From an optimization exercise on the open Yosys and OpenROAD flow, aimed at a short achievable clock period and few clock cycles; shortcuts taken in it are not production practice. At most, simulation tests tie the RTL to the original design; equivalence was not proved. The series may have gaps, and a smaller design here may also do less where the tests do not look. For runs 2, 3 and 6, only the layout was checked, not whether the RTL still works. Power and IR drop assume default switching activity.

--- design/flow/design.v ---
module multiplier3 (
    input           clk,
    input           rst,
    input [15:0]    instr,
    input [15:0]    A,
    input [15:0]    B,
    output [15:0]   product,
    output [1:0]    mul_status,
    output [15:0]   ex_instr_out
);
    reg [15:0]      m2_instr;
    reg [20:0]      m2_pp [3:0];
    reg [15:0]      ex_instr;
    reg [31:0]      ex_sum;
    assign mul_status[1] = (m2_instr != 16'd0);
    assign mul_status[0] = (ex_instr != 16'd0);
    assign ex_instr_out = ex_instr;
    assign product = (ex_sum > 16'hffff ? 16'hffff : ex_sum[15:0]);
    always @(posedge clk) begin
        if (rst == 1'b1) begin
            m2_instr <= 16'd0;
            ex_instr <= 16'd0;
        end else begin
            m2_instr <= instr;
            ex_instr <= m2_instr;
        end
        m2_pp[3] <= (((A & {16{B[15]}}) << 3) 
                    + ((A & {16{B[14]}}) << 2)
                    + ((A & {16{B[13]}}) << 1)
                    + ((A & {16{B[12]}})));
        m2_pp[2] <= (((A & {16{B[11]}}) << 3) 
                    + ((A & {16{B[10]}}) << 2)
                    + ((A & {16{B[9]}}) << 1)
                    + ((A & {16{B[8]}})));
        m2_pp[1] <= (((A & {16{B[7]}}) << 3) 
                    + ((A & {16{B[6]}}) << 2)
                    + ((A & {16{B[5]}}) << 1)
                    + ((A & {16{B[4]}})));
        m2_pp[0] <= (((A & {16{B[3]}}) << 3) 
                    + ((A & {16{B[2]}}) << 2)
                    + ((A & {16{B[1]}}) << 1)
                    + ((A & {16{B[0]}})));
        ex_sum <= (m2_pp[3] << 12) + (m2_pp[2] << 8)
                   + (m2_pp[1] << 4) + m2_pp[0];
    end
endmodule
module alu (
    input           clk,
    input           rst,
    input [15:0]    rs1_data,
    input [15:0]    rs2_data,
    input [15:0]    instr,
    input [15:0]    pc,
    output reg [15:0]   out,
    output [1:0]    alu_status,
    output [15:0]   ex_instr_out,
    output reg      br_taken,
    output reg [15:0]   br_target
);
    reg [15:0] alu_instr;
    wire [15:0] mul_instr;
    reg [15:0] A;
    reg [15:0] B;
    reg [3:0] opcode;
    reg sel;
    wire [15:0] mul_out;
    wire [1:0] mul_status;
    multiplier3 mul(
        .clk (clk),
        .rst (rst),
        .instr (mul_instr),
        .A (rs1_data),
        .B (rs2_data),
        .product (mul_out),
        .mul_status (mul_status),
        .ex_instr_out (ex_instr_out)
    );
    assign alu_status = mul_status;
    assign mul_instr = (instr[15:12] == 4'h5 ? instr : 4'd0);
    always @(*) begin
        sel = (alu_status != 2'b00 || instr[15:12] == 4'h5);
        alu_instr = instr;
        A = rs1_data;
        B = rs2_data;
        if (sel == 1'b1)  begin
            alu_instr = ex_instr_out;
        end
        opcode = alu_instr[15:12];
        if (opcode > 4'h5) begin
            B = alu_instr[7:4];
        end
        br_taken = 1'b0;
        br_target = 16'd0;
        out = 16'd0;
        if (opcode == 4'h0 || opcode == 4'h6 || opcode == 4'hb || opcode == 4'hc) begin
            out = A + B;
        end else if (opcode == 4'h1) begin
            out = A - B;
        end else if (opcode == 4'h2 || opcode == 4'h7) begin
            out = A & B;
        end else if (opcode == 4'h3 || opcode == 4'h8) begin
            out = A | B;
        end else if (opcode == 4'h4) begin
            out = A ^ B;
        end else if (opcode == 4'h9) begin
            out = A << B;
        end else if (opcode == 4'ha) begin
            out = A >> B;
        end else if (opcode == 4'h5) begin
            out = mul_out;
        end else if (opcode == 4'hd) begin
            out = 16'd0;
            if (rs1_data != rs2_data)
                br_taken = 1'b1;
            br_target = pc + {{12{instr[7]}}, instr[7:4]};
        end else if (opcode == 4'he) begin
            out = pc + 16'd1;
            br_taken = 1'b1;
            br_target = pc + {{8{instr[11]}}, instr[11:4]};
        end else if (opcode == 4'hf) begin
            out = pc + 16'd1;
            br_taken = 1'b1;
            br_target = A + {{12{instr[7]}}, instr[7:4]};
        end
    end
endmodule
module register_file(
    input clk,
    input rst,
    input [3:0]    rd_1,
    input [3:0]    rd_2,
    input [3:0]    wr,
    input [15:0]    wr_data,
    input           wr_en,
    output reg [15:0] rd_1_data,
    output reg [15:0] rd_2_data
);
    reg [15:0] gpr [15:0];
    integer i;
    always @(posedge clk) begin
        if (rst == 1'b1) begin
            rd_1_data <= 16'd0;
            rd_2_data <= 16'd0;
            for (i = 0; i < 16; i = i + 1) begin
                gpr[i] <= 16'd0;
            end
        end else begin
            rd_1_data <= gpr[rd_1];
            rd_2_data <= gpr[rd_2];
            if (wr_en == 1'b1 && wr != 4'd0) begin
                gpr[wr] <= wr_data;
            end
            gpr[4'd0] <= 16'd0;
        end
    end
endmodule
module hazard_control(
    input [15:0]   id_instr,
    input [3:0]    ex_rd,
    input [3:0]    mem_rd,
    input [3:0]    wb_rd,
    input [1:0]    alu_status,
    input [3:0]    m1_opcode,    
    input          fwd_r1_en,
    input          fwd_r2_en,
    output reg if_id_stall,
    output reg id_ex_stall
);
    wire [3:0] id_rs1;
    wire [3:0] id_rs2;
    assign id_rs1 = (id_instr[15:12] != 4'he ? id_instr[11:8] : 4'd0);
    assign id_rs2 = (id_instr[15:12] < 4'h6 ? id_instr[7:4] : (id_instr[15:13] == 3'b110 ? id_instr[3:0] : 4'd0));
    assign rs1_hazard = (id_rs1 != 4'd0 && (id_rs1 == ex_rd || id_rs1 == mem_rd || id_rs1 == wb_rd));
    assign rs2_hazard = (id_rs2 != 4'd0 && (id_rs2 == ex_rd || id_rs2 == mem_rd || id_rs2 == wb_rd));
    always @(*) begin
        if_id_stall = 1'b0;
        id_ex_stall = 1'b0;
        if (alu_status > 2'b01 || m1_opcode == 4'h5) begin
            if_id_stall = 1'b1;
            id_ex_stall = 1'b1;
        end else if ((rs1_hazard && fwd_r1_en == 1'b0) || (rs2_hazard && fwd_r2_en == 1'b0)) begin
            if_id_stall = 1'b1;
            id_ex_stall = 1'b1;
        end
        if (id_instr[15:12] == 4'hd || id_instr[15:12] == 4'he ||id_instr[15:12] == 4'hf) begin
            if_id_stall = 1'b1;
        end
    end
endmodule
module forward_control(
    input [15:0]   id_instr,
    input [15:0]   ex_instr,
    input [15:0]   mem_instr,
    input [3:0]   wb_dest,
    input          wb_en,
    input [15:0]   ex_data,
    input [15:0]   mem_data,
    input [15:0]   wb_data,
    output reg [15:0]   fwd_r1_data,
    output reg          fwd_r1_en,
    output reg [15:0]   fwd_r2_data,
    output reg          fwd_r2_en
);
    wire [3:0] id_rs1;
    wire [3:0] id_rs2;
    assign id_rs1 = (id_instr[15:12] != 4'he ? id_instr[11:8] : 4'd0);
    assign id_rs2 = (id_instr[15:12] < 4'h6 ? id_instr[7:4] : (id_instr[15:13] == 3'b110 ? id_instr[3:0] : 4'd0));
    wire [3:0] ex_dest;
    wire       ex_rdy;
    wire [3:0] mem_dest;
    wire       mem_rdy;
    assign ex_dest = (ex_instr[15:13] != 3'b110 ? ex_instr[3:0] : 4'd0);
    assign ex_rdy = (ex_instr[15:12] != 4'hb);
    assign mem_dest = (mem_instr[15:13] != 3'b110 ? mem_instr[3:0] : 4'd0);
    assign mem_rdy = (mem_instr[15:12] != 4'hb);
    always @(*) begin
        fwd_r1_en = 1'b0;
        fwd_r1_data = 4'd0;
        if (id_rs1 != 4'd0) begin
            if (id_rs1 == wb_dest && wb_en == 1'b1 && id_rs1 != mem_dest && id_rs1 != ex_dest) begin
                fwd_r1_data = wb_data;
                fwd_r1_en = 1'b1;
            end else if (id_rs1 == mem_dest && mem_rdy == 1'b1 && id_rs1 != ex_dest) begin
                fwd_r1_data = mem_data;
                fwd_r1_en = 1'b1;
            end else if (id_rs1 == ex_dest && ex_rdy == 1'b1) begin
                fwd_r1_data = ex_data;
                fwd_r1_en = 1'b1;
            end
        end
        fwd_r2_en = 1'b0;
        fwd_r2_data = 4'd0;
        if (id_rs2 != 4'd0) begin
            if (id_rs2 == wb_dest && wb_en == 1'b1 && id_rs2 != mem_dest && id_rs2 != ex_dest) begin
                fwd_r2_data = wb_data;
                fwd_r2_en = 1'b1;
            end else if (id_rs2 == mem_dest && mem_rdy == 1'b1 && id_rs2 != ex_dest) begin
                fwd_r2_data = mem_data;
                fwd_r2_en = 1'b1;
            end else if (id_rs2 == ex_dest && ex_rdy == 1'b1) begin
                fwd_r2_data = ex_data;
                fwd_r2_en = 1'b1;
            end
        end
    end
endmodule
module i_cache (
    input clk,
    input rst,
    input [15:0] rd_dest,
    input rd_en,
    input nop,
    input [15:0] imem_rdata,
    output reg [15:0] rd_out,
    output reg [15:0] pc_out
);
    always @(posedge clk) begin
        if (rst == 1'b1) begin
            rd_out <= 16'd0;
            pc_out <= 16'hffff;
        end else begin
            if (rd_en == 1'b1) begin
                rd_out <= imem_rdata;
                pc_out <= rd_dest;
            end
            if (nop == 1'b1) begin
                rd_out <= 16'd0;
            end
        end
    end
endmodule
module d_cache (
    input clk,
    input rst,
    input           rd_en,
    input [15:0]    dmem_rdata,
    output reg [15:0] rd_out
);
    always @(posedge clk) begin
        if (rst == 1'b1) begin
            rd_out <= 16'd0;
        end else if (rd_en == 1'b1) begin
            rd_out <= dmem_rdata;
        end
    end
endmodule
module manta_style (
    input clk,
    input rst,
    output [15:0] imem_addr,
    input  [15:0] imem_rdata,
    output [15:0] dmem_addr,
    output        dmem_we,
    output [15:0] dmem_wdata,
    input  [15:0] dmem_rdata
);
    reg [15:0] pc;
    reg [15:0] id_instr;
    reg [15:0] id_pc;
    reg [3:0] id_rs1;
    reg [3:0] id_rs2;
    reg [3:0] id_wr;
    reg [15:0] id_wr_data;
    reg        id_wr_en;
    reg [15:0] ex_instr;
    reg [15:0] ex_pc;
    reg [15:0] ex_fwd_r1_data;
    reg        ex_fwd_r1_en;
    reg [15:0] ex_fwd_r2_data;
    reg        ex_fwd_r2_en;
    reg [15:0] ex_rs1_data;
    reg [15:0] ex_rs2_data;
    reg [15:0] ex_alu_out;
    reg [1:0]  alu_status;
    reg [15:0] alu_ex_instr;
    reg        br_taken;
    reg [15:0] br_target;
    reg [15:0] mem_instr;
    reg [15:0] mem_pc;
    reg [15:0] mem_rd_dest;
    reg        mem_rd_en;
    reg [15:0] mem_wr_dest;
    reg [15:0] mem_wr_data;
    reg        mem_wr_en;
    reg  [15:0] mem_alu_out;
    reg [15:0] mem_r2_data;
    reg [15:0] wb_instr;
    reg [15:0] wb_pc;
    reg [15:0] wb_mem_out;
    reg [15:0] wb_alu_out;
    reg [3:0]    hc_ex_rd;
    reg [3:0]    hc_mem_rd;
    reg [3:0]    hc_wb_rd;
    reg [3:0]    hc_m1_opcode;
    reg        if_id_stall;
    reg        id_ex_stall;
    wire        if_id_stall_wire;
    wire        id_ex_stall_wire;
    wire [15:0] id_instr_wire;
    wire [15:0] id_pc_wire;
    wire [15:0] ex_rs1_data_wire;
    wire [15:0] ex_rs2_data_wire;
    wire [15:0] ex_alu_out_wire;
    wire [1:0] alu_status_wire;
    wire [15:0] alu_ex_instr_wire;
    wire        br_taken_wire;
    wire [15:0] br_target_wire;
    wire [15:0] wb_mem_out_wire;
    wire [15:0] fwd_r1_data_wire;
    wire        fwd_r1_en_wire;
    wire [15:0] fwd_r2_data_wire;
    wire        fwd_r2_en_wire;
    hazard_control hc(
        .id_instr (id_instr),
        .ex_rd (hc_ex_rd),
        .mem_rd (hc_mem_rd),
        .wb_rd (hc_wb_rd),
        .alu_status (alu_status),
        .m1_opcode (ex_instr[15:12]),        
        .fwd_r1_en (fwd_r1_en_wire),
        .fwd_r2_en (fwd_r2_en_wire),
        .if_id_stall (if_id_stall_wire),
        .id_ex_stall (id_ex_stall_wire)
    );
    forward_control fc(
        .id_instr (id_instr),
        .ex_instr ((alu_status == 2'b00 && ex_instr[15:12] != 4'h5) ? ex_instr : alu_ex_instr),
        .mem_instr (mem_instr),
        .wb_dest (id_wr),
        .wb_en (id_wr_en),
        .ex_data (ex_alu_out_wire),
        .mem_data (mem_alu_out),
        .wb_data (id_wr_data),
        .fwd_r1_data (fwd_r1_data_wire),
        .fwd_r1_en (fwd_r1_en_wire),
        .fwd_r2_data (fwd_r2_data_wire),
        .fwd_r2_en (fwd_r2_en_wire)
    );
    i_cache icache(
        .clk (clk),
        .rst (rst),
        .rd_dest (pc),
        .rd_en (~if_id_stall),
        .nop (if_id_stall == 1'b1 && id_ex_stall == 1'b0),
        .imem_rdata (imem_rdata),
        .rd_out (id_instr_wire),
        .pc_out (id_pc_wire)
    );
    register_file rf(
        .clk (clk),
        .rst (rst),
        .rd_1 (id_rs1),
        .rd_2 (id_rs2),
        .wr (id_wr),
        .wr_data (id_wr_data),
        .wr_en (id_wr_en),
        .rd_1_data (ex_rs1_data_wire),
        .rd_2_data (ex_rs2_data_wire)
    );
    alu alu(
        .clk (clk),
        .rst (rst),
        .rs1_data (ex_rs1_data),
        .rs2_data (ex_rs2_data),
        .instr (ex_instr),
        .pc (ex_pc),
        .out (ex_alu_out_wire),
        .alu_status (alu_status_wire),
        .ex_instr_out (alu_ex_instr_wire),
        .br_taken (br_taken_wire),
        .br_target (br_target_wire)
    );
    d_cache dcache(
        .clk (clk),
        .rst (rst),
        .rd_en (mem_rd_en),
        .dmem_rdata (dmem_rdata),
        .rd_out (wb_mem_out_wire)
    );
    assign imem_addr = pc;
    assign dmem_addr = mem_rd_dest;
    assign dmem_we = mem_wr_en;
    assign dmem_wdata = mem_wr_data;
    always @(*) begin
        if_id_stall = if_id_stall_wire;
        id_ex_stall = id_ex_stall_wire;
        id_instr = id_instr_wire;
        id_pc = id_pc_wire;
        ex_rs1_data = ex_rs1_data_wire;
        ex_rs2_data = ex_rs2_data_wire;
        ex_alu_out = ex_alu_out_wire;
        alu_status = alu_status_wire;
        alu_ex_instr = alu_ex_instr_wire;
        br_taken = br_taken_wire;
        br_target = br_target_wire;
        if (if_id_stall != 1'b1) begin
            pc = id_pc + 1;
            if (br_taken == 1'b1) begin
                pc = br_target;
            end
        end else begin
            pc = id_pc;
        end
        id_rs1 = id_instr[11:8];
        id_rs2 = (id_instr[15:12] < 4'h6 ? id_instr[7:4] : (id_instr[15:13] == 3'b110 ? id_instr[3:0] : 4'd0));
        id_wr = wb_instr[3:0];
        id_wr_data = (wb_instr[15:12] != 4'hb ? wb_alu_out : wb_mem_out_wire);
        id_wr_en = (wb_instr[15:12] != 4'hc && wb_instr[15:12] != 4'hd ? 1'b1 : 1'b0);
        if (ex_fwd_r1_en == 1'b1) begin
            ex_rs1_data = ex_fwd_r1_data;
        end
        if (ex_fwd_r2_en == 1'b1) begin
            ex_rs2_data = ex_fwd_r2_data;
        end
        mem_rd_dest = mem_alu_out;
        mem_wr_dest = mem_alu_out;
        mem_wr_data = mem_r2_data;
        mem_rd_en = 1'b0;
        mem_wr_en = 1'b0;
        if (mem_instr[15:12] == 4'hb) begin
            mem_rd_en = 1'b1;
        end else if (mem_instr[15:12] == 4'hc) begin
            mem_wr_en = 1'b1;
        end
        hc_mem_rd = (mem_instr[15:13] != 3'b110 ? mem_instr[3:0] : 4'd0);
        hc_wb_rd = (wb_instr[15:13] != 3'b110 ? wb_instr[3:0] : 4'd0);
        hc_ex_rd = (alu_ex_instr[15:13] != 3'b110 ? alu_ex_instr[3:0] : 4'd0);
        if (alu_status == 2'b00 && ex_instr[15:12] != 4'h5) begin
            hc_ex_rd = (ex_instr[15:13] != 3'b110 ? ex_instr[3:0] : 4'd0);
        end
    end
    always @(posedge clk) begin
        if (rst == 1'b1) begin
            ex_pc <= 16'd0;
            ex_instr <= 16'd0;
            ex_fwd_r1_data <= 16'd0;
            ex_fwd_r1_en <= 1'b0;
            ex_fwd_r2_data <= 16'd0;
            ex_fwd_r2_en <= 1'b0;
            mem_instr <= 16'd0;
            mem_alu_out <= 16'd0;
            mem_r2_data <= 16'd0;
            wb_instr <= 16'd0;
            wb_alu_out <= 16'd0;
        end else begin
            ex_pc <= id_pc_wire;
            if (id_ex_stall != 1'b1) begin
                ex_instr <= id_instr;
            end else begin
                ex_instr <= 4'h0;
            end
            ex_fwd_r1_data <= fwd_r1_data_wire;
            ex_fwd_r1_en <= fwd_r1_en_wire;
            ex_fwd_r2_data <= fwd_r2_data_wire;
            ex_fwd_r2_en <= fwd_r2_en_wire;
            if (alu_status == 2'b00 && ex_instr[15:12] != 4'h5) begin
                mem_instr <= ex_instr;
            end else begin
                mem_instr <= alu_ex_instr;
            end
            mem_alu_out <= ex_alu_out;
            mem_r2_data <= ex_rs2_data;
            wb_instr <= mem_instr;
            wb_alu_out <= mem_alu_out;
        end
    end
endmodule
--- design/flow/run.sh ---
#!/bin/bash
# synth_recipe.tcl (not shown) runs the flow's synth.tcl, then flattens the netlist and writes it again
# the make line also repeats each setting of config.mk as NAME=value (left out here)
make -C /OpenROAD-flow-scripts/flow DESIGN_CONFIG=/design/flow/config.mk WORK_HOME=/design/flow/orfs CLKGATE_MAP_FILE= SYNTH_SCRIPT=/design/flow/synth_recipe.tcl finish
--- design/flow/config.mk ---
export PLATFORM = sky130hd
export DESIGN_NAME = manta_style
export DESIGN_NICKNAME = manta_style
export VERILOG_FILES = /design/flow/design.v
export SDC_FILE = /design/flow/constraint.sdc
export NUM_CORES = 4
export LEC_CHECK = 0
export CAP_MARGIN = 20
export CORE_MARGIN = 2
export CORE_UTILIZATION = 40
export PLACE_DENSITY = 0.6
export SLEW_MARGIN = 20
--- design/flow/constraint.sdc ---
create_clock -name core_clock -period 8.5 [get_ports {clk}]
set_input_delay 1.7000 -clock core_clock [delete_from_list [all_inputs] [get_ports {clk}]]
set_output_delay 1.7000 -clock core_clock [all_outputs]
set_load 0.01 [all_outputs]
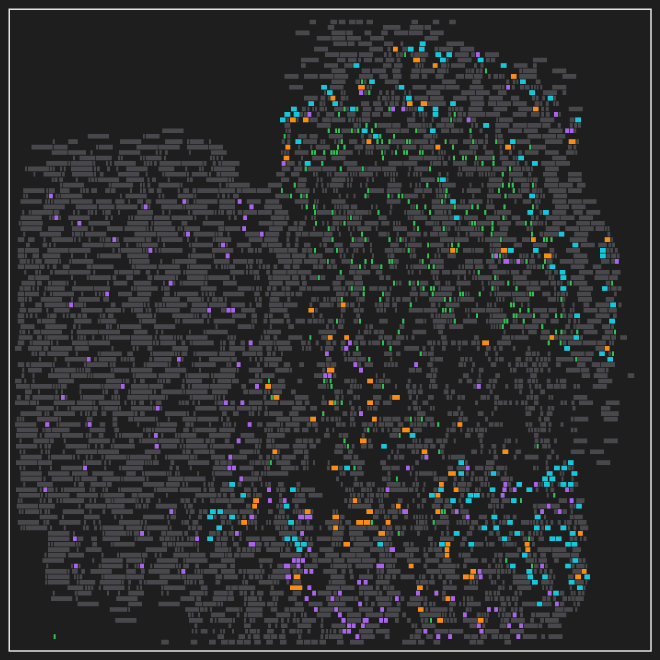
*Gate families picked out, run 1*
Scale: 2 px per µm.
family	color	cells	most used
xor and xnor cells	cyan	137	xnor2_1
and/or cells	purple	155	and3_1
non-inverting ao/oa cells	orange	83	a21o_1
inv cells	green	253	inv_1
final cell count without fillers: 5828
commonest non-fill, non-tap cell in the layout: nand2_1
fraction of area in multi-input gates: 52.29%

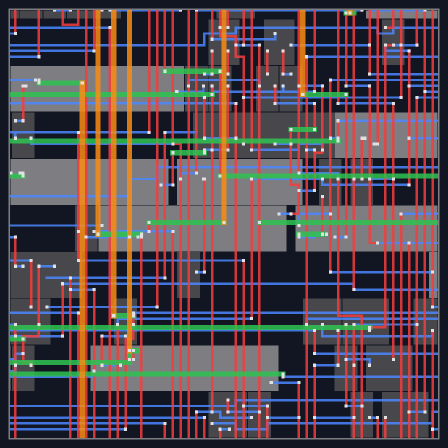
*A small window of the routed layout, run 1*
Region (68, 68) to (93, 93) µm. Cells in gray, sequential cells in the stronger gray; small squares are vias.
layer	color
M4	orange
M2	red
M1	blue
M3	green
netlist names of flops here include	rf.gpr (7)
cells with their middle in the window	33
most frequent	nand2_1 (8), nor2_1 (6), edfxtp_1 (6)
sequential cells in the window	7

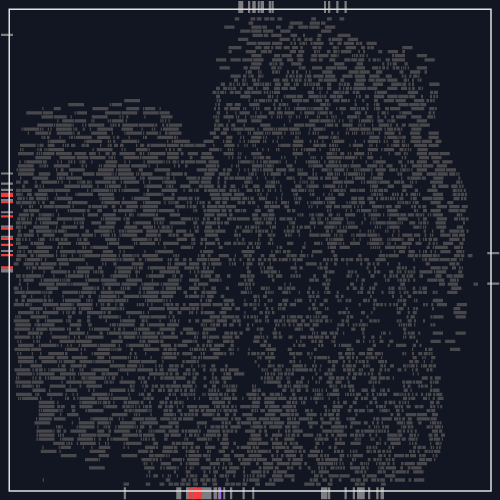
*Ports around the boundary, run 1*
Scale: 1.5 px per µm. Pins as bars across the die edge, other pins in gray.
port	color	pins	direction	edge
dmem_we	purple	1	output	bottom
dmem_rdata	red	16	input	9 left, 7 bottom
all pins by edge	46 bottom, 20 left, 15 top, 2 right
Die Wd: 320.1 µm
Die Y-Extent: 320.1 µm
IO Port Bufs: 82

## run 1: cells in the mapped netlist (18+ instances only)
library cell,n
and3_1,75
xor2_1,33
a221oi_1,21
nor2_1,584
o211ai_1,34
a311oi_1,51
nand3_1,175
a21o_1,26
o31ai_1,20
nor4_1,37
edfxtp_1,240
a2111oi_0,19
mux4_2,80
clkbuf_1,214
and2_1,34
xnor2_1,104
o21ai_0,147
mux2i_1,52
dfxtp_1,373
nand2b_1,18
a21oi_1,214
inv_1,245
buf_1,28
a31oi_1,41
nor2b_1,73
nand2_1,652
fa_1,147
or3_1,19
a211oi_1,41
nor3_1,83
ha_1,243
o22ai_1,39
## run 1: critical path: stages (launching register included)
cell	delay [ns]
dfxtp_1	0.33
nor4_1	0.47
and4_1	0.71
a41o_1	0.66
nand3_1	0.28
o31ai_1	0.15
mux2_2	0.40
o21ai_0	0.35
nand4_2	0.66
a2111oi_0	0.61
or2_2	0.22
clkdlybuf4s50_1	0.53
## run 1: worst max path at each step
stage	startpoint	to	slack [ns]	depth (start not counted)
3_3_place_gp	alu.mul.ex_instr[0]	imem_addr[13]	1.63	11
3_5_place_dp	alu.mul.ex_instr[0]	imem_addr[13]	1.52	11
2_1_floorplan	ex_fwd_r1_en	imem_addr[15]	1.81	16
6_report	alu.mul.ex_instr[1]	imem_addr[13]	0.74	11
5_1_grt	alu.mul.ex_instr[12]	imem_addr[13]	0.23	11
4_1_cts	alu.mul.ex_instr[1]	imem_addr[13]	0.79	11
## run 1: routing by layer
layer	vias to the layer above	routed length [µm]	track usage, %	part of all wire [%]
li1	15760	-	-	-
met1	16860	59100	36.17	42
met2	1586	64190	43.83	45
met3	374	11870	4.881	8.4
met4	4	6484	12.11	4.6
met5	-	23	0	0.016
## run 1: power by group
group	internal (mW)	switching (mW)	leakage [nW]
Clock	1.87	1.33	1.19
Combinational	0.832	1.43	11.6
Sequential	3.30	0.179	5.54
Total	6.00	2.94	18.3
## run 1: sequential cells by signal, indices dropped and copies added (netlist names), 16 cells and up
register / count
alu.mul.m2_instr: 16
ex_instr: 16
mem_r2_data: 16
ex_fwd_r1_data: 16
alu.mul.m2_pp: 83
alu.mul.ex_sum: 32
mem_alu_out: 16
icache.rd_out: 16
alu.mul.ex_instr: 16
dcache.rd_out: 16
rf.rd_2_data: 16
ex_fwd_r2_data: 16
icache.pc_out: 16
rf.rd_1_data: 16
rf.gpr: 256
wb_alu_out: 16
ex_pc: 16
## run 1: through the flow
step	utilization (%)	worst slack, ns	cell area (µm²)	std cells	total power [mW]
finish	45.49	0.7450	44900	5828	8.945
global placement	43.02	1.630	42460	5700	5.758
CTS	45.48	0.7862	44890	5828	8.969
global route	45.49	0.2291	44900	5828	9.349
floorplan	-	1.808	40040	4468	4.929
detailed placement	43.02	1.516	42470	5700	5.766
## run 1: area by class of cell
class	count	area [µm²]	area share, %
Timing Repair Buffer	206	1753	3.904
Clock inverter	33	402.9	0.8973
Tap cell	1287	1610	3.587
Multi-Input combinational cell	3341	23480	52.29
Sequential cell	613	14680	32.70
Inverter	253	949.7	2.115
Clock buffer	95	2023	4.506
## run 1: logic make-up after synthesis
family	Yosys count
DFF	613
muxes	135
AOI/OAI and AO/OA	838
buffers and inverters	514
adders and majority gates	390
other	1
and+or+nand+nor	1823
xor gates and xnor gates	137
## run 1: cell usage in the layout (no fill, tap or decap), drive strengths merged, types with 104 or more instances in the layout
cell	netlist	routed
edfxtp	240	240
nor2	585	585
dfxtp	373	373
inv	246	252
buf	46	125
fa	147	147
o21ai	150	150
ha	243	243
nand2	652	652
nand3	175	175
xnor2	104	104
a21oi	214	214
==> results.py, run 1 <==
metrics = {
    "outcome": {
        "status": "no timing/DRC/antenna violations",
    },
    "synth": {
        "async_reset_ff_share_pct": 0,
        "synth-adder-area-share_pct": 14.97,
        "synth-seq-cells": 613,
        "synth_flop_cell": "dfxtp_1",
        "syn_area_per_cell_um2": 8.982,
        "synthSimpleGateAreaFrac_pct": 20.33,
        "synth-edff-count": 240,
        "synth_compound_area_share_pct": 14.13,
        "synth_top_area_share_pct": 18.68,
        "yosysWarnings": 11,
        "synth_area_leaders": "dfxtp_1 19%, edfxtp_1 18%, ha_1 7.6%",
        "synth_top_family_by_area": "simple AND/OR/NAND/NOR gates",
        "synthCells": 4451,
        "synth_xor_area_share_pct": 3.001,
    },
    "timing": {
        "fin_crit_ns": 7.755,
        "fin_tns_setup_ns": 0,
        "slew_headroom_pct": 20.52,
        "slew_viol_final": 0,
        "worst_pin_slew_ns": 1.183,
        "hold_viol": 0,
        "hold_slack_ns": 0.3283,
        "max_freq_ghz": 0.1289,
        "worst_clock_skew_ns": 0.05676,
        "setup_violations": 0,
        "finalCritPeriodShare_pct": 91.24,
        "rsz0062_at_grt": "false",
    },
    "clock_network": {
        "clk_path_buf_depth": 3,
        "tritoncts": "done",
        "clkTransAtPathRegs_ns": 0.06,
        "hold_buffers": 0,
        "clk_latency_ns": 0.68,
        "clkSinkCount": 613,
        "numCtsBuffers": 70,
    },
    "critical_path": {
        "reg2reg_depth": 21,
        "r2r_start": "ex_fwd_r2_en",
        "cp.arrival_ns": 6.06,
        "worst-setup-path-type": "flop to output pin",
        "cp_max_fo": 27,
        "regToRegSetupSlack_ns": 2.01,
        "endpoint_kind": "output pin",
        "cp.required_ns": 6.80,
        "critPathLaunchType": "flop",
    },
    "power": {
        "vdd_drop_max_mv": 0.1552,
        "p_leak_nw": 18.29,
    },
    "finish": {
        "diodes": 0,
        "fin_nets": 4909,
        "drive_gt1_share_pct": 8.544,
        "num-fill-cells": 9565,
    },
    "drt": {
        "first_iter_violations": 3881,
        "wl_per_cell_um": 24.31,
        "viasPerCell": 5.935,
        "drc_errors": 0,
        "antenna_left": 0,
        "drt-total-wl_um": 141700,
    },
    "global_route": {
        "grt_max_degree": 80,
        "overflow": 0,
        "antenna_found_initial": 4,
        "grt_use_total_pct": 27.35,
        "grt_pass1_wl_um": 212600,
        "first_global_vias": 33600,
    },
    "floorplan": {
        "core_area_mm2": 0.09871,
        "initial_utilization_pct": 40.50,
        "dieArea_mm2": 0.1025,
        "io_pins": 83,
        "rows": 115,
    },
    "place": {
        "dp_hpwl_um": 99710,
        "place_congestion": 0.9893,
    },
    "job": {
        "max-cap-violations": 0,
    },
    "worst_hold_path": {
        "whs_endpoint": "alu.mul.ex_sum[0]",
        "hold_start": "alu.mul.m2_pp[0][0]",
    },
}
Testbench counts for the RTL of run 1, summed over its fixed seeds: cycles 699,543.
### Full-chip view from the flow's report step, run 1

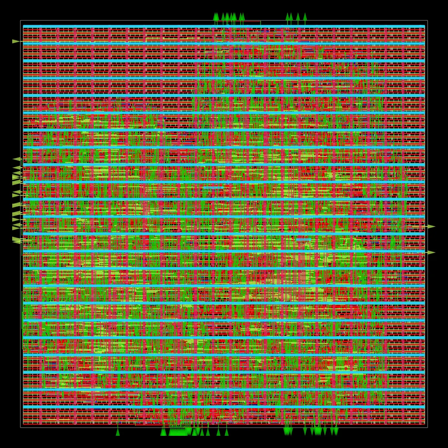

==> run 2: a larger rewrite; changed files in full <==
==> design/flow/design.v <==
module multiplier3 (
    input             clk,
    input      [15:0] A,
    input      [15:0] B,
    output     [15:0] product
);
    reg [19:0] p0, p1, p2, p3;
    always @(posedge clk) begin
        p0 <= A * B[3:0];
        p1 <= A * B[7:4];
        p2 <= A * B[11:8];
        p3 <= A * B[15:12];
    end
    wire [31:0] full = {12'd0, p0} + {8'd0, p1, 4'd0} + {4'd0, p2, 8'd0} + {p3, 12'd0};
    assign product = (|full[31:16]) ? 16'hffff : full[15:0];
endmodule
module alu (
    input      [15:0] A,
    input      [15:0] B,
    input      [3:0]  shamt,
    input      [15:0] pc1,
    input             op_add,     
    input             op_sub,
    input             op_and,
    input             op_or,
    input             op_xor,
    input             op_shl,
    input             op_shr,
    input             op_link,
    output     [15:0] sum,
    output     [15:0] out
);
    assign sum = A + (op_sub ? ~B : B) + {15'd0, op_sub};
    wire [15:0] shl = A << shamt;
    wire [15:0] shr = A >> shamt;
    assign out = ({16{op_add | op_sub}} & sum)
               | ({16{op_and}}  & (A & B))
               | ({16{op_or}}   & (A | B))
               | ({16{op_xor}}  & (A ^ B))
               | ({16{op_shl}}  & shl)
               | ({16{op_shr}}  & shr)
               | ({16{op_link}} & pc1);
endmodule
module register_file (
    input             clk,
    input             rst,
    input      [3:0]  rd_1,
    input      [3:0]  rd_2,
    input      [3:0]  wr,
    input      [15:0] wr_data,
    input             wr_en,
    output     [15:0] rd_1_data,
    output     [15:0] rd_2_data
);
    reg [15:0] gpr [1:15];
    integer i;
    always @(posedge clk) begin
        if (rst) begin
            for (i = 1; i < 16; i = i + 1) gpr[i] <= 16'd0;
        end else if (wr_en && wr != 4'd0) begin
            gpr[wr] <= wr_data;
        end
    end
    assign rd_1_data = (rd_1 == 4'd0) ? 16'd0 : gpr[rd_1];
    assign rd_2_data = (rd_2 == 4'd0) ? 16'd0 : gpr[rd_2];
endmodule
module manta_style (
    input clk,
    input rst,
    output [15:0] imem_addr,
    input  [15:0] imem_rdata,
    output [15:0] dmem_addr,
    output        dmem_we,
    output [15:0] dmem_wdata,
    input  [15:0] dmem_rdata
);
    reg [15:0] fa;               
    reg        lr_v;             
    reg [3:0]  lr_rd;            
    reg [15:0] lr_q;
    assign imem_addr = fa;
    wire [3:0]  f_op     = imem_rdata[15:12];
    wire        f_bne_t  = (f_op == 4'hd) && (imem_rdata[11:8] != imem_rdata[3:0]);
    wire        f_jalr_p = (f_op == 4'hf) && lr_v && (imem_rdata[11:8] == lr_rd);
    wire        f_jmp    = f_bne_t || (f_op == 4'he) || f_jalr_p;
    wire [15:0] f_off4   = {{12{imem_rdata[7]}}, imem_rdata[7:4]};
    wire [15:0] f_off    = f_op[1] ? {{8{imem_rdata[11]}}, imem_rdata[11:4]} : f_off4;
    wire [15:0] f_seq    = fa + 16'd1;
    wire [15:0] f_tgt    = f_jalr_p ? lr_q + f_off4 : fa + f_off;
    reg        d_valid;
    reg [15:0] d_ir;
    reg [15:0] d_pc1;
    reg        d_jp;             
    reg [15:0] d_pbase;
    wire [3:0] d_op = d_ir[15:12];
    wire [3:0] d_ra = d_ir[11:8];
    wire [3:0] d_rb = d_ir[7:4];
    wire [3:0] d_rc = d_ir[3:0];
    wire       d_uses_a = (d_op != 4'he);
    wire       d_rr     = (d_op < 4'h6);                     
    wire       d_cd     = (d_op == 4'hc) || (d_op == 4'hd);   
    wire [3:0] d_r1 = d_uses_a ? d_ra : 4'd0;
    wire [3:0] d_r2 = d_rr ? d_rb : (d_cd ? d_rc : 4'd0);
    wire       d_wr = !d_cd && (d_rc != 4'd0);
    wire       d_imm = !d_rr;                                
    wire [15:0] d_immv = (d_op == 4'hf) ? {{12{d_ir[7]}}, d_ir[7:4]} : {12'd0, d_ir[7:4]};
    reg        e_valid;
    reg        e_wr;
    reg [3:0]  e_rd;
    reg        e_late;           
    reg        e_load, e_store, e_mul, e_bne, e_jalr;
    reg        e_add, e_sub, e_and, e_or, e_xor, e_shl, e_shr, e_link;
    reg [15:0] e_a, e_b, e_s, e_pc1;
    reg        e_fam, e_faw, e_fbm, e_fbw, e_fsm, e_fsw;
    reg        e_bt;             
    reg        e_jp;             
    reg [15:0] e_pbase;
    reg        m_wr;
    reg [3:0]  m_rd;
    reg        m_load, m_mul;
    reg        m_we;
    reg [15:0] m_res;
    reg [15:0] m_s;
    reg        w_wr;
    reg [3:0]  w_rd;
    reg [15:0] w_res;
    wire [15:0] rf1, rf2;
    register_file rf (
        .clk(clk), .rst(rst),
        .rd_1(d_r1), .rd_2(d_r2),
        .wr(w_rd), .wr_data(w_res), .wr_en(w_wr),
        .rd_1_data(rf1), .rd_2_data(rf2)
    );
    wire [15:0] d_v1 = (w_wr && w_rd == d_r1) ? w_res : rf1;
    wire [15:0] d_v2 = (w_wr && w_rd == d_r2) ? w_res : rf2;
    wire d_he1 = e_wr && (e_rd == d_r1) && (d_r1 != 4'd0);
    wire d_he2 = e_wr && (e_rd == d_r2) && (d_r2 != 4'd0);
    wire d_hm1 = m_wr && (m_rd == d_r1) && (d_r1 != 4'd0);
    wire d_hm2 = m_wr && (m_rd == d_r2) && (d_r2 != 4'd0);
    wire d_stall = d_valid && e_late && (d_he1 || d_he2);
    wire [15:0] x_a = e_fam ? m_res : (e_faw ? w_res : e_a);
    wire [15:0] x_b = e_fbm ? m_res : (e_fbw ? w_res : e_b);
    wire [15:0] x_s = e_fsm ? m_res : (e_fsw ? w_res : e_s);
    wire [15:0] x_sum, x_out;
    alu alu (
        .A(x_a), .B(x_b), .shamt(e_b[3:0]), .pc1(e_pc1),
        .op_add(e_add), .op_sub(e_sub), .op_and(e_and), .op_or(e_or),
        .op_xor(e_xor), .op_shl(e_shl), .op_shr(e_shr), .op_link(e_link),
        .sum(x_sum), .out(x_out)
    );
    wire [15:0] mul_out;
    multiplier3 mul (.clk(clk), .A(x_a), .B(x_b), .product(mul_out));
    wire x_redir = e_valid && ((e_bne && e_bt && (x_a == x_s)) ||
                               (e_jalr && !(e_jp && (x_a == e_pbase))));
    wire [15:0] x_tgt = e_bne ? e_pc1 : x_sum;
    assign dmem_addr  = m_res;
    assign dmem_we    = m_we;
    assign dmem_wdata = m_s;
    always @(posedge clk) begin
        if (rst) begin
            fa <= 16'd0;
        end else if (x_redir) begin
            fa <= x_tgt;
        end else if (!d_stall) begin
            fa <= f_jmp ? f_tgt : f_seq;
        end
        if (rst) begin
            lr_v <= 1'b0;
        end else if (f_op == 4'he && imem_rdata[3:0] != 4'd0) begin
            lr_v  <= 1'b1;
            lr_rd <= imem_rdata[3:0];
            lr_q  <= f_seq;
        end
        if (rst || x_redir) begin
            d_valid <= 1'b0;
        end else if (!d_stall) begin
            d_valid <= 1'b1;
            d_ir    <= imem_rdata;
            d_pc1   <= f_seq;
            d_jp    <= f_jalr_p;
            d_pbase <= lr_q;
        end
        e_rd   <= d_rc;
        e_late <= (d_op == 4'hb) || (d_op == 4'h5);
        e_load <= (d_op == 4'hb);
        e_store <= (d_op == 4'hc);
        e_mul  <= (d_op == 4'h5);
        e_bne  <= (d_op == 4'hd);
        e_jalr <= (d_op == 4'hf);
        e_add  <= (d_op == 4'h0) || (d_op == 4'h6) || (d_op == 4'hb) || (d_op == 4'hc);
        e_sub  <= (d_op == 4'h1);
        e_and  <= (d_op == 4'h2) || (d_op == 4'h7);
        e_or   <= (d_op == 4'h3) || (d_op == 4'h8);
        e_xor  <= (d_op == 4'h4);
        e_shl  <= (d_op == 4'h9);
        e_shr  <= (d_op == 4'ha);
        e_link <= (d_op == 4'he) || (d_op == 4'hf);
        e_a    <= d_v1;
        e_b    <= d_imm ? d_immv : d_v2;
        e_s    <= d_v2;
        e_pc1  <= d_pc1;
        e_fam  <= d_he1;
        e_faw  <= d_hm1;
        e_fbm  <= d_he2 && !d_imm;
        e_fbw  <= d_hm2 && !d_imm;
        e_fsm  <= d_he2;
        e_fsw  <= d_hm2;
        e_bt   <= (d_ra != d_rc);
        e_jp   <= d_jp;
        e_pbase <= d_pbase;
        if (rst || x_redir || d_stall || !d_valid) begin
            e_valid <= 1'b0;
            e_wr    <= 1'b0;
        end else begin
            e_valid <= 1'b1;
            e_wr    <= d_wr;
        end
        m_rd    <= e_rd;
        m_load  <= e_load;
        m_mul   <= e_mul;
        m_res   <= x_out;
        m_s     <= x_s;
        if (rst) begin
            m_wr <= 1'b0;
            m_we <= 1'b0;
        end else begin
            m_wr <= e_wr;
            m_we <= e_valid && e_store;
        end
        w_rd  <= m_rd;
        w_res <= m_load ? dmem_rdata : (m_mul ? mul_out : m_res);
        if (rst) begin
            w_wr <= 1'b0;
        end else begin
            w_wr <= m_wr;
        end
    end
endmodule
==> design/flow/config.mk <==
export PLATFORM = sky130hd
export DESIGN_NAME = manta_style
export DESIGN_NICKNAME = manta_style
export VERILOG_FILES = /design/flow/design.v
export SDC_FILE = /design/flow/constraint.sdc
export NUM_CORES = 4
export LEC_CHECK = 0
export ABC_CLOCK_PERIOD_IN_PS = 3000
export CAP_MARGIN = 20
export CORE_MARGIN = 2
export CORE_UTILIZATION = 40
export PLACE_DENSITY = 0.6
export SETUP_SLACK_MARGIN = 5
export SLEW_MARGIN = 20
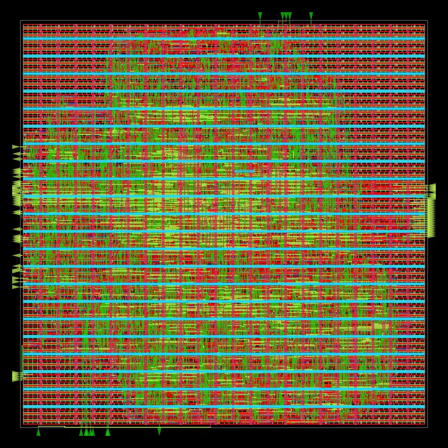
*Full-chip view from the flow's report step, run 2*
Die Y-Extent: 316.0 µm
fin area: 0.04797 mm²
Layout Utilization: 49.68%
number of I/O pins: 83
Rows: 114

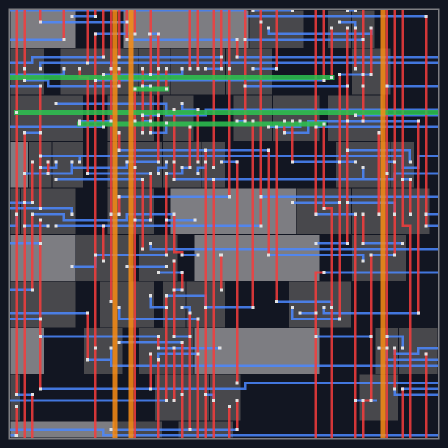
*A small window of the routed layout, run 2*
Region (67, 67) to (92, 92) µm. Cells in gray, sequential cells in the stronger gray; small squares are vias.
layer	color
M2	red
M4	orange
M1	blue
M3	green
netlist names of flops here include	w_rd (3)
sequential cells in the window	6
most frequent	xnor2_1 (9), dfxtp_1 (6), nor2_1 (4)
cells with their middle in the window	44

==> results.py, run 2 <==
metrics = {
    "finish": {
        "drive_gt1_share_pct": 18.65,
        "stdcell_count": 5824,
        "layout_commonest_cell": "nand2_1",
        "regMostFlops": "rf.gpr",
        "num-fill-cells": 8721,
        "largest_reg_flops": 256,
        "layout_common_cells": "680 x nand2_1, 325 x edfxtp_1, 287 x nor2_1",
    },
    "global_route": {
        "antenna_found_initial": 3,
        "grt_pass1_wl_um": 201500,
        "overflow": 0,
        "grt_max_degree": 73,
    },
    "clock_network": {
        "numCtsBuffers": 70,
        "clkTransAtPathRegs_ns": 0.06,
        "clkSinkCount": 592,
        "clk_latency_ns": 0.66,
        "tritoncts": "done",
    },
    "timing": {
        "fin_crit_ns": 5.672,
        "rsz0062_at_grt": "true",
        "fin_tns_setup_ns": 0,
        "setup_violations": 0,
        "slew_headroom_pct": 26.06,
        "worst_clock_skew_ns": 0.04555,
        "hold_slack_ns": 0.3277,
        "worst_pin_slew_ns": 1.097,
        "hold_viol": 0,
    },
    "synth": {
        "synth_flop_cell": "edfxtp_1",
        "synthCells": 4292,
        "synth_common_cells": "701 x nand2_1, 325 x edfxtp_1, 303 x nor2_1",
        "yosysWarnings": 3,
        "synth_top_area_share_pct": 25.06,
        "synth-seq-cells": 592,
        "syn_area_per_cell_um2": 9.074,
        "async_reset_ff_share_pct": 0,
        "synth_area_leaders": "edfxtp_1 25%, dfxtp_1 14%, ha_1 6.9%",
    },
    "critical_path": {
        "cp.arrival_ns": 6.18,
        "endpoint_kind": "flop",
        "critPathLaunchType": "flop",
        "cp_max_fo": 8,
        "regToRegSetupSlack_ns": 2.83,
        "cp_top_family": "compound AO/OA/AOI/OAI gates",
        "reg2reg_depth": 33,
        "cp.required_ns": 9.01,
        "r2r_start": "mul.p0[5]",
        "timing.critical_path.mode_cell": "buf_6",
        "cp_slowest_cell": "fa_2",
        "critical_path_depth": 33,
    },
    "outcome": {
        "status": "no timing/DRC/antenna violations",
    },
    "floorplan": {
        "initial_utilization_pct": 40.33,
        "die_x_um": 316.0,
        "core_area_mm2": 0.09657,
        "dieArea_mm2": 0.09988,
    },
    "place": {
        "portBuffers": 82,
        "dp_hpwl_um": 90400,
    },
    "power": {
        "p_total_mw": 11.68,
        "p_leak_nw": 19.72,
        "vdd_drop_max_mv": 0.1897,
    },
    "drt": {
        "wl_per_cell_um": 23.78,
        "viasPerCell": 5.791,
        "drc_errors": 0,
        "antenna_left": 0,
    },
    "worst_hold_path": {
        "whs_endpoint": "m_load",
    },
}
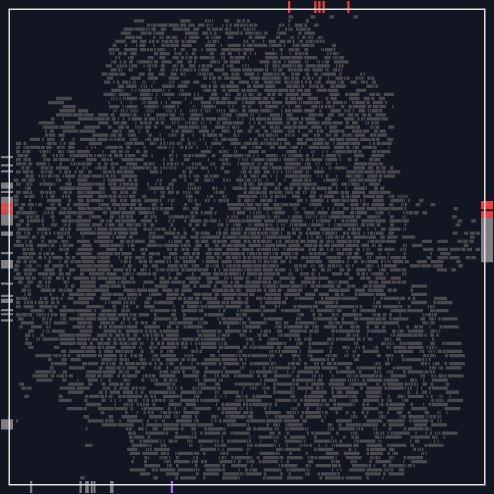
*Ports around the boundary, run 2*
Scale: 1.5 px per µm. Pins as bars across the die edge, other pins in gray.
port	color	pins	direction	edge
dmem_rdata	red	16	input	7 right, 5 top, 4 left
dmem_we	purple	1	output	bottom
all pins by edge	40 left, 29 right, 9 bottom, 5 top

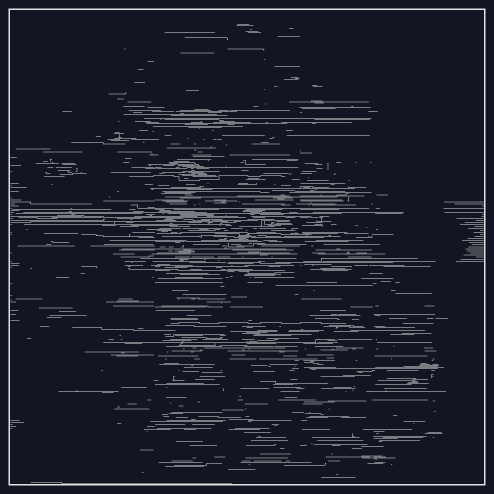
*M3 wires, run 2*
Scale: 1.5 px per µm.
main direction	horizontal
share of all routed wire	10%
longest straight run	154 µm
nets with wire on the layer	515
wire length on this layer	14200 µm
total number of vias: 33.73k
routing usage on met3: 5.657%
DRT Wirelength: 138500 µm

run 2: cell types whose count changed in the layout (fill, tap and decap cells not counted), sizes merged, moves of 31 or more:
cell	before	now
nor3	85	54
mux2i	52	108
and2	35	254
nor2	585	303
buf	125	296
nor2b	73	32
mux4	80	3
dfxtp	373	267
nand3	175	113
nand2	652	701
edfxtp	240	325
o21ai	150	194
xnor2	104	162
run 2: power breakdown:
| group | total [mW] | internal, mW | switching [mW] |
|---|---|---|---|
| clock | 3.10 | 1.78 | 1.32 |
| sequential | 3.71 | 3.36 | 0.352 |
| combinational | 4.87 | 2.01 | 2.86 |
run 2: worst max path at each step:
stage / startpoint / endpoint
final: mul.p0[5] / w_res[3]
after global routing: mul.p1[0] / w_res[3]
after CTS: mul.p1[1] / w_res[12]
after detailed placement: mul.p1[1] / w_res[0]
after global placement: mul.p1[1] / w_res[5]
after floorplan: mul.p1[0] / w_res[14]
run 2: cell families (layout without fill, tap and decap cells):
| kind of cell | after synthesis | after routing | share of synthesized area, % |
|---|---|---|---|
| other cells | 1 | 17 | 0.009628 |
| fa+ha+maj | 346 | 346 | 13.62 |
| xor+xnor | 218 | 218 | 4.902 |
| flops | 592 | 592 | 38.78 |
| mux | 142 | 142 | 3.845 |
| simple gates | 1606 | 1606 | 18.92 |
| compound gates | 843 | 845 | 14.62 |
| buf+inv | 544 | 782 | 5.294 |
run 2: per-layer routing:
metal | up-vias | wire [µm] | GRT usage (%)
met5 | - | 13 | 0
met2 | 1678 | 61130 | 41.15
li1 | 15270 | - | -
met4 | 2 | 5077 | 9.533
met1 | 16490 | 58070 | 37.31
met3 | 288 | 14240 | 5.657
run 2: final cells by class:
type,count,share of cell area (%)
repair buffers,386,8.025
diodes,1,0.005216
inverters,266,2.405
repair inverters,2,0.02347
clock buffers,84,3.912
multi-input cells,3173,49.61
clock inverters,44,1.030
well taps,1276,3.328
flip-flops and latches,592,31.66
run 2: through the flow:
stage / util [%] / setup slack (ns)
floorplan: - / 3.355
global placement: 43.07 / 2.495
detailed placement: 43.07 / 2.332
CTS: 47.62 / 2.732
global route: 49.68 / 2.620
finish: 49.68 / 2.828
run 2: timing repair:
action / CTS / global route
cloned: 7 / 11
endpoints found under the setup margin: 425 / 269
pin swaps: 76 / 114
hold buffers: 0 / 0
buffers inserted: 112 / 97
resized for setup: 296 / 224
run 2: worst register-to-register path: cells and delay by family (launching register included):
kind / cells / cell delay, ns
AO/OA/AOI/OAI: 12 / 2.30
flip-flops: 1 / 0.34
AND/OR/NAND/NOR: 5 / 0.66
buffers and inverters: 12 / 1.22
XOR/XNOR: 1 / 0.17
adder cells (fa/ha/maj): 3 / 0.89
### Gate families picked out, run 2

Scale: 2 px per µm.
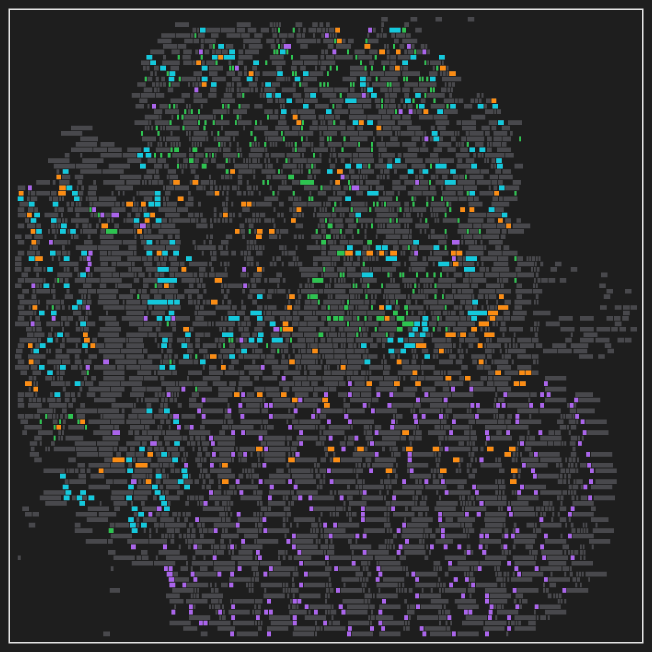

## Run 3: files that changed since run 2, shown whole
==> design/flow/design.v <==
module multiplier3 (
    input             clk,
    input      [15:0] A,
    input      [15:0] B,
    output     [15:0] product
);
    wire pp_0_0 = A[0] & B[0];
    wire pp_1_0 = A[1] & B[0];
    wire pp_2_0 = A[2] & B[0];
    wire pp_3_0 = A[3] & B[0];
    wire pp_4_0 = A[4] & B[0];
    wire pp_5_0 = A[5] & B[0];
    wire pp_6_0 = A[6] & B[0];
    wire pp_7_0 = A[7] & B[0];
    wire pp_8_0 = A[8] & B[0];
    wire pp_9_0 = A[9] & B[0];
    wire pp_10_0 = A[10] & B[0];
    wire pp_11_0 = A[11] & B[0];
    wire pp_12_0 = A[12] & B[0];
    wire pp_13_0 = A[13] & B[0];
    wire pp_14_0 = A[14] & B[0];
    wire pp_15_0 = A[15] & B[0];
    wire pp_0_1 = A[0] & B[1];
    wire pp_1_1 = A[1] & B[1];
    wire pp_2_1 = A[2] & B[1];
    wire pp_3_1 = A[3] & B[1];
    wire pp_4_1 = A[4] & B[1];
    wire pp_5_1 = A[5] & B[1];
    wire pp_6_1 = A[6] & B[1];
    wire pp_7_1 = A[7] & B[1];
    wire pp_8_1 = A[8] & B[1];
    wire pp_9_1 = A[9] & B[1];
    wire pp_10_1 = A[10] & B[1];
    wire pp_11_1 = A[11] & B[1];
    wire pp_12_1 = A[12] & B[1];
    wire pp_13_1 = A[13] & B[1];
    wire pp_14_1 = A[14] & B[1];
    wire pp_0_2 = A[0] & B[2];
    wire pp_1_2 = A[1] & B[2];
    wire pp_2_2 = A[2] & B[2];
    wire pp_3_2 = A[3] & B[2];
    wire pp_4_2 = A[4] & B[2];
    wire pp_5_2 = A[5] & B[2];
    wire pp_6_2 = A[6] & B[2];
    wire pp_7_2 = A[7] & B[2];
    wire pp_8_2 = A[8] & B[2];
    wire pp_9_2 = A[9] & B[2];
    wire pp_10_2 = A[10] & B[2];
    wire pp_11_2 = A[11] & B[2];
    wire pp_12_2 = A[12] & B[2];
    wire pp_13_2 = A[13] & B[2];
    wire pp_0_3 = A[0] & B[3];
    wire pp_1_3 = A[1] & B[3];
    wire pp_2_3 = A[2] & B[3];
    wire pp_3_3 = A[3] & B[3];
    wire pp_4_3 = A[4] & B[3];
    wire pp_5_3 = A[5] & B[3];
    wire pp_6_3 = A[6] & B[3];
    wire pp_7_3 = A[7] & B[3];
    wire pp_8_3 = A[8] & B[3];
    wire pp_9_3 = A[9] & B[3];
    wire pp_10_3 = A[10] & B[3];
    wire pp_11_3 = A[11] & B[3];
    wire pp_12_3 = A[12] & B[3];
    wire pp_0_4 = A[0] & B[4];
    wire pp_1_4 = A[1] & B[4];
    wire pp_2_4 = A[2] & B[4];
    wire pp_3_4 = A[3] & B[4];
    wire pp_4_4 = A[4] & B[4];
    wire pp_5_4 = A[5] & B[4];
    wire pp_6_4 = A[6] & B[4];
    wire pp_7_4 = A[7] & B[4];
    wire pp_8_4 = A[8] & B[4];
    wire pp_9_4 = A[9] & B[4];
    wire pp_10_4 = A[10] & B[4];
    wire pp_11_4 = A[11] & B[4];
    wire pp_0_5 = A[0] & B[5];
    wire pp_1_5 = A[1] & B[5];
    wire pp_2_5 = A[2] & B[5];
    wire pp_3_5 = A[3] & B[5];
    wire pp_4_5 = A[4] & B[5];
    wire pp_5_5 = A[5] & B[5];
    wire pp_6_5 = A[6] & B[5];
    wire pp_7_5 = A[7] & B[5];
    wire pp_8_5 = A[8] & B[5];
    wire pp_9_5 = A[9] & B[5];
    wire pp_10_5 = A[10] & B[5];
    wire pp_0_6 = A[0] & B[6];
    wire pp_1_6 = A[1] & B[6];
    wire pp_2_6 = A[2] & B[6];
    wire pp_3_6 = A[3] & B[6];
    wire pp_4_6 = A[4] & B[6];
    wire pp_5_6 = A[5] & B[6];
    wire pp_6_6 = A[6] & B[6];
    wire pp_7_6 = A[7] & B[6];
    wire pp_8_6 = A[8] & B[6];
    wire pp_9_6 = A[9] & B[6];
    wire pp_0_7 = A[0] & B[7];
    wire pp_1_7 = A[1] & B[7];
    wire pp_2_7 = A[2] & B[7];
    wire pp_3_7 = A[3] & B[7];
    wire pp_4_7 = A[4] & B[7];
    wire pp_5_7 = A[5] & B[7];
    wire pp_6_7 = A[6] & B[7];
    wire pp_7_7 = A[7] & B[7];
    wire pp_8_7 = A[8] & B[7];
    wire pp_0_8 = A[0] & B[8];
    wire pp_1_8 = A[1] & B[8];
    wire pp_2_8 = A[2] & B[8];
    wire pp_3_8 = A[3] & B[8];
    wire pp_4_8 = A[4] & B[8];
    wire pp_5_8 = A[5] & B[8];
    wire pp_6_8 = A[6] & B[8];
    wire pp_7_8 = A[7] & B[8];
    wire pp_0_9 = A[0] & B[9];
    wire pp_1_9 = A[1] & B[9];
    wire pp_2_9 = A[2] & B[9];
    wire pp_3_9 = A[3] & B[9];
    wire pp_4_9 = A[4] & B[9];
    wire pp_5_9 = A[5] & B[9];
    wire pp_6_9 = A[6] & B[9];
    wire pp_0_10 = A[0] & B[10];
    wire pp_1_10 = A[1] & B[10];
    wire pp_2_10 = A[2] & B[10];
    wire pp_3_10 = A[3] & B[10];
    wire pp_4_10 = A[4] & B[10];
    wire pp_5_10 = A[5] & B[10];
    wire pp_0_11 = A[0] & B[11];
    wire pp_1_11 = A[1] & B[11];
    wire pp_2_11 = A[2] & B[11];
    wire pp_3_11 = A[3] & B[11];
    wire pp_4_11 = A[4] & B[11];
    wire pp_0_12 = A[0] & B[12];
    wire pp_1_12 = A[1] & B[12];
    wire pp_2_12 = A[2] & B[12];
    wire pp_3_12 = A[3] & B[12];
    wire pp_0_13 = A[0] & B[13];
    wire pp_1_13 = A[1] & B[13];
    wire pp_2_13 = A[2] & B[13];
    wire pp_0_14 = A[0] & B[14];
    wire pp_1_14 = A[1] & B[14];
    wire pp_0_15 = A[0] & B[15];
    wire [15:0] aor;
    assign aor[15] = A[15];
    genvar g;
    generate for (g = 0; g < 15; g = g + 1) begin : aor_g
        assign aor[g] = aor[g + 1] | A[g];
    end endgenerate
    wire hi_any = (B[1] & aor[15]) | (B[2] & aor[14]) | (B[3] & aor[13]) | (B[4] & aor[12]) | (B[5] & aor[11]) | (B[6] & aor[10]) | (B[7] & aor[9]) | (B[8] & aor[8]) | (B[9] & aor[7]) | (B[10] & aor[6]) | (B[11] & aor[5]) | (B[12] & aor[4]) | (B[13] & aor[3]) | (B[14] & aor[2]) | (B[15] & aor[1]);
    wire s1 = pp_13_0 ^ pp_12_1;
    wire c2 = pp_13_0 & pp_12_1;
    wire s3 = pp_14_0 ^ pp_13_1 ^ pp_12_2;
    wire c4 = (pp_14_0 & pp_13_1) | (pp_14_0 & pp_12_2) | (pp_13_1 & pp_12_2);
    wire s5 = pp_11_3 ^ pp_10_4;
    wire c6 = pp_11_3 & pp_10_4;
    wire s7 = pp_15_0 ^ pp_14_1 ^ pp_13_2;
    wire c8 = (pp_15_0 & pp_14_1) | (pp_15_0 & pp_13_2) | (pp_14_1 & pp_13_2);
    wire s9 = pp_12_3 ^ pp_11_4 ^ pp_10_5;
    wire c10 = (pp_12_3 & pp_11_4) | (pp_12_3 & pp_10_5) | (pp_11_4 & pp_10_5);
    wire s11 = pp_9_6 ^ pp_8_7;
    wire c12 = pp_9_6 & pp_8_7;
    wire s13 = pp_9_0 ^ pp_8_1;
    wire c14 = pp_9_0 & pp_8_1;
    wire s15 = pp_10_0 ^ pp_9_1 ^ pp_8_2;
    wire c16 = (pp_10_0 & pp_9_1) | (pp_10_0 & pp_8_2) | (pp_9_1 & pp_8_2);
    wire s17 = pp_7_3 ^ pp_6_4;
    wire c18 = pp_7_3 & pp_6_4;
    wire s19 = pp_11_0 ^ pp_10_1 ^ pp_9_2;
    wire c20 = (pp_11_0 & pp_10_1) | (pp_11_0 & pp_9_2) | (pp_10_1 & pp_9_2);
    wire s21 = pp_8_3 ^ pp_7_4 ^ pp_6_5;
    wire c22 = (pp_8_3 & pp_7_4) | (pp_8_3 & pp_6_5) | (pp_7_4 & pp_6_5);
    wire s23 = pp_5_6 ^ pp_4_7;
    wire c24 = pp_5_6 & pp_4_7;
    wire s25 = pp_12_0 ^ pp_11_1 ^ pp_10_2;
    wire c26 = (pp_12_0 & pp_11_1) | (pp_12_0 & pp_10_2) | (pp_11_1 & pp_10_2);
    wire s27 = pp_9_3 ^ pp_8_4 ^ pp_7_5;
    wire c28 = (pp_9_3 & pp_8_4) | (pp_9_3 & pp_7_5) | (pp_8_4 & pp_7_5);
    wire s29 = pp_6_6 ^ pp_5_7 ^ pp_4_8;
    wire c30 = (pp_6_6 & pp_5_7) | (pp_6_6 & pp_4_8) | (pp_5_7 & pp_4_8);
    wire s31 = pp_3_9 ^ pp_2_10;
    wire c32 = pp_3_9 & pp_2_10;
    wire s33 = s1 ^ pp_11_2 ^ pp_10_3;
    wire c34 = (s1 & pp_11_2) | (s1 & pp_10_3) | (pp_11_2 & pp_10_3);
    wire s35 = pp_9_4 ^ pp_8_5 ^ pp_7_6;
    wire c36 = (pp_9_4 & pp_8_5) | (pp_9_4 & pp_7_6) | (pp_8_5 & pp_7_6);
    wire s37 = pp_6_7 ^ pp_5_8 ^ pp_4_9;
    wire c38 = (pp_6_7 & pp_5_8) | (pp_6_7 & pp_4_9) | (pp_5_8 & pp_4_9);
    wire s39 = pp_3_10 ^ pp_2_11 ^ pp_1_12;
    wire c40 = (pp_3_10 & pp_2_11) | (pp_3_10 & pp_1_12) | (pp_2_11 & pp_1_12);
    wire s41 = s3 ^ s5 ^ pp_9_5;
    wire c42 = (s3 & s5) | (s3 & pp_9_5) | (s5 & pp_9_5);
    wire s43 = pp_8_6 ^ pp_7_7 ^ pp_6_8;
    wire c44 = (pp_8_6 & pp_7_7) | (pp_8_6 & pp_6_8) | (pp_7_7 & pp_6_8);
    wire s45 = pp_5_9 ^ pp_4_10 ^ pp_3_11;
    wire c46 = (pp_5_9 & pp_4_10) | (pp_5_9 & pp_3_11) | (pp_4_10 & pp_3_11);
    wire s47 = pp_2_12 ^ pp_1_13 ^ pp_0_14;
    wire c48 = (pp_2_12 & pp_1_13) | (pp_2_12 & pp_0_14) | (pp_1_13 & pp_0_14);
    wire s49 = s7 ^ s9 ^ s11;
    wire c50 = (s7 & s9) | (s7 & s11) | (s9 & s11);
    wire s51 = pp_7_8 ^ pp_6_9 ^ pp_5_10;
    wire c52 = (pp_7_8 & pp_6_9) | (pp_7_8 & pp_5_10) | (pp_6_9 & pp_5_10);
    wire s53 = pp_4_11 ^ pp_3_12 ^ pp_2_13;
    wire c54 = (pp_4_11 & pp_3_12) | (pp_4_11 & pp_2_13) | (pp_3_12 & pp_2_13);
    wire s55 = pp_1_14 ^ pp_0_15 ^ c4;
    wire c56 = (pp_1_14 & pp_0_15) | (pp_1_14 & c4) | (pp_0_15 & c4);
    wire s57 = pp_6_0 ^ pp_5_1;
    wire c58 = pp_6_0 & pp_5_1;
    wire s59 = pp_7_0 ^ pp_6_1 ^ pp_5_2;
    wire c60 = (pp_7_0 & pp_6_1) | (pp_7_0 & pp_5_2) | (pp_6_1 & pp_5_2);
    wire s61 = pp_4_3 ^ pp_3_4;
    wire c62 = pp_4_3 & pp_3_4;
    wire s63 = pp_8_0 ^ pp_7_1 ^ pp_6_2;
    wire c64 = (pp_8_0 & pp_7_1) | (pp_8_0 & pp_6_2) | (pp_7_1 & pp_6_2);
    wire s65 = pp_5_3 ^ pp_4_4 ^ pp_3_5;
    wire c66 = (pp_5_3 & pp_4_4) | (pp_5_3 & pp_3_5) | (pp_4_4 & pp_3_5);
    wire s67 = pp_2_6 ^ pp_1_7;
    wire c68 = pp_2_6 & pp_1_7;
    wire s69 = s13 ^ pp_7_2 ^ pp_6_3;
    wire c70 = (s13 & pp_7_2) | (s13 & pp_6_3) | (pp_7_2 & pp_6_3);
    wire s71 = pp_5_4 ^ pp_4_5 ^ pp_3_6;
    wire c72 = (pp_5_4 & pp_4_5) | (pp_5_4 & pp_3_6) | (pp_4_5 & pp_3_6);
    wire s73 = pp_2_7 ^ pp_1_8 ^ pp_0_9;
    wire c74 = (pp_2_7 & pp_1_8) | (pp_2_7 & pp_0_9) | (pp_1_8 & pp_0_9);
    wire s75 = s15 ^ s17 ^ pp_5_5;
    wire c76 = (s15 & s17) | (s15 & pp_5_5) | (s17 & pp_5_5);
    wire s77 = pp_4_6 ^ pp_3_7 ^ pp_2_8;
    wire c78 = (pp_4_6 & pp_3_7) | (pp_4_6 & pp_2_8) | (pp_3_7 & pp_2_8);
    wire s79 = pp_1_9 ^ pp_0_10 ^ c14;
    wire c80 = (pp_1_9 & pp_0_10) | (pp_1_9 & c14) | (pp_0_10 & c14);
    wire s81 = s19 ^ s21 ^ s23;
    wire c82 = (s19 & s21) | (s19 & s23) | (s21 & s23);
    wire s83 = pp_3_8 ^ pp_2_9 ^ pp_1_10;
    wire c84 = (pp_3_8 & pp_2_9) | (pp_3_8 & pp_1_10) | (pp_2_9 & pp_1_10);
    wire s85 = pp_0_11 ^ c16 ^ c18;
    wire c86 = (pp_0_11 & c16) | (pp_0_11 & c18) | (c16 & c18);
    wire s87 = s25 ^ s27 ^ s29;
    wire c88 = (s25 & s27) | (s25 & s29) | (s27 & s29);
    wire s89 = s31 ^ pp_1_11 ^ pp_0_12;
    wire c90 = (s31 & pp_1_11) | (s31 & pp_0_12) | (pp_1_11 & pp_0_12);
    wire s91 = c20 ^ c22 ^ c24;
    wire c92 = (c20 & c22) | (c20 & c24) | (c22 & c24);
    wire s93 = s33 ^ s35 ^ s37;
    wire c94 = (s33 & s35) | (s33 & s37) | (s35 & s37);
    wire s95 = s39 ^ pp_0_13 ^ c26;
    wire c96 = (s39 & pp_0_13) | (s39 & c26) | (pp_0_13 & c26);
    wire s97 = c28 ^ c30 ^ c32;
    wire c98 = (c28 & c30) | (c28 & c32) | (c30 & c32);
    wire s99 = s41 ^ s43 ^ s45;
    wire c100 = (s41 & s43) | (s41 & s45) | (s43 & s45);
    wire s101 = s47 ^ c2 ^ c34;
    wire c102 = (s47 & c2) | (s47 & c34) | (c2 & c34);
    wire s103 = c36 ^ c38 ^ c40;
    wire c104 = (c36 & c38) | (c36 & c40) | (c38 & c40);
    wire s105 = s49 ^ s51 ^ s53;
    wire c106 = (s49 & s51) | (s49 & s53) | (s51 & s53);
    wire s107 = s55 ^ c6 ^ c42;
    wire c108 = (s55 & c6) | (s55 & c42) | (c6 & c42);
    wire s109 = c44 ^ c46 ^ c48;
    wire c110 = (c44 & c46) | (c44 & c48) | (c46 & c48);
    wire s111 = pp_4_0 ^ pp_3_1;
    wire c112 = pp_4_0 & pp_3_1;
    wire s113 = pp_5_0 ^ pp_4_1 ^ pp_3_2;
    wire c114 = (pp_5_0 & pp_4_1) | (pp_5_0 & pp_3_2) | (pp_4_1 & pp_3_2);
    wire s115 = pp_2_3 ^ pp_1_4;
    wire c116 = pp_2_3 & pp_1_4;
    wire s117 = s57 ^ pp_4_2 ^ pp_3_3;
    wire c118 = (s57 & pp_4_2) | (s57 & pp_3_3) | (pp_4_2 & pp_3_3);
    wire s119 = pp_2_4 ^ pp_1_5 ^ pp_0_6;
    wire c120 = (pp_2_4 & pp_1_5) | (pp_2_4 & pp_0_6) | (pp_1_5 & pp_0_6);
    wire s121 = s59 ^ s61 ^ pp_2_5;
    wire c122 = (s59 & s61) | (s59 & pp_2_5) | (s61 & pp_2_5);
    wire s123 = pp_1_6 ^ pp_0_7 ^ c58;
    wire c124 = (pp_1_6 & pp_0_7) | (pp_1_6 & c58) | (pp_0_7 & c58);
    wire s125 = s63 ^ s65 ^ s67;
    wire c126 = (s63 & s65) | (s63 & s67) | (s65 & s67);
    wire s127 = pp_0_8 ^ c60 ^ c62;
    wire c128 = (pp_0_8 & c60) | (pp_0_8 & c62) | (c60 & c62);
    wire s129 = s69 ^ s71 ^ s73;
    wire c130 = (s69 & s71) | (s69 & s73) | (s71 & s73);
    wire s131 = c64 ^ c66 ^ c68;
    wire c132 = (c64 & c66) | (c64 & c68) | (c66 & c68);
    wire s133 = s75 ^ s77 ^ s79;
    wire c134 = (s75 & s77) | (s75 & s79) | (s77 & s79);
    wire s135 = c70 ^ c72 ^ c74;
    wire c136 = (c70 & c72) | (c70 & c74) | (c72 & c74);
    wire s137 = s81 ^ s83 ^ s85;
    wire c138 = (s81 & s83) | (s81 & s85) | (s83 & s85);
    wire s139 = c76 ^ c78 ^ c80;
    wire c140 = (c76 & c78) | (c76 & c80) | (c78 & c80);
    wire s141 = s87 ^ s89 ^ s91;
    wire c142 = (s87 & s89) | (s87 & s91) | (s89 & s91);
    wire s143 = c82 ^ c84 ^ c86;
    wire c144 = (c82 & c84) | (c82 & c86) | (c84 & c86);
    wire s145 = s93 ^ s95 ^ s97;
    wire c146 = (s93 & s95) | (s93 & s97) | (s95 & s97);
    wire s147 = c88 ^ c90 ^ c92;
    wire c148 = (c88 & c90) | (c88 & c92) | (c90 & c92);
    wire s149 = s99 ^ s101 ^ s103;
    wire c150 = (s99 & s101) | (s99 & s103) | (s101 & s103);
    wire s151 = c94 ^ c96 ^ c98;
    wire c152 = (c94 & c96) | (c94 & c98) | (c96 & c98);
    wire s153 = s105 ^ s107 ^ s109;
    wire c154 = (s105 & s107) | (s105 & s109) | (s107 & s109);
    wire s155 = c100 ^ c102 ^ c104;
    wire c156 = (c100 & c102) | (c100 & c104) | (c102 & c104);
    wire ovf1 = hi_any | c8 | c10 | c12 | c50 | c52 | c54 | c56 | c106 | c108 | c110;
    reg ovf1_q;
    reg c154_q;
    reg c156_q;
    reg q0_0;
    reg q0_1;
    reg q1_1;
    reg q0_2;
    reg q1_2;
    reg q2_2;
    reg q0_3;
    reg q1_3;
    reg q2_3;
    reg q3_3;
    reg q0_4;
    reg q1_4;
    reg q2_4;
    reg q3_4;
    reg q0_5;
    reg q1_5;
    reg q2_5;
    reg q3_5;
    reg q0_6;
    reg q1_6;
    reg q2_6;
    reg q3_6;
    reg q0_7;
    reg q1_7;
    reg q2_7;
    reg q3_7;
    reg q0_8;
    reg q1_8;
    reg q2_8;
    reg q3_8;
    reg q0_9;
    reg q1_9;
    reg q2_9;
    reg q3_9;
    reg q0_10;
    reg q1_10;
    reg q2_10;
    reg q3_10;
    reg q0_11;
    reg q1_11;
    reg q2_11;
    reg q3_11;
    reg q0_12;
    reg q1_12;
    reg q2_12;
    reg q3_12;
    reg q0_13;
    reg q1_13;
    reg q2_13;
    reg q3_13;
    reg q0_14;
    reg q1_14;
    reg q2_14;
    reg q3_14;
    reg q0_15;
    reg q1_15;
    reg q2_15;
    reg q3_15;
    always @(posedge clk) begin
        ovf1_q <= ovf1;
        q0_0 <= pp_0_0;
        q0_1 <= pp_1_0;
        q1_1 <= pp_0_1;
        q0_2 <= pp_2_0;
        q1_2 <= pp_1_1;
        q2_2 <= pp_0_2;
        q0_3 <= pp_3_0;
        q1_3 <= pp_2_1;
        q2_3 <= pp_1_2;
        q3_3 <= pp_0_3;
        q0_4 <= s111;
        q1_4 <= pp_2_2;
        q2_4 <= pp_1_3;
        q3_4 <= pp_0_4;
        q0_5 <= s113;
        q1_5 <= s115;
        q2_5 <= pp_0_5;
        q3_5 <= c112;
        q0_6 <= s117;
        q1_6 <= s119;
        q2_6 <= c114;
        q3_6 <= c116;
        q0_7 <= s121;
        q1_7 <= s123;
        q2_7 <= c118;
        q3_7 <= c120;
        q0_8 <= s125;
        q1_8 <= s127;
        q2_8 <= c122;
        q3_8 <= c124;
        q0_9 <= s129;
        q1_9 <= s131;
        q2_9 <= c126;
        q3_9 <= c128;
        q0_10 <= s133;
        q1_10 <= s135;
        q2_10 <= c130;
        q3_10 <= c132;
        q0_11 <= s137;
        q1_11 <= s139;
        q2_11 <= c134;
        q3_11 <= c136;
        q0_12 <= s141;
        q1_12 <= s143;
        q2_12 <= c138;
        q3_12 <= c140;
        q0_13 <= s145;
        q1_13 <= s147;
        q2_13 <= c142;
        q3_13 <= c144;
        q0_14 <= s149;
        q1_14 <= s151;
        q2_14 <= c146;
        q3_14 <= c148;
        q0_15 <= s153;
        q1_15 <= s155;
        q2_15 <= c150;
        q3_15 <= c152;
        c154_q <= c154;
        c156_q <= c156;
    end
    wire s157 = q0_3 ^ q1_3;
    wire c158 = q0_3 & q1_3;
    wire s159 = q0_4 ^ q1_4 ^ q2_4;
    wire c160 = (q0_4 & q1_4) | (q0_4 & q2_4) | (q1_4 & q2_4);
    wire s161 = q0_5 ^ q1_5 ^ q2_5;
    wire c162 = (q0_5 & q1_5) | (q0_5 & q2_5) | (q1_5 & q2_5);
    wire s163 = q0_6 ^ q1_6 ^ q2_6;
    wire c164 = (q0_6 & q1_6) | (q0_6 & q2_6) | (q1_6 & q2_6);
    wire s165 = q0_7 ^ q1_7 ^ q2_7;
    wire c166 = (q0_7 & q1_7) | (q0_7 & q2_7) | (q1_7 & q2_7);
    wire s167 = q0_8 ^ q1_8 ^ q2_8;
    wire c168 = (q0_8 & q1_8) | (q0_8 & q2_8) | (q1_8 & q2_8);
    wire s169 = q0_9 ^ q1_9 ^ q2_9;
    wire c170 = (q0_9 & q1_9) | (q0_9 & q2_9) | (q1_9 & q2_9);
    wire s171 = q0_10 ^ q1_10 ^ q2_10;
    wire c172 = (q0_10 & q1_10) | (q0_10 & q2_10) | (q1_10 & q2_10);
    wire s173 = q0_11 ^ q1_11 ^ q2_11;
    wire c174 = (q0_11 & q1_11) | (q0_11 & q2_11) | (q1_11 & q2_11);
    wire s175 = q0_12 ^ q1_12 ^ q2_12;
    wire c176 = (q0_12 & q1_12) | (q0_12 & q2_12) | (q1_12 & q2_12);
    wire s177 = q0_13 ^ q1_13 ^ q2_13;
    wire c178 = (q0_13 & q1_13) | (q0_13 & q2_13) | (q1_13 & q2_13);
    wire s179 = q0_14 ^ q1_14 ^ q2_14;
    wire c180 = (q0_14 & q1_14) | (q0_14 & q2_14) | (q1_14 & q2_14);
    wire s181 = q0_15 ^ q1_15 ^ q2_15;
    wire c182 = (q0_15 & q1_15) | (q0_15 & q2_15) | (q1_15 & q2_15);
    wire s183 = q0_2 ^ q1_2;
    wire c184 = q0_2 & q1_2;
    wire s185 = s157 ^ q2_3 ^ q3_3;
    wire c186 = (s157 & q2_3) | (s157 & q3_3) | (q2_3 & q3_3);
    wire s187 = s159 ^ q3_4 ^ c158;
    wire c188 = (s159 & q3_4) | (s159 & c158) | (q3_4 & c158);
    wire s189 = s161 ^ q3_5 ^ c160;
    wire c190 = (s161 & q3_5) | (s161 & c160) | (q3_5 & c160);
    wire s191 = s163 ^ q3_6 ^ c162;
    wire c192 = (s163 & q3_6) | (s163 & c162) | (q3_6 & c162);
    wire s193 = s165 ^ q3_7 ^ c164;
    wire c194 = (s165 & q3_7) | (s165 & c164) | (q3_7 & c164);
    wire s195 = s167 ^ q3_8 ^ c166;
    wire c196 = (s167 & q3_8) | (s167 & c166) | (q3_8 & c166);
    wire s197 = s169 ^ q3_9 ^ c168;
    wire c198 = (s169 & q3_9) | (s169 & c168) | (q3_9 & c168);
    wire s199 = s171 ^ q3_10 ^ c170;
    wire c200 = (s171 & q3_10) | (s171 & c170) | (q3_10 & c170);
    wire s201 = s173 ^ q3_11 ^ c172;
    wire c202 = (s173 & q3_11) | (s173 & c172) | (q3_11 & c172);
    wire s203 = s175 ^ q3_12 ^ c174;
    wire c204 = (s175 & q3_12) | (s175 & c174) | (q3_12 & c174);
    wire s205 = s177 ^ q3_13 ^ c176;
    wire c206 = (s177 & q3_13) | (s177 & c176) | (q3_13 & c176);
    wire s207 = s179 ^ q3_14 ^ c178;
    wire c208 = (s179 & q3_14) | (s179 & c178) | (q3_14 & c178);
    wire s209 = s181 ^ q3_15 ^ c180;
    wire c210 = (s181 & q3_15) | (s181 & c180) | (q3_15 & c180);
    wire [15:0] ra = {s209, s207, s205, s203, s201, s199, s197, s195, s193, s191, s189, s187, s185, s183, q0_1, q0_0};
    wire [15:0] rb = {c208, c206, c204, c202, c200, c198, c196, c194, c192, c190, c188, c186, c184, q2_2, q1_1, 1'b0};
    wire [16:0] sum = {1'b0, ra} + {1'b0, rb};
    wire ovf = ovf1_q | sum[16] | c182 | c210 | c154_q | c156_q;
    assign product = ovf ? 16'hffff : sum[15:0];
endmodule
module alu (
    input      [15:0] A,
    input      [15:0] B,
    input      [3:0]  shamt,
    input      [15:0] pc1,
    input             op_add,     
    input             op_sub,
    input             op_and,
    input             op_or,
    input             op_xor,
    input             op_shl,
    input             op_shr,
    input             op_link,
    output     [15:0] sum,
    output     [15:0] out
);
    assign sum = A + (op_sub ? ~B : B) + {15'd0, op_sub};
    wire [15:0] shl = A << shamt;
    wire [15:0] shr = A >> shamt;
    assign out = ({16{op_add | op_sub}} & sum)
               | ({16{op_and}}  & (A & B))
               | ({16{op_or}}   & (A | B))
               | ({16{op_xor}}  & (A ^ B))
               | ({16{op_shl}}  & shl)
               | ({16{op_shr}}  & shr)
               | ({16{op_link}} & pc1);
endmodule
module register_file (
    input             clk,
    input             rst,
    input      [3:0]  rd_1,
    input      [3:0]  rd_2,
    input      [3:0]  wr,
    input      [15:0] wr_data,
    input             wr_en,
    output     [15:0] rd_1_data,
    output     [15:0] rd_2_data
);
    reg [15:0] gpr [1:15];
    integer i;
    always @(posedge clk) begin
        if (rst) begin
            for (i = 1; i < 16; i = i + 1) gpr[i] <= 16'd0;
        end else if (wr_en && wr != 4'd0) begin
            gpr[wr] <= wr_data;
        end
    end
    assign rd_1_data = (rd_1 == 4'd0) ? 16'd0 : gpr[rd_1];
    assign rd_2_data = (rd_2 == 4'd0) ? 16'd0 : gpr[rd_2];
endmodule
module manta_style (
    input clk,
    input rst,
    output [15:0] imem_addr,
    input  [15:0] imem_rdata,
    output [15:0] dmem_addr,
    output        dmem_we,
    output [15:0] dmem_wdata,
    input  [15:0] dmem_rdata
);
    reg [15:0] fa;               
    reg        lr_v;             
    reg [3:0]  lr_rd;            
    reg [15:0] lr_q;
    assign imem_addr = fa;
    wire [3:0]  f_op     = imem_rdata[15:12];
    wire        f_bne_t  = (f_op == 4'hd) && (imem_rdata[11:8] != imem_rdata[3:0]);
    wire        f_jalr_p = (f_op == 4'hf) && lr_v && (imem_rdata[11:8] == lr_rd);
    wire        f_jmp    = f_bne_t || (f_op == 4'he) || f_jalr_p;
    wire [15:0] f_off4   = {{12{imem_rdata[7]}}, imem_rdata[7:4]};
    wire [15:0] f_off    = f_op[1] ? {{8{imem_rdata[11]}}, imem_rdata[11:4]} : f_off4;
    wire [15:0] f_seq    = fa + 16'd1;
    wire [15:0] f_tgt    = f_jalr_p ? lr_q + f_off4 : fa + f_off;
    reg        d_valid;
    reg [15:0] d_ir;
    reg [15:0] d_pc1;
    reg        d_jp;             
    reg [15:0] d_pbase;
    wire [3:0] d_op = d_ir[15:12];
    wire [3:0] d_ra = d_ir[11:8];
    wire [3:0] d_rb = d_ir[7:4];
    wire [3:0] d_rc = d_ir[3:0];
    wire       d_uses_a = (d_op != 4'he);
    wire       d_rr     = (d_op < 4'h6);                     
    wire       d_cd     = (d_op == 4'hc) || (d_op == 4'hd);   
    wire [3:0] d_r1 = d_uses_a ? d_ra : 4'd0;
    wire [3:0] d_r2 = d_rr ? d_rb : (d_cd ? d_rc : 4'd0);
    wire       d_wr = !d_cd && (d_rc != 4'd0);
    wire       d_imm = !d_rr;                                
    wire [15:0] d_immv = (d_op == 4'hf) ? {{12{d_ir[7]}}, d_ir[7:4]} : {12'd0, d_ir[7:4]};
    reg        e_valid;
    reg        e_wr;
    reg [3:0]  e_rd;
    reg        e_late;           
    reg        e_load, e_store, e_mul, e_bne, e_jalr;
    reg        e_add, e_sub, e_and, e_or, e_xor, e_shl, e_shr, e_link;
    reg [15:0] e_a, e_b, e_s, e_pc1;
    reg        e_fam, e_faw, e_fbm, e_fbw, e_fsm, e_fsw;
    reg        e_mfam, e_mfaw, e_mfbm, e_mfbw;
    reg        e_bt;             
    reg        e_jp;             
    reg [15:0] e_pbase;
    reg        m_wr;
    reg [3:0]  m_rd;
    reg        m_load, m_mul;
    reg        m_we;
    reg [15:0] m_res;
    reg [15:0] m_s;
    reg        w_wr;
    reg [3:0]  w_rd;
    reg [15:0] w_res;
    wire [15:0] rf1, rf2;
    register_file rf (
        .clk(clk), .rst(rst),
        .rd_1(d_r1), .rd_2(d_r2),
        .wr(w_rd), .wr_data(w_res), .wr_en(w_wr),
        .rd_1_data(rf1), .rd_2_data(rf2)
    );
    wire [15:0] d_v1 = (w_wr && w_rd == d_r1) ? w_res : rf1;
    wire [15:0] d_v2 = (w_wr && w_rd == d_r2) ? w_res : rf2;
    wire d_he1 = e_wr && (e_rd == d_r1) && (d_r1 != 4'd0);
    wire d_he2 = e_wr && (e_rd == d_r2) && (d_r2 != 4'd0);
    wire d_hm1 = m_wr && (m_rd == d_r1) && (d_r1 != 4'd0);
    wire d_hm2 = m_wr && (m_rd == d_r2) && (d_r2 != 4'd0);
    wire d_stall = d_valid && e_late && (d_he1 || d_he2);
    wire [15:0] x_a = e_fam ? m_res : (e_faw ? w_res : e_a);
    wire [15:0] x_b = e_fbm ? m_res : (e_fbw ? w_res : e_b);
    wire [15:0] x_s = e_fsm ? m_res : (e_fsw ? w_res : e_s);
    wire [15:0] x_sum, x_out;
    alu alu (
        .A(x_a), .B(x_b), .shamt(e_b[3:0]), .pc1(e_pc1),
        .op_add(e_add), .op_sub(e_sub), .op_and(e_and), .op_or(e_or),
        .op_xor(e_xor), .op_shl(e_shl), .op_shr(e_shr), .op_link(e_link),
        .sum(x_sum), .out(x_out)
    );
    wire [15:0] mul_out;
    wire [15:0] x_ma = e_mfam ? m_res : (e_mfaw ? w_res : e_a);
    wire [15:0] x_mb = e_mfbm ? m_res : (e_mfbw ? w_res : e_b);
    multiplier3 mul (.clk(clk), .A(x_ma), .B(x_mb), .product(mul_out));
    wire x_redir = e_valid && ((e_bne && e_bt && (x_a == x_s)) ||
                               (e_jalr && !(e_jp && (x_a == e_pbase))));
    wire [15:0] x_tgt = e_bne ? e_pc1 : x_sum;
    assign dmem_addr  = m_res;
    assign dmem_we    = m_we;
    assign dmem_wdata = m_s;
    always @(posedge clk) begin
        if (rst) begin
            fa <= 16'd0;
        end else if (x_redir) begin
            fa <= x_tgt;
        end else if (!d_stall) begin
            fa <= f_jmp ? f_tgt : f_seq;
        end
        if (rst) begin
            lr_v <= 1'b0;
        end else if (f_op == 4'he && imem_rdata[3:0] != 4'd0) begin
            lr_v  <= 1'b1;
            lr_rd <= imem_rdata[3:0];
            lr_q  <= f_seq;
        end
        if (rst || x_redir) begin
            d_valid <= 1'b0;
        end else if (!d_stall) begin
            d_valid <= 1'b1;
        end
        if (!d_stall) begin
            d_ir    <= imem_rdata;
            d_pc1   <= f_seq;
            d_jp    <= f_jalr_p;
            d_pbase <= lr_q;
        end
        e_rd   <= d_rc;
        e_late <= (d_op == 4'hb) || (d_op == 4'h5);
        e_load <= (d_op == 4'hb);
        e_store <= (d_op == 4'hc);
        e_mul  <= (d_op == 4'h5);
        e_bne  <= (d_op == 4'hd);
        e_jalr <= (d_op == 4'hf);
        e_add  <= (d_op == 4'h0) || (d_op == 4'h6) || (d_op == 4'hb) || (d_op == 4'hc);
        e_sub  <= (d_op == 4'h1);
        e_and  <= (d_op == 4'h2) || (d_op == 4'h7);
        e_or   <= (d_op == 4'h3) || (d_op == 4'h8);
        e_xor  <= (d_op == 4'h4);
        e_shl  <= (d_op == 4'h9);
        e_shr  <= (d_op == 4'ha);
        e_link <= (d_op == 4'he) || (d_op == 4'hf);
        e_a    <= d_v1;
        e_b    <= d_imm ? d_immv : d_v2;
        e_s    <= d_v2;
        e_pc1  <= d_pc1;
        e_fam  <= d_he1;
        e_faw  <= d_hm1;
        e_fbm  <= d_he2 && !d_imm;
        e_fbw  <= d_hm2 && !d_imm;
        e_fsm  <= d_he2;
        e_fsw  <= d_hm2;
        e_mfam <= d_he1 && (d_op == 4'h5);
        e_mfaw <= d_hm1 && (d_op == 4'h5);
        e_mfbm <= d_he2 && (d_op == 4'h5);
        e_mfbw <= d_hm2 && (d_op == 4'h5);
        e_bt   <= (d_ra != d_rc);
        e_jp   <= d_jp;
        e_pbase <= d_pbase;
        if (rst || x_redir || d_stall || !d_valid) begin
            e_valid <= 1'b0;
            e_wr    <= 1'b0;
        end else begin
            e_valid <= 1'b1;
            e_wr    <= d_wr;
        end
        m_rd    <= e_rd;
        m_load  <= e_load;
        m_mul   <= e_mul;
        m_res   <= x_out;
        m_s     <= x_s;
        if (rst) begin
            m_wr <= 1'b0;
            m_we <= 1'b0;
        end else begin
            m_wr <= e_wr;
            m_we <= e_valid && e_store;
        end
        w_rd  <= m_rd;
        w_res <= m_load ? dmem_rdata : (m_mul ? mul_out : m_res);
        if (rst) begin
            w_wr <= 1'b0;
        end else begin
            w_wr <= m_wr;
        end
    end
endmodule
==> design/flow/config.mk <==
export PLATFORM = sky130hd
export DESIGN_NAME = manta_style
export DESIGN_NICKNAME = manta_style
export VERILOG_FILES = /design/flow/design.v
export SDC_FILE = /design/flow/constraint.sdc
export NUM_CORES = 4
export LEC_CHECK = 0
export ABC_CLOCK_PERIOD_IN_PS = 3000
export CAP_MARGIN = 40
export CORE_MARGIN = 2
export CORE_UTILIZATION = 40
export PLACE_DENSITY = 0.6
export SETUP_SLACK_MARGIN = 5
export SLEW_MARGIN = 40
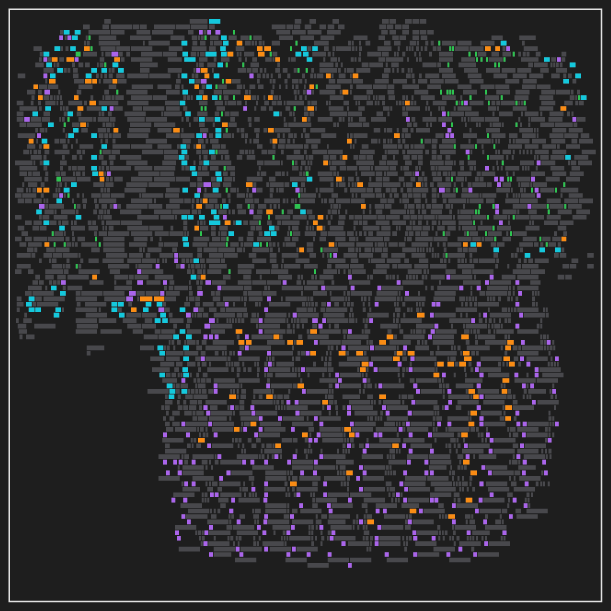
*Gate families picked out, run 3*
Scale: 2 px per µm.
family	color	cells
and/or cells	purple	348
non-inverting ao/oa cells	orange	136
inv cells	green	123
xor and xnor cells	cyan	143

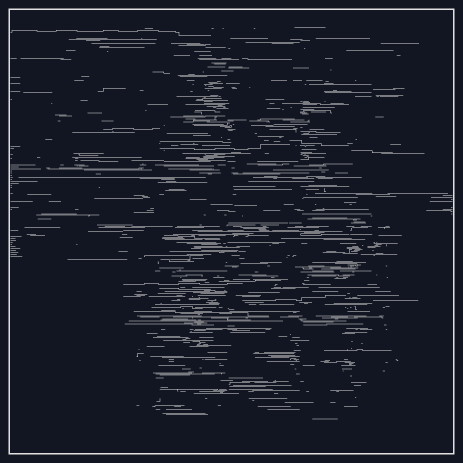
*M3 wires, run 3*
Scale: 1.5 px per µm.
longest straight run	125 µm
main direction	horizontal
wire length on this layer	9930 µm
nets with wire on the layer	428
share of all routed wire	8.5%
total number of vias: 28.47k
DRT Wirelength: 117200 µm
routing usage on met3: 3.774%

==> results.py, run 3 <==
metrics = {
    "finish": {
        "diodes": 0,
        "layout_common_cells": "600 x nand2_1, 325 x edfxtp_1, 252 x nor2_1",
        "drive_gt1_share_pct": 14.27,
        "syn_to_final_growth_pct": 18.17,
        "regMostFlops": "rf.gpr",
        "largest_reg_flops": 256,
        "layout_commonest_cell": "nand2_1",
    },
    "power": {
        "p_leak_nw": 15.63,
        "vdd_drop_max_mv": 0.1539,
        "intPower_mw": 5.755,
        "p_comb_share_pct": 29.0,
        "power_frac_clock_pct": 31.6,
        "p_sw_share_pct": 34.53,
        "pwr-share-seq_pct": 39.5,
    },
    "worst_hold_path": {
        "whs_endpoint": "m_mul",
    },
    "critical_path": {
        "cp.required_ns": 8.98,
        "cp_top_family": "adder cells",
        "regToRegSetupSlack_ns": 4.89,
        "endpoint_kind": "flop",
        "timing.critical_path.mode_cell": "fa_1",
        "critPathLaunchType": "flop",
        "reg2reg_depth": 15,
        "r2r_start": "e_mfaw",
        "cp_max_fo": 6,
        "cp_slowest_cell": "fa_1",
        "critical_path_depth": 15,
    },
    "global_route": {
        "overflow": 0,
        "antenna_found_initial": 1,
        "grt_pass1_wl_um": 170800,
        "grt_max_degree": 71,
    },
    "floorplan": {
        "io_pins": 83,
        "core_area_mm2": 0.08382,
        "rows": 106,
        "initial_utilization_pct": 40.52,
    },
    "timing": {
        "hold_viol": 0,
        "worst_clock_skew_ns": 0.02521,
        "worst_pin_slew_ns": 0.9184,
        "hold_slack_ns": 0.3272,
        "setup_violations": 0,
        "rsz0062_at_grt": "true",
        "slew_headroom_pct": 38.12,
    },
    "synth": {
        "synth_area_leaders": "edfxtp_1 29%, dfxtp_1 15%, nand2_1 6.7%",
        "synth_top_area_share_pct": 28.73,
        "yosysMostFrequentCell": "nand2_1",
        "synthMuxAreaShare_pct": 3.901,
        "synth_top_cell_by_area": "edfxtp_1",
        "synth_flop_cell": "edfxtp_1",
        "synth-adder-area-share_pct": 9.505,
        "synthSimpleGateAreaFrac_pct": 20.73,
        "synth_xor_area_share_pct": 3.688,
        "async_reset_ff_share_pct": 0,
        "synth_common_cells": "607 x nand2_1, 325 x edfxtp_1, 270 x nor2_1",
        "yosysWarnings": 3,
        "syn_area_per_cell_um2": 9.367,
        "synthCells": 3626,
        "synth-seq-cells": 577,
    },
    "outcome": {
        "status": "no timing/DRC/antenna violations",
    },
    "clock_network": {
        "clkSinkCount": 577,
        "tritoncts": "done",
        "clk_latency_ns": 0.63,
        "clkTransAtPathRegs_ns": 0.06,
    },
    "place": {
        "portBuffers": 82,
    },
    "drt": {
        "antenna_left": 0,
        "drc_errors": 0,
    },
}
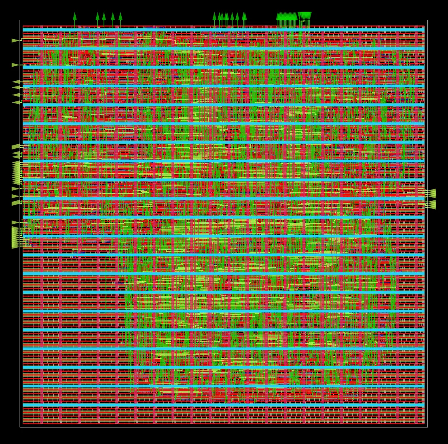
*Full-chip view from the flow's report step, run 3*
final cell count without fillers: 4898
Die Wd: 295.4 µm
Die Y-Extent: 295.4 µm
fin area: 0.04013 mm²

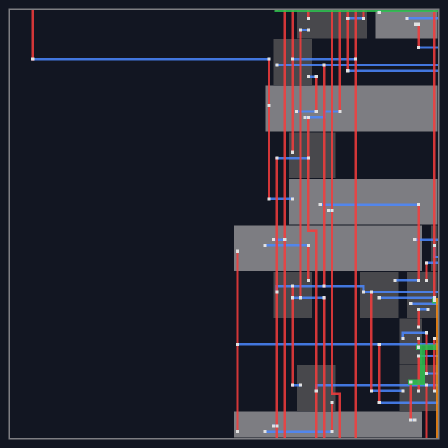
*A small window of the routed layout, run 3*
Region (61, 61) to (86, 86) µm. Cells in gray, sequential cells in the stronger gray; small squares are vias.
layer	color
M1	blue
M4	orange
M2	red
M3	green
cells with their middle in the window	13
sequential cells in the window	4
netlist names of flops here include	rf.gpr (4)
most frequent	and2_1 (5), edfxtp_1 (4)

-- run 3: changes by cell type in the layout (fill, tap and decap cells not counted), moves of 35 or more --
cell,before,now
a21oi_1,138,180
buf_4,212,129
ha_1,178,99
inv_1,221,107
nand2_1,680,600
nor2_1,287,252
o21ai_0,137,78
xnor2_1,148,106
-- run 3: power by group through the flow --
stage / Sequential (mW) / Combinational [mW] / Clock, mW
final: 3.47 / 2.55 / 2.78
after global routing: 3.49 / 2.75 / 2.92
after CTS: 3.46 / 2.35 / 2.82
after detailed placement: 3.51 / 2.21 / 0
after global placement: 3.51 / 2.19 / 0
after floorplan: 3.39 / 1.47 / 0
-- run 3: layer usage --
layer  vias up  part of all wire, %  global-route usage (%)
met4         0                  4.7                   10.65
met5         -                    0                       0
met2      1442                   44                   39.91
met3       281                  8.5                   3.774
li1      12890                    -                       -
met1     13850                   43                   36.40
-- run 3: area by class of cell --
class	instances	area [µm²]
Tap cell	1134	1419
Inverter	123	475.5
Fill cell	7908	43690
Timing Repair Buffer	259	2608
Sequential cell	577	14890
Multi-Input combinational cell	2687	18670
Clock buffer	95	1852
Clock inverter	23	224.0
-- run 3: logic make-up (layout without fill, tap and decap cells) --
logic type	Yosys count	count (layout)
xor+xnor	143	143
compound gates	706	709
fa+ha+maj	201	201
other cells	1	16
buf+inv	381	500
mux	120	120
simple gates	1497	1498
flops	577	577
-- run 3: worst reg2reg max path, cell delays in order (launching register included) --
cell,delay [ns]
dfxtp_4,0.37
buf_6,0.14
buf_4,0.13
mux2i_1,0.12
o21ai_2,0.24
nand2b_1,0.10
fa_1,0.50
inv_2,0.04
fa_1,0.48
fa_2,0.37
nor4_2,0.14
nand3b_1,0.12
nor3_2,0.12
o21ai_1,0.09
a2111oi_2,0.30
o2111ai_1,0.18
-- run 3: worst max path at each step --
stage                          endpoint          start  slack, ns
final                        mul.ovf1_q         e_mfaw       4.89
after global routing         mul.ovf1_q         e_mfaw       4.71
after CTS                    mul.ovf1_q         e_mfbw       4.83
after detailed placement         fa[12]  imem_rdata[7]       3.50
after global placement           fa[12]  imem_rdata[7]       3.50
after floorplan           rf.gpr[12][0]            rst       4.62
-- run 3: what timing repair did --
action	CTS	global route
hold buffers	0	0
pin swaps	15	42
setup buffers	34	54
resized for setup	148	125
setup endpoints to repair	301	201
cloned	5	8
-- run 3: through the flow --
stage	worst slack [ns]	total power [mW]
after floorplan	4.621	4.858
after global placement	3.496	5.703
after detailed placement	3.503	5.729
after CTS	4.831	8.626
after global routing	4.707	9.155
final	4.892	8.790
### Ports around the boundary, run 3

Scale: 1.5 px per µm. Pins as bars across the die edge, other pins in gray.
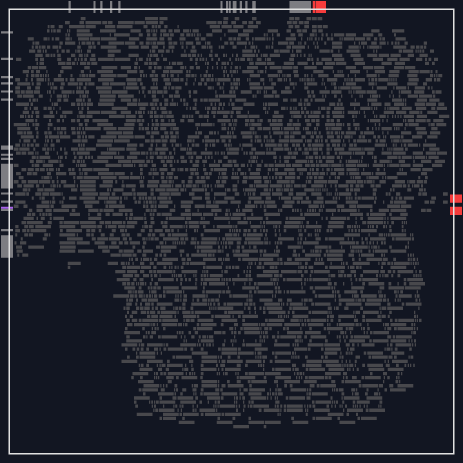

==> inputs of run 4 (changes only) <==
--- a/design/flow/design.v
+++ b/design/flow/design.v
@@ -304,8 +304,6 @@
     wire s155 = c100 ^ c102 ^ c104;
     wire c156 = (c100 & c102) | (c100 & c104) | (c102 & c104);
-    wire ovf1 = hi_any | c8 | c10 | c12 | c50 | c52 | c54 | c56 | c106 | c108 | c110;
+    wire ovf1 = hi_any | c8 | c10 | c12 | c50 | c52 | c54 | c56 | c106 | c108 | c110 | c154 | c156;
     reg ovf1_q;
-    reg c154_q;
-    reg c156_q;
     reg q0_0;
     reg q0_1;
@@ -426,6 +424,4 @@
         q2_15 <= c150;
         q3_15 <= c152;
-        c154_q <= c154;
-        c156_q <= c156;
     end
     wire s157 = q0_3 ^ q1_3;
@@ -486,5 +482,5 @@
     wire [15:0] rb = {c208, c206, c204, c202, c200, c198, c196, c194, c192, c190, c188, c186, c184, q2_2, q1_1, 1'b0};
     wire [16:0] sum = {1'b0, ra} + {1'b0, rb};
-    wire ovf = ovf1_q | sum[16] | c182 | c210 | c154_q | c156_q;
+    wire ovf = ovf1_q | sum[16] | c182 | c210;
     assign product = ovf ? 16'hffff : sum[15:0];
 endmodule
@@ -587,5 +583,4 @@
     reg [15:0] e_a, e_b, e_s, e_pc1;
     reg        e_fam, e_faw, e_fbm, e_fbw, e_fsm, e_fsw;
-    reg        e_mfam, e_mfaw, e_mfbm, e_mfbw;
     reg        e_bt;             
     reg        e_jp;             
@@ -625,7 +620,5 @@
     );
     wire [15:0] mul_out;
-    wire [15:0] x_ma = e_mfam ? m_res : (e_mfaw ? w_res : e_a);
-    wire [15:0] x_mb = e_mfbm ? m_res : (e_mfbw ? w_res : e_b);
-    multiplier3 mul (.clk(clk), .A(x_ma), .B(x_mb), .product(mul_out));
+    multiplier3 mul (.clk(clk), .A(x_a), .B(x_b), .product(mul_out));
     wire x_redir = e_valid && ((e_bne && e_bt && (x_a == x_s)) ||
                                (e_jalr && !(e_jp && (x_a == e_pbase))));
@@ -685,8 +678,4 @@
         e_fsm  <= d_he2;
         e_fsw  <= d_hm2;
-        e_mfam <= d_he1 && (d_op == 4'h5);
-        e_mfaw <= d_hm1 && (d_op == 4'h5);
-        e_mfbm <= d_he2 && (d_op == 4'h5);
-        e_mfbw <= d_hm2 && (d_op == 4'h5);
         e_bt   <= (d_ra != d_rc);
         e_jp   <= d_jp;
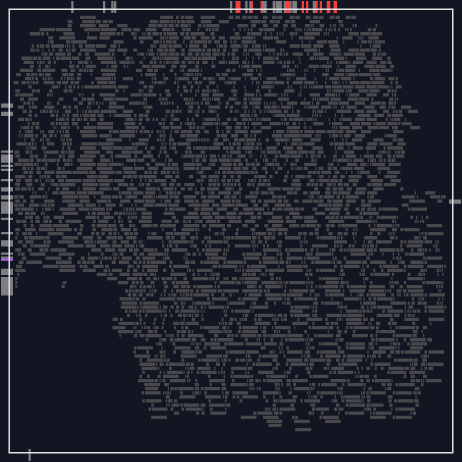
*Ports around the boundary, run 4*
Scale: 1.5 px per µm. Pins as bars across the die edge, other pins in gray.
port	color	pins	direction	edge
dmem_we	purple	1	output	left
dmem_rdata	red	16	input	top
all pins by edge	42 left, 38 top, 2 right, 1 bottom

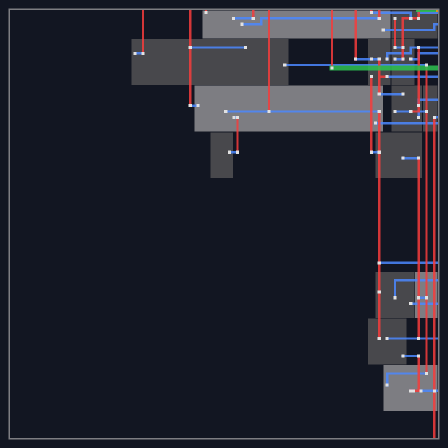
*A small window of the routed layout, run 4*
Region (61, 61) to (86, 86) µm. Cells in gray, sequential cells in the stronger gray; small squares are vias.
layer	color
M4	orange
M3	green
M2	red
M1	blue
cells with their middle in the window	11
sequential cells in the window	2
netlist names of flops here include	rf.gpr (2)
most frequent	and2_1 (2), edfxtp_1 (2)

==> results.py, run 4 <==
metrics = {
    "global_route": {
        "grt_max_degree": 119,
        "antenna_found_initial": 3,
        "overflow": 0,
        "grt_pass1_wl_um": 181000,
        "first_global_vias": 27160,
    },
    "clock_network": {
        "numCtsBuffers": 68,
        "cts-root-buf": "clkbuf_16",
        "clkTransAtPathRegs_ns": 0.06,
        "hold_buffers": 0,
        "clk_latency_ns": 0.62,
        "clkSinkCount": 571,
        "htreeDepth": 3,
        "tritoncts": "done",
    },
    "timing": {
        "worst_pin_slew_ns": 0.9387,
        "slew_viol_final": 0,
        "rsz0062_at_grt": "true",
        "hold_slack_ns": 0.3268,
        "setup_violations": 0,
        "layout_setup_ws_ns": 4.109,
        "max_freq_ghz": 0.2277,
        "fin_tns_setup_ns": 0,
        "slew_headroom_pct": 37.36,
        "fin_crit_ns": 4.391,
        "worst_clock_skew_ns": 0.02363,
        "hold_viol": 0,
    },
    "synth": {
        "yosysSeqAreaShare_pct": 43.46,
        "synth_area_leaders": "edfxtp_1 29%, dfxtp_1 15%, fa_1 5.6%",
        "async_reset_ff_share_pct": 0,
        "synth_top_cell_by_area": "edfxtp_1",
        "synth_top_area_share_pct": 28.88,
        "synth_common_cells": "421 x nand2_1, 325 x edfxtp_1, 265 x nor2_1",
        "synthCells": 3462,
        "synth_cell_types": 89,
        "yosysWarnings": 3,
        "synth_flop_cell": "edfxtp_1",
        "synth-seq-cells": 571,
        "yosysMostFrequentCell": "nand2_1",
        "syn_area_per_cell_um2": 9.760,
    },
    "drt": {
        "first_iter_violations": 3071,
        "dr.pass1.iters": 9,
        "drc_errors": 0,
        "antenna_left": 0,
        "vias": 28000,
    },
    "finish": {
        "drive_gt1_share_pct": 16.25,
        "layout_common_cells": "415 x nand2_1, 325 x edfxtp_1, 252 x nor2_1",
        "largest_reg_flops": 256,
        "regMostFlops": "rf.gpr",
        "fin_util_pct": 48.15,
        "final_area_mm2": 0.04029,
        "diodes": 0,
        "syn_to_final_growth_pct": 19.26,
        "layout_commonest_cell": "nand2_1",
    },
    "floorplan": {
        "core_area_mm2": 0.08369,
        "io_pins": 83,
        "initial_utilization_pct": 40.37,
    },
    "power": {
        "p_leak_nw": 15.77,
        "p_per_area_mw_per_mm2": 224.0,
        "p_sw_share_pct": 34.42,
        "intPower_mw": 5.919,
        "vdd_drop_max_mv": 0.1348,
        "pwr-share-seq_pct": 38.7,
        "power_frac_clock_pct": 32.7,
        "p_comb_share_pct": 28.6,
        "switchingPower_mw": 3.107,
    },
    "place": {
        "portBuffers": 82,
        "dp_hpwl_um": 80220,
        "place_ws_ns": 3.278,
    },
    "critical_path": {
        "cp.required_ns": 8.99,
        "endpoint_kind": "flop",
        "r2r_start": "e_fbw",
        "critPathLaunchType": "flop",
        "crit_start": "e_fbw",
        "cp_max_fo": 15,
    },
    "job": {
        "max-cap-violations": 0,
    },
    "outcome": {
        "status": "no timing/DRC/antenna violations",
    },
}
Testbench counts for the RTL of run 4, summed over its fixed seeds: cycles 541,542.
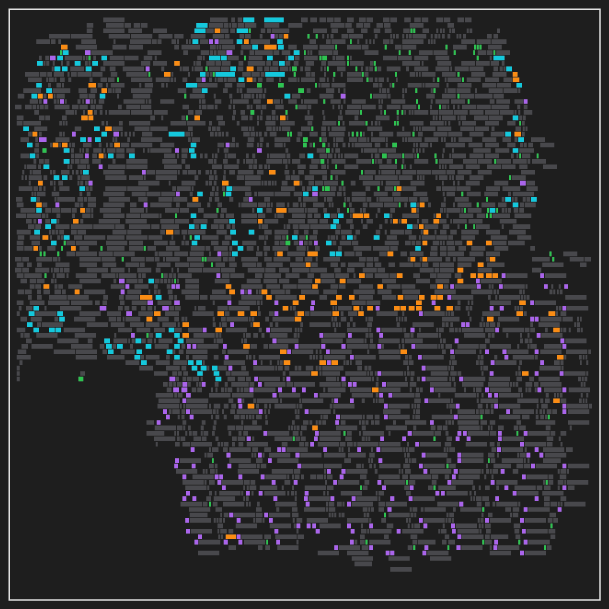
*Gate families picked out, run 4*
Scale: 2 px per µm.
family	color	cells	most used
inv cells	green	169	inv_1
non-inverting ao/oa cells	orange	135	a22o_1
xor and xnor cells	cyan	141	xnor2_1
and/or cells	purple	300	and2_1
fraction of area in multi-input gates: 46.02%
final cell count without fillers: 4734

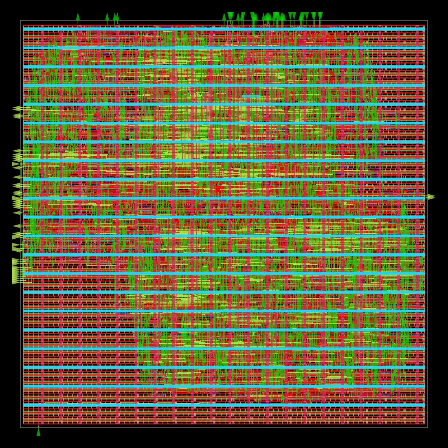
*Full-chip view from the flow's report step, run 4*
Die Wd: 294.6 µm
Rows: 106
Die Y-Extent: 294.6 µm
die area: 0.08681 mm²
DRT Wirelength: 123900 µm

-- run 4: cell families after synthesis --
group	synth area share, %
AND/OR/NAND/NOR	16.92
AO/OA/AOI/OAI	15.27
flip-flops	43.46
buffers and inverters	5.099
adder cells (fa/ha/maj)	9.554
multiplexers	5.999
XOR/XNOR	3.696
other	0.01110
-- run 4: final cells by class --
type / count / area [µm²]
clock inverter: 27 / 306.5
tap: 1134 / 1419
multi-input combinational: 2472 / 18540
clock buffer: 93 / 1918
timing repair buffer: 268 / 2644
inverter: 169 / 691.9
fill: 7686 / 43390
sequential: 571 / 14770
-- run 4: final timing paths --
kind / to / slack, ns / cells after the start
worst max-delay path: mul.ovf1_q / 4.11 / 18
worst min-delay path: m_mul / 0.33 / 0
worst max register to register: mul.ovf1_q / 4.11 / 18
worst min register to register: m_mul / 0.33 / 0
-- run 4: stage by stage --
stage	instances	total power, mW
2_1_floorplan	3477	4.820
3_3_place_gp	4509	5.700
3_5_place_dp	4510	5.718
4_1_cts	4691	8.854
5_1_grt	4734	9.379
6_report	4734	9.025
-- run 4: worst max-delay path: stages (launching register included) --
cell      delay (ns)
dfxtp_4         0.43
buf_12          0.15
mux2i_1         0.18
nor2_1          0.05
a21oi_1         0.15
buf_6           0.23
inv_1           0.08
nand2_1         0.09
fa_1            0.41
inv_1           0.08
fa_1            0.43
fa_1            0.49
fa_2            0.34
nand4b_1        0.20
nor4_2          0.15
nand2_1         0.06
or4_1           0.43
nor4_1          0.19
nand3_1         0.11
-- run 4: layer usage --
layer	part of all wire [%]	up-vias	global-route usage [%]
met3	9.6	323	5.414
met2	44	1525	42.44
met5	0.0089	-	0
met4	4.7	2	12.42
met1	42	13710	39.35
li1	-	12450	-
-- run 4: power groups by stage --
| stage | registers [mW] | clock network [mW] | logic [mW] |
|---|---|---|---|
| after floorplan | 3.34 | 0 | 1.48 |
| after global placement | 3.53 | 0 | 2.17 |
| after detailed placement | 3.54 | 0 | 2.18 |
| after CTS | 3.48 | 2.99 | 2.39 |
| after global routing | 3.52 | 3.10 | 2.77 |
| final | 3.49 | 2.95 | 2.58 |
-- run 4: what timing repair did --
item	4_1_cts	5_1_grt
gates resized for setup	215	111
gates cloned	4	1
setup buffers	57	42
setup endpoints to repair	382	102
pin swaps	28	37
### M3 wires, run 4

Scale: 1.5 px per µm.
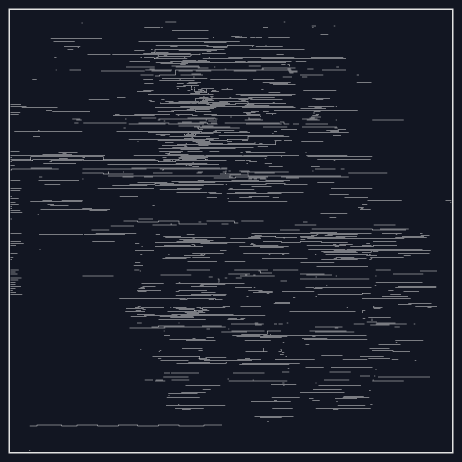

==> inputs of run 5 (changes only) <==
--- a/design/flow/design.v
+++ b/design/flow/design.v
@@ -143,8 +143,19 @@
     wire [15:0] aor;
     assign aor[15] = A[15];
-    genvar g;
-    generate for (g = 0; g < 15; g = g + 1) begin : aor_g
-        assign aor[g] = aor[g + 1] | A[g];
-    end endgenerate
+    assign aor[0] = |A[15:0];
+    assign aor[1] = |A[15:1];
+    assign aor[2] = |A[15:2];
+    assign aor[3] = |A[15:3];
+    assign aor[4] = |A[15:4];
+    assign aor[5] = |A[15:5];
+    assign aor[6] = |A[15:6];
+    assign aor[7] = |A[15:7];
+    assign aor[8] = |A[15:8];
+    assign aor[9] = |A[15:9];
+    assign aor[10] = |A[15:10];
+    assign aor[11] = |A[15:11];
+    assign aor[12] = |A[15:12];
+    assign aor[13] = |A[15:13];
+    assign aor[14] = |A[15:14];
     wire hi_any = (B[1] & aor[15]) | (B[2] & aor[14]) | (B[3] & aor[13]) | (B[4] & aor[12]) | (B[5] & aor[11]) | (B[6] & aor[10]) | (B[7] & aor[9]) | (B[8] & aor[8]) | (B[9] & aor[7]) | (B[10] & aor[6]) | (B[11] & aor[5]) | (B[12] & aor[4]) | (B[13] & aor[3]) | (B[14] & aor[2]) | (B[15] & aor[1]);
     wire s1 = pp_13_0 ^ pp_12_1;
@@ -304,6 +315,18 @@
     wire s155 = c100 ^ c102 ^ c104;
     wire c156 = (c100 & c102) | (c100 & c104) | (c102 & c104);
-    wire ovf1 = hi_any | c8 | c10 | c12 | c50 | c52 | c54 | c56 | c106 | c108 | c110 | c154 | c156;
+    wire ovf1 = hi_any;
     reg ovf1_q;
+    reg c8_q;
+    reg c10_q;
+    reg c12_q;
+    reg c50_q;
+    reg c52_q;
+    reg c54_q;
+    reg c56_q;
+    reg c106_q;
+    reg c108_q;
+    reg c110_q;
+    reg c154_q;
+    reg c156_q;
     reg q0_0;
     reg q0_1;
@@ -424,4 +447,16 @@
         q2_15 <= c150;
         q3_15 <= c152;
+        c8_q <= c8;
+        c10_q <= c10;
+        c12_q <= c12;
+        c50_q <= c50;
+        c52_q <= c52;
+        c54_q <= c54;
+        c56_q <= c56;
+        c106_q <= c106;
+        c108_q <= c108;
+        c110_q <= c110;
+        c154_q <= c154;
+        c156_q <= c156;
     end
     wire s157 = q0_3 ^ q1_3;
@@ -482,5 +517,5 @@
     wire [15:0] rb = {c208, c206, c204, c202, c200, c198, c196, c194, c192, c190, c188, c186, c184, q2_2, q1_1, 1'b0};
     wire [16:0] sum = {1'b0, ra} + {1'b0, rb};
-    wire ovf = ovf1_q | sum[16] | c182 | c210;
+    wire ovf = ovf1_q | sum[16] | c182 | c210 | c8_q | c10_q | c12_q | c50_q | c52_q | c54_q | c56_q | c106_q | c108_q | c110_q | c154_q | c156_q;
     assign product = ovf ? 16'hffff : sum[15:0];
 endmodule
@@ -583,4 +618,5 @@
     reg [15:0] e_a, e_b, e_s, e_pc1;
     reg        e_fam, e_faw, e_fbm, e_fbw, e_fsm, e_fsw;
+    reg        e_mfam, e_mfaw, e_mfbm, e_mfbw;
     reg        e_bt;             
     reg        e_jp;             
@@ -592,4 +628,6 @@
     reg [15:0] m_res;
     reg [15:0] m_s;
+    reg        m_jmiss;          
+    reg [15:0] m_jt;
     reg        w_wr;
     reg [3:0]  w_rd;
@@ -620,8 +658,10 @@
     );
     wire [15:0] mul_out;
-    multiplier3 mul (.clk(clk), .A(x_a), .B(x_b), .product(mul_out));
-    wire x_redir = e_valid && ((e_bne && e_bt && (x_a == x_s)) ||
-                               (e_jalr && !(e_jp && (x_a == e_pbase))));
-    wire [15:0] x_tgt = e_bne ? e_pc1 : x_sum;
+    wire [15:0] x_ma = e_mfam ? m_res : (e_mfaw ? w_res : e_a);
+    wire [15:0] x_mb = e_mfbm ? m_res : (e_mfbw ? w_res : e_b);
+    multiplier3 mul (.clk(clk), .A(x_ma), .B(x_mb), .product(mul_out));
+    wire x_bmiss = e_valid && e_bne && e_bt && (x_a == x_s);
+    wire x_jmiss = e_valid && e_jalr && !(e_jp && (x_a == e_pbase));
+    wire x_redir = x_bmiss || x_jmiss || m_jmiss;
     assign dmem_addr  = m_res;
     assign dmem_we    = m_we;
@@ -630,6 +670,8 @@
         if (rst) begin
             fa <= 16'd0;
-        end else if (x_redir) begin
-            fa <= x_tgt;
+        end else if (m_jmiss) begin
+            fa <= m_jt;
+        end else if (x_bmiss) begin
+            fa <= e_pc1;
         end else if (!d_stall) begin
             fa <= f_jmp ? f_tgt : f_seq;
@@ -678,4 +720,8 @@
         e_fsm  <= d_he2;
         e_fsw  <= d_hm2;
+        e_mfam <= d_he1 && (d_op == 4'h5);
+        e_mfaw <= d_hm1 && (d_op == 4'h5);
+        e_mfbm <= d_he2 && (d_op == 4'h5);
+        e_mfbw <= d_hm2 && (d_op == 4'h5);
         e_bt   <= (d_ra != d_rc);
         e_jp   <= d_jp;
@@ -693,8 +739,11 @@
         m_res   <= x_out;
         m_s     <= x_s;
+        m_jt    <= x_sum;
         if (rst) begin
             m_wr <= 1'b0;
             m_we <= 1'b0;
+            m_jmiss <= 1'b0;
         end else begin
+            m_jmiss <= x_jmiss;
             m_wr <= e_wr;
             m_we <= e_valid && e_store;
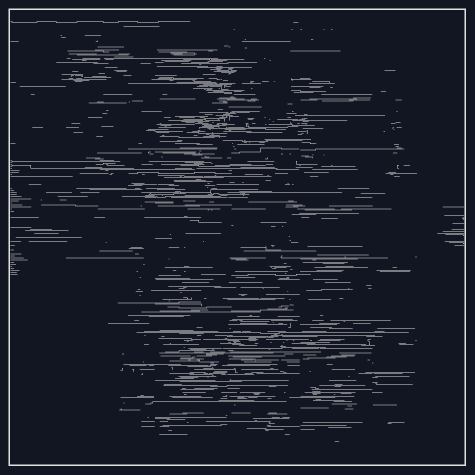
*M3 wires, run 5*
Scale: 1.5 px per µm.
nets with wire on the layer	483
share of all routed wire	9.2%

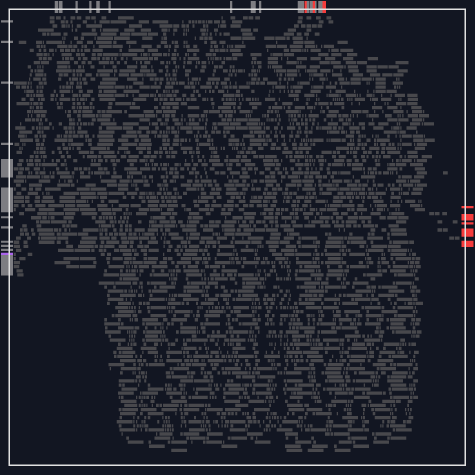
*Ports around the boundary, run 5*
Scale: 1.5 px per µm. Pins as bars across the die edge, other pins in gray.
port	color	pins	direction	edge
dmem_rdata	red	16	input	12 right, 4 top
dmem_we	purple	1	output	left
all pins by edge	41 left, 30 top, 12 right

==> results.py, run 5 <==
metrics = {
    "power": {
        "vdd_drop_max_mv": 0.1741,
        "p_leak_nw": 16.58,
        "p_per_area_mw_per_mm2": 237.3,
    },
    "clock_network": {
        "cts-root-buf": "clkbuf_16",
        "numCtsBuffers": 70,
        "htreeDepth": 3,
        "clkSinkCount": 604,
        "clk_latency_ns": 0.63,
        "clkTransAtPathRegs_ns": 0.06,
        "hold_buffers": 0,
        "tritoncts": "done",
        "clk_path_buf_depth": 3,
    },
    "critical_path": {
        "endpoint_kind": "output pin",
        "cp.buffers_inverters": 1,
        "worst-setup-path-type": "flop to output pin",
        "regToRegSetupSlack_ns": 5.05,
        "cp.arrival_ns": 1.81,
        "cp.required_ns": 6.80,
        "cp_slowest_cell": "clkdlybuf4s50_1",
        "cp_max_fo": 7,
        "slowest_delay_ns": 0.65,
        "cp_top_family": "buffers and inverters",
        "critical_path.cell_chain": "clkdlybuf4s50_1",
        "critPathLaunchType": "flop",
    },
    "timing": {
        "hold_viol": 0,
        "slew_headroom_pct": 40.30,
        "worst_pin_slew_ns": 0.8955,
        "layout_setup_ws_ns": 4.994,
        "finalCritPeriodShare_pct": 41.25,
        "max_freq_ghz": 0.2852,
        "worst_clock_skew_ns": 0.02538,
        "fin_tns_setup_ns": 0,
        "setup_violations": 0,
        "hold_slack_ns": 0.3266,
        "rsz0062_at_grt": "true",
        "slew_viol_final": 0,
        "fin_crit_ns": 3.506,
    },
    "floorplan": {
        "core_area_mm2": 0.08851,
        "initial_utilization_pct": 40.42,
        "io_pins": 83,
    },
    "synth": {
        "yosysMostFrequentCell": "nand2_1",
        "synth_top_area_share_pct": 27.28,
        "async_reset_ff_share_pct": 0,
        "synth_top_cell_by_area": "edfxtp_1",
        "synthesis.area_mm2": 0.03578,
        "synth_common_cells": "405 x nand2_1, 342 x nor2_1, 325 x edfxtp_1",
        "synth_flop_cell": "edfxtp_1",
        "synthCells": 3686,
        "synth-seq-cells": 604,
        "synth-edff-count": 325,
        "syn_area_per_cell_um2": 9.706,
        "yosysSeqAreaShare_pct": 42.89,
        "synth_cell_types": 92,
        "yosysWarnings": 3,
        "synth_area_leaders": "edfxtp_1 27%, dfxtp_1 16%, fa_1 5.3%",
    },
    "finish": {
        "stdcell_count": 4974,
        "drive_gt1_share_pct": 15.31,
        "syn_to_final_growth_pct": 17.32,
        "fin_nets": 3987,
        "num-fill-cells": 8072,
        "fin_util_pct": 47.42,
        "layout_common_cells": "399 x nand2_1, 339 x nor2_1, 325 x edfxtp_1",
        "layout_commonest_cell": "nand2_1",
        "regMostFlops": "rf.gpr",
        "largest_reg_flops": 256,
    },
    "global_route": {
        "overflow": 0,
        "grt_use_total_pct": 26.99,
        "grt_pass1_wl_um": 184100,
        "antenna_found_initial": 2,
        "first_global_vias": 27980,
        "grt_max_degree": 75,
    },
    "place": {
        "portBuffers": 82,
        "place_ws_ns": 3.774,
        "place_congestion": 0.9541,
        "dp_hpwl_um": 82330,
        "dp.cells": 4771,
    },
    "drt": {
        "vias": 29520,
        "first_iter_violations": 3541,
        "antenna_left": 0,
        "viasPerCell": 5.935,
        "dr.pass1.iters": 6,
        "drc_errors": 0,
        "drt-total-wl_um": 127000,
        "wl_per_cell_um": 25.53,
    },
    "worst_hold_path": {
        "hold_path_class": "flop to flop",
    },
    "job": {
        "max-cap-violations": 0,
    },
    "outcome": {
        "status": "no timing/DRC/antenna violations",
    },
}
Testbench counts for the RTL of run 5, summed over its fixed seeds: cycles 541,542.
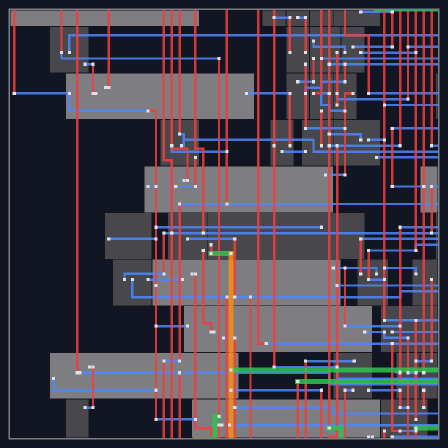
*A small window of the routed layout, run 5*
Region (63, 63) to (88, 88) µm. Cells in gray, sequential cells in the stronger gray; small squares are vias.
layer	color
M3	green
M4	orange
M2	red
M1	blue
netlist names of flops here include	rf.gpr (6)
cells with their middle in the window	28
sequential cells in the window	6
most frequent	edfxtp_1 (6), nand2_1 (4), and2_1 (4)

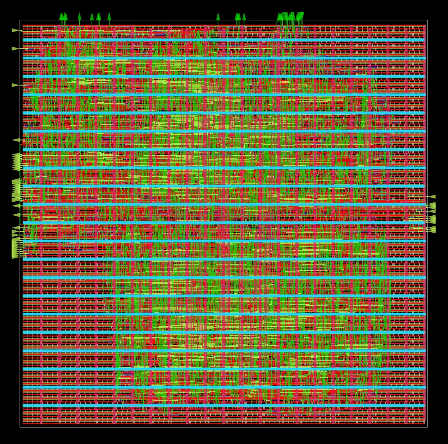
*Full-chip view from the flow's report step, run 5*
fin area: 0.04197 mm²
Rows: 109
die area: 0.09185 mm²
Die Wd: 303.1 µm

[run 5: cell families after synthesis]
family          Yosys count  synth area share [%]
compound gates          687                 13.59
xor+xnor                138                 3.378
fa+ha+maj               201                 9.023
buf+inv                 436                 4.861
flops                   604                 42.89
mux                     241                 7.754
other cells               1               0.01048
simple gates           1378                 18.49
[run 5: where the power goes]
group	leakage [nW]	internal [mW]	switching, mW
logic	9.71	1.20	1.90
clock network	1.18	1.91	1.25
registers	5.69	3.39	0.311
[run 5: through the flow]
| step | area (µm²) | power [mW] |
|---|---|---|
| final | 41970 | 9.958 |
| after global routing | 41970 | 10.37 |
| after CTS | 41130 | 9.788 |
| after detailed placement | 38040 | 6.495 |
| after global placement | 38010 | 6.467 |
| after floorplan | 36110 | 5.396 |
[run 5: path summary, 6_finish.rpt]
kind                 start            to  depth (start not counted)
hold reg to reg     e_load        m_load                          0
setup reg to reg  d_ir[15]        e_b[1]                         11
hold / removal      e_load        m_load                          0
setup / recovery  m_res[0]  dmem_addr[0]                          1
[run 5: final cells by class]
type	count	area (µm²)	area share (%)
clock inverter	36	416.7	0.9927
antenna	1	2.502	0.005962
multi-input combinational	2665	19620	46.74
sequential	604	15420	36.74
timing repair buffer	247	2419	5.763
clock buffer	92	1999	4.764
tap	1165	1458	3.473
inverter	164	638.1	1.520
[run 5: what timing repair did]
item / 4_1_cts / 5_1_grt
cloned: 5 / 5
endpoints found under the setup margin: 243 / 69
pin swaps: 18 / 29
resized for setup: 151 / 119
buffers inserted: 22 / 42
[run 5: per-layer routing]
| metal | GRT usage (%) | vias to the layer above | part of all wire, % |
|---|---|---|---|
| met5 | 0 | - | 0 |
| met1 | 37.67 | 14450 | 42 |
| met3 | 4.433 | 309 | 9.2 |
| met2 | 41.41 | 1603 | 44 |
| met4 | 11.53 | 0 | 4.6 |
| li1 | - | 13160 | - |
### Gate families picked out, run 5

Scale: 2 px per µm.
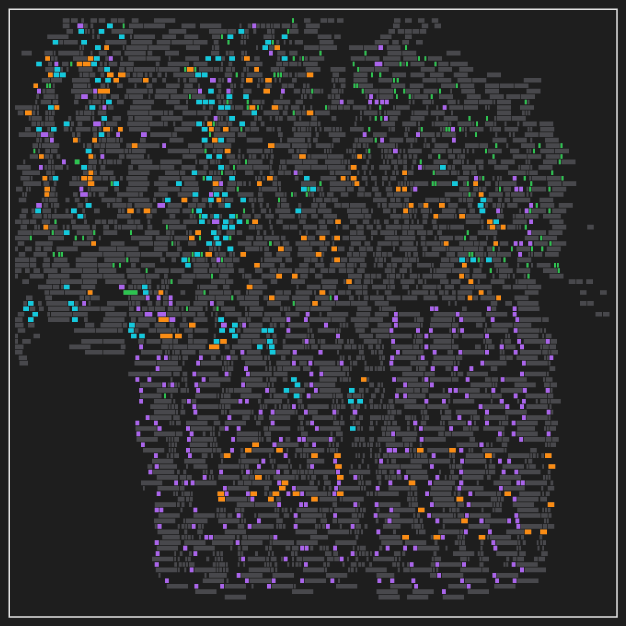

==> inputs of run 6 (changes only) <==
--- a/design/flow/design.v
+++ b/design/flow/design.v
@@ -3,5 +3,6 @@
     input      [15:0] A,
     input      [15:0] B,
-    output     [15:0] product
+    output     [15:0] product,      
+    output            ovf           
 );
     wire pp_0_0 = A[0] & B[0];
@@ -517,6 +518,6 @@
     wire [15:0] rb = {c208, c206, c204, c202, c200, c198, c196, c194, c192, c190, c188, c186, c184, q2_2, q1_1, 1'b0};
     wire [16:0] sum = {1'b0, ra} + {1'b0, rb};
-    wire ovf = ovf1_q | sum[16] | c182 | c210 | c8_q | c10_q | c12_q | c50_q | c52_q | c54_q | c56_q | c106_q | c108_q | c110_q | c154_q | c156_q;
-    assign product = ovf ? 16'hffff : sum[15:0];
+    assign ovf = ovf1_q | sum[16] | c182 | c210 | c8_q | c10_q | c12_q | c50_q | c52_q | c54_q | c56_q | c106_q | c108_q | c110_q | c154_q | c156_q;
+    assign product = sum[15:0];
 endmodule
 module alu (
@@ -633,13 +634,15 @@
     reg [3:0]  w_rd;
     reg [15:0] w_res;
+    reg        w_ovf;            
+    wire [15:0] w_val = w_res | {16{w_ovf}};
     wire [15:0] rf1, rf2;
     register_file rf (
         .clk(clk), .rst(rst),
         .rd_1(d_r1), .rd_2(d_r2),
-        .wr(w_rd), .wr_data(w_res), .wr_en(w_wr),
+        .wr(w_rd), .wr_data(w_val), .wr_en(w_wr),
         .rd_1_data(rf1), .rd_2_data(rf2)
     );
-    wire [15:0] d_v1 = (w_wr && w_rd == d_r1) ? w_res : rf1;
-    wire [15:0] d_v2 = (w_wr && w_rd == d_r2) ? w_res : rf2;
+    wire [15:0] d_v1 = (w_wr && w_rd == d_r1) ? w_val : rf1;
+    wire [15:0] d_v2 = (w_wr && w_rd == d_r2) ? w_val : rf2;
     wire d_he1 = e_wr && (e_rd == d_r1) && (d_r1 != 4'd0);
     wire d_he2 = e_wr && (e_rd == d_r2) && (d_r2 != 4'd0);
@@ -647,7 +650,7 @@
     wire d_hm2 = m_wr && (m_rd == d_r2) && (d_r2 != 4'd0);
     wire d_stall = d_valid && e_late && (d_he1 || d_he2);
-    wire [15:0] x_a = e_fam ? m_res : (e_faw ? w_res : e_a);
-    wire [15:0] x_b = e_fbm ? m_res : (e_fbw ? w_res : e_b);
-    wire [15:0] x_s = e_fsm ? m_res : (e_fsw ? w_res : e_s);
+    wire [15:0] x_a = e_fam ? m_res : (e_faw ? w_val : e_a);
+    wire [15:0] x_b = e_fbm ? m_res : (e_fbw ? w_val : e_b);
+    wire [15:0] x_s = e_fsm ? m_res : (e_fsw ? w_val : e_s);
     wire [15:0] x_sum, x_out;
     alu alu (
@@ -658,7 +661,8 @@
     );
     wire [15:0] mul_out;
-    wire [15:0] x_ma = e_mfam ? m_res : (e_mfaw ? w_res : e_a);
-    wire [15:0] x_mb = e_mfbm ? m_res : (e_mfbw ? w_res : e_b);
-    multiplier3 mul (.clk(clk), .A(x_ma), .B(x_mb), .product(mul_out));
+    wire [15:0] x_ma = e_mfam ? m_res : (e_mfaw ? w_val : e_a);
+    wire [15:0] x_mb = e_mfbm ? m_res : (e_mfbw ? w_val : e_b);
+    wire        mul_ovf;
+    multiplier3 mul (.clk(clk), .A(x_ma), .B(x_mb), .product(mul_out), .ovf(mul_ovf));
     wire x_bmiss = e_valid && e_bne && e_bt && (x_a == x_s);
     wire x_jmiss = e_valid && e_jalr && !(e_jp && (x_a == e_pbase));
@@ -751,4 +755,5 @@
         w_rd  <= m_rd;
         w_res <= m_load ? dmem_rdata : (m_mul ? mul_out : m_res);
+        w_ovf <= m_mul && mul_ovf;
         if (rst) begin
             w_wr <= 1'b0;
==> design/flow/flow/run.sh (new file) <==
#!/bin/bash
set -euo pipefail
bash standard.sh SETUP_SLACK_MARGIN=5.7 finish > standard.log 2>&1
==> design/flow/standard.sh (new file) <==
#!/bin/bash
# synth_recipe.tcl (not shown) runs the flow's synth.tcl, then flattens the netlist and writes it again
# the make line also repeats each setting of config.mk as NAME=value (left out here)
make -C /OpenROAD-flow-scripts/flow DESIGN_CONFIG=/design/flow/config.mk WORK_HOME=/design/flow/orfs CLKGATE_MAP_FILE= SYNTH_SCRIPT=/design/flow/synth_recipe.tcl "${@:-finish}"
--- a/design/flow/config.mk
+++ b/design/flow/config.mk
@@ -6,5 +6,4 @@
 export NUM_CORES = 4
 export LEC_CHECK = 0
-export ABC_CLOCK_PERIOD_IN_PS = 3000
 export CAP_MARGIN = 40
 export CORE_MARGIN = 2
removed: design/flow/run.sh
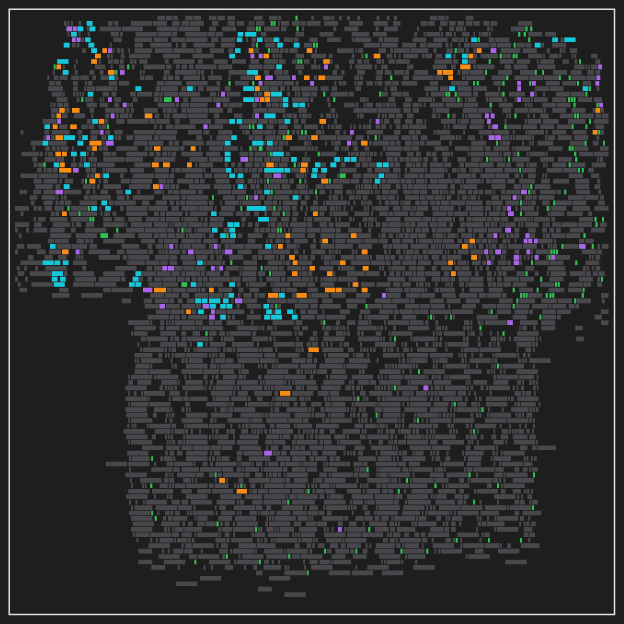
*Gate families picked out, run 6*
Scale: 2 px per µm.
family	color	cells
non-inverting ao/oa cells	orange	88
and/or cells	purple	90
xor and xnor cells	cyan	135
inv cells	green	214
commonest non-fill, non-tap cell in the layout: nor2_1
final cell count without fillers: 5482

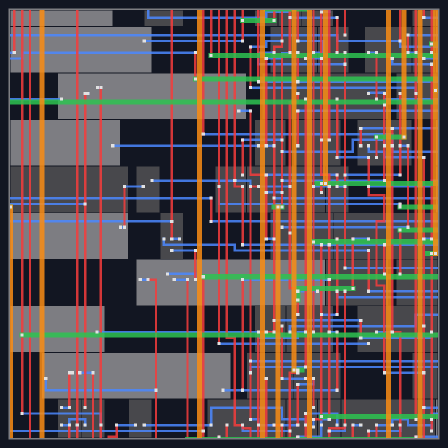
*A small window of the routed layout, run 6*
Region (63, 63) to (88, 88) µm. Cells in gray, sequential cells in the stronger gray; small squares are vias.
layer	color
M3	green
M4	orange
M2	red
M1	blue
sequential cells in the window	7
netlist names of flops here include	rf.gpr (7)
most frequent	edfxtp_1 (7), nand2_1 (6)
cells with their middle in the window	37

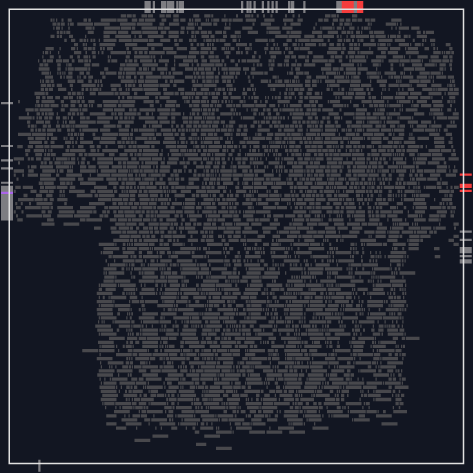
*Ports around the boundary, run 6*
Scale: 1.5 px per µm. Pins as bars across the die edge, other pins in gray.
port	color	pins	direction	edge
dmem_rdata	red	16	input	12 top, 4 right
dmem_we	purple	1	output	left
Die Wd: 301.8 µm
Die Y-Extent: 301.8 µm

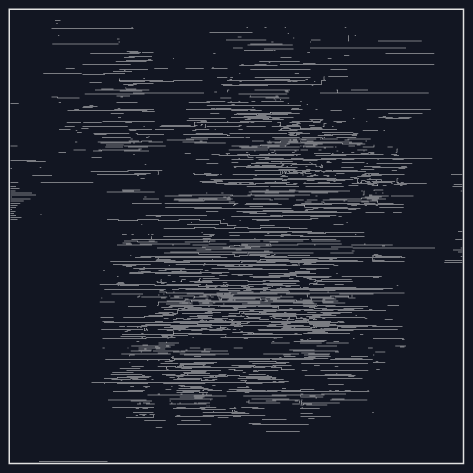
*M3 wires, run 6*
Scale: 1.5 px per µm.
main direction	horizontal
wire length on this layer	17700 µm
longest straight run	128 µm
share of all routed wire	12%

==> results.py, run 6 <==
metrics = {
    "power": {
        "vdd_drop_max_mv": 0.2119,
        "intPower_mw": 6.873,
    },
    "critical_path": {
        "cp.required_ns": 9.05,
        "regToRegSetupSlack_ns": 4.87,
        "reg2reg_depth": 16,
        "cp.arrival_ns": 4.18,
        "worstReg2RegEnd": "m_res[13]",
        "endpoint_kind": "flop",
        "crit_start": "imem_rdata[7]",
        "critical_path_depth": 14,
        "crit_end": "fa[14]",
    },
    "timing": {
        "hold_viol": 0,
        "hold_slack_ns": 0.3268,
        "slew_headroom_pct": 35.53,
        "slew_viol_final": 0,
        "worst_pin_slew_ns": 0.9661,
        "finalCritPeriodShare_pct": 42.74,
        "fin_tns_setup_ns": 0,
    },
    "synth": {
        "yosysMostFrequentCell": "nor2_1",
        "synth_cell_types": 96,
        "synthCells": 3832,
        "synth_top_cell_by_area": "edfxtp_1",
        "syn_area_per_cell_um2": 9.259,
        "synth_flop_cell": "edfxtp_1",
        "synthesis.area_mm2": 0.03548,
    },
    "place": {
        "portBuffers": 82,
        "dpl_cell_area_mm2": 0.03822,
    },
    "finish": {
        "regMostFlops": "rf.gpr",
        "layout_common_cells": "531 x nor2_1, 425 x nand2_1, 325 x edfxtp_1",
        "drive_gt1_share_pct": 32.70,
    },
    "outcome": {
        "status": "no timing/DRC/antenna violations",
    },
    "floorplan": {
        "rows": 109,
        "initial_utilization_pct": 40.27,
        "dieArea_mm2": 0.09110,
        "io_pins": 83,
    },
    "drt": {
        "drt-total-wl_um": 152000,
        "viasPerCell": 6.161,
        "first_iter_violations": 4831,
    },
    "clock_network": {
        "numCtsBuffers": 69,
        "clkTransAtPathRegs_ns": 0.06,
        "htreeDepth": 3,
        "clkSinkCount": 605,
    },
    "worst_hold_path": {
        "hold_path_class": "flop to flop",
    },
    "global_route": {
        "grt_pass1_wl_um": 209800,
        "antenna_found_initial": 7,
        "overflow": 0,
    },
}
==> run 6: changes by cell type after synthesis, sizes merged, moves of 24 or more <==
cell / change
a311oi: +29
o21ai: +71
mux2i: -112
and2: -233
a211oi: +53
inv: +52
nor3b: +43
and3: -43
nand2: +71
nor2: +227
xnor2: -27
xor2: +24
==> run 6: power groups by stage <==
stage	combinational [mW]	clock (mW)	sequential, mW
floorplan	1.88	0	3.61
global placement	2.75	0	3.77
detailed placement	2.77	0	3.77
CTS	3.57	3.02	3.68
global route	4.42	3.15	3.72
finish	4.22	3.01	3.71
==> run 6: what timing repair did <==
action	CTS	global route
pin swaps	148	226
setup buffers	233	172
gates resized for setup	777	444
setup endpoints to repair	764	475
hold buffers	0	0
cloned	50	19
==> run 6: cell type report <==
class / count / area [µm²]
fill: 7317 / 38410
multi-input combinational: 2768 / 22800
sequential: 605 / 15500
timing repair buffer: 604 / 6858
clock buffer: 94 / 1892
tap: 1165 / 1458
inverter: 214 / 830.8
clock inverter: 30 / 349.1
antenna: 2 / 5.005
==> run 6: logic make-up after synthesis <==
group,Yosys count,synth area share (%)
buffers and inverters,500,5.558
muxes,110,3.830
and+or+nand+nor,1444,18.05
DFF,605,43.31
adders and majority gates,201,9.099
AOI/OAI and AO/OA,836,16.81
xor gates and xnor gates,135,3.333
other,1,0.01057
==> run 6: worst min path at each step <==
stage          startpoint       end  slack (ns)  depth (start not counted)
6_report            e_mul     m_mul        0.33                          0
3_3_place_gp        e_mul     m_mul        0.31                          0
4_1_cts             e_mul     m_mul        0.33                          0
3_5_place_dp        e_mul     m_mul        0.31                          0
5_1_grt          d_pc1[4]  e_pc1[4]        0.34                          0
2_1_floorplan      e_load    m_load        0.31                          0
==> run 6: per-stage QoR <==
stage / instances / util, % / worst slack (ns)
5_1_grt: 5481 / 56.40 / 4.798
2_1_floorplan: 3847 / - / 4.591
3_5_place_dp: 4882 / 43.38 / 3.555
3_3_place_gp: 4882 / 43.34 / 3.630
6_report: 5482 / 56.40 / 4.867
4_1_cts: 5289 / 51.86 / 4.738
==> run 6: per-layer routing <==
layer | vias to the layer above | part of all wire, % | global-route usage, % | wire length, µm
met1 | 16440 | 38 | 41.78 | 58110
met3 | 572 | 12 | 6.464 | 17740
met2 | 2327 | 43 | 47.36 | 65900
met4 | 4 | 6.8 | 16.20 | 10260
met5 | - | 0.016 | 0 | 24
li1 | 14430 | - | - | -

afterwards: timing with drivers on the ports:
The results above use ideal ports. As a check the final layouts listed here were re-extracted and re-timed, cells and wires unchanged. Step 1 assumes that a clkbuf_16 drives the clock port and a buf_2 every other input. Step 2, shift: input delay + t, output delay - t, t = (earliest + latest rising clock arrival at the registers) / 2. This alone moves slack from input paths to output paths. Three values: no drivers, after step 1, after step 2; two values: the first two.
run	shift t [ns]	setup slack, ns
run 1	0.720	0.745 / 0.674 / 1.394
run 2	0.706	2.828 / 2.828 / 2.828
run 3	0.683	4.892 / 4.892 / 4.407
run 4	0.682	4.109 / 4.109 / 4.109
run 5	0.684	4.994 / 4.923 / 4.433
run 6	0.692	4.867 / 4.867 / 4.214
After both steps every run listed still meets setup and hold.
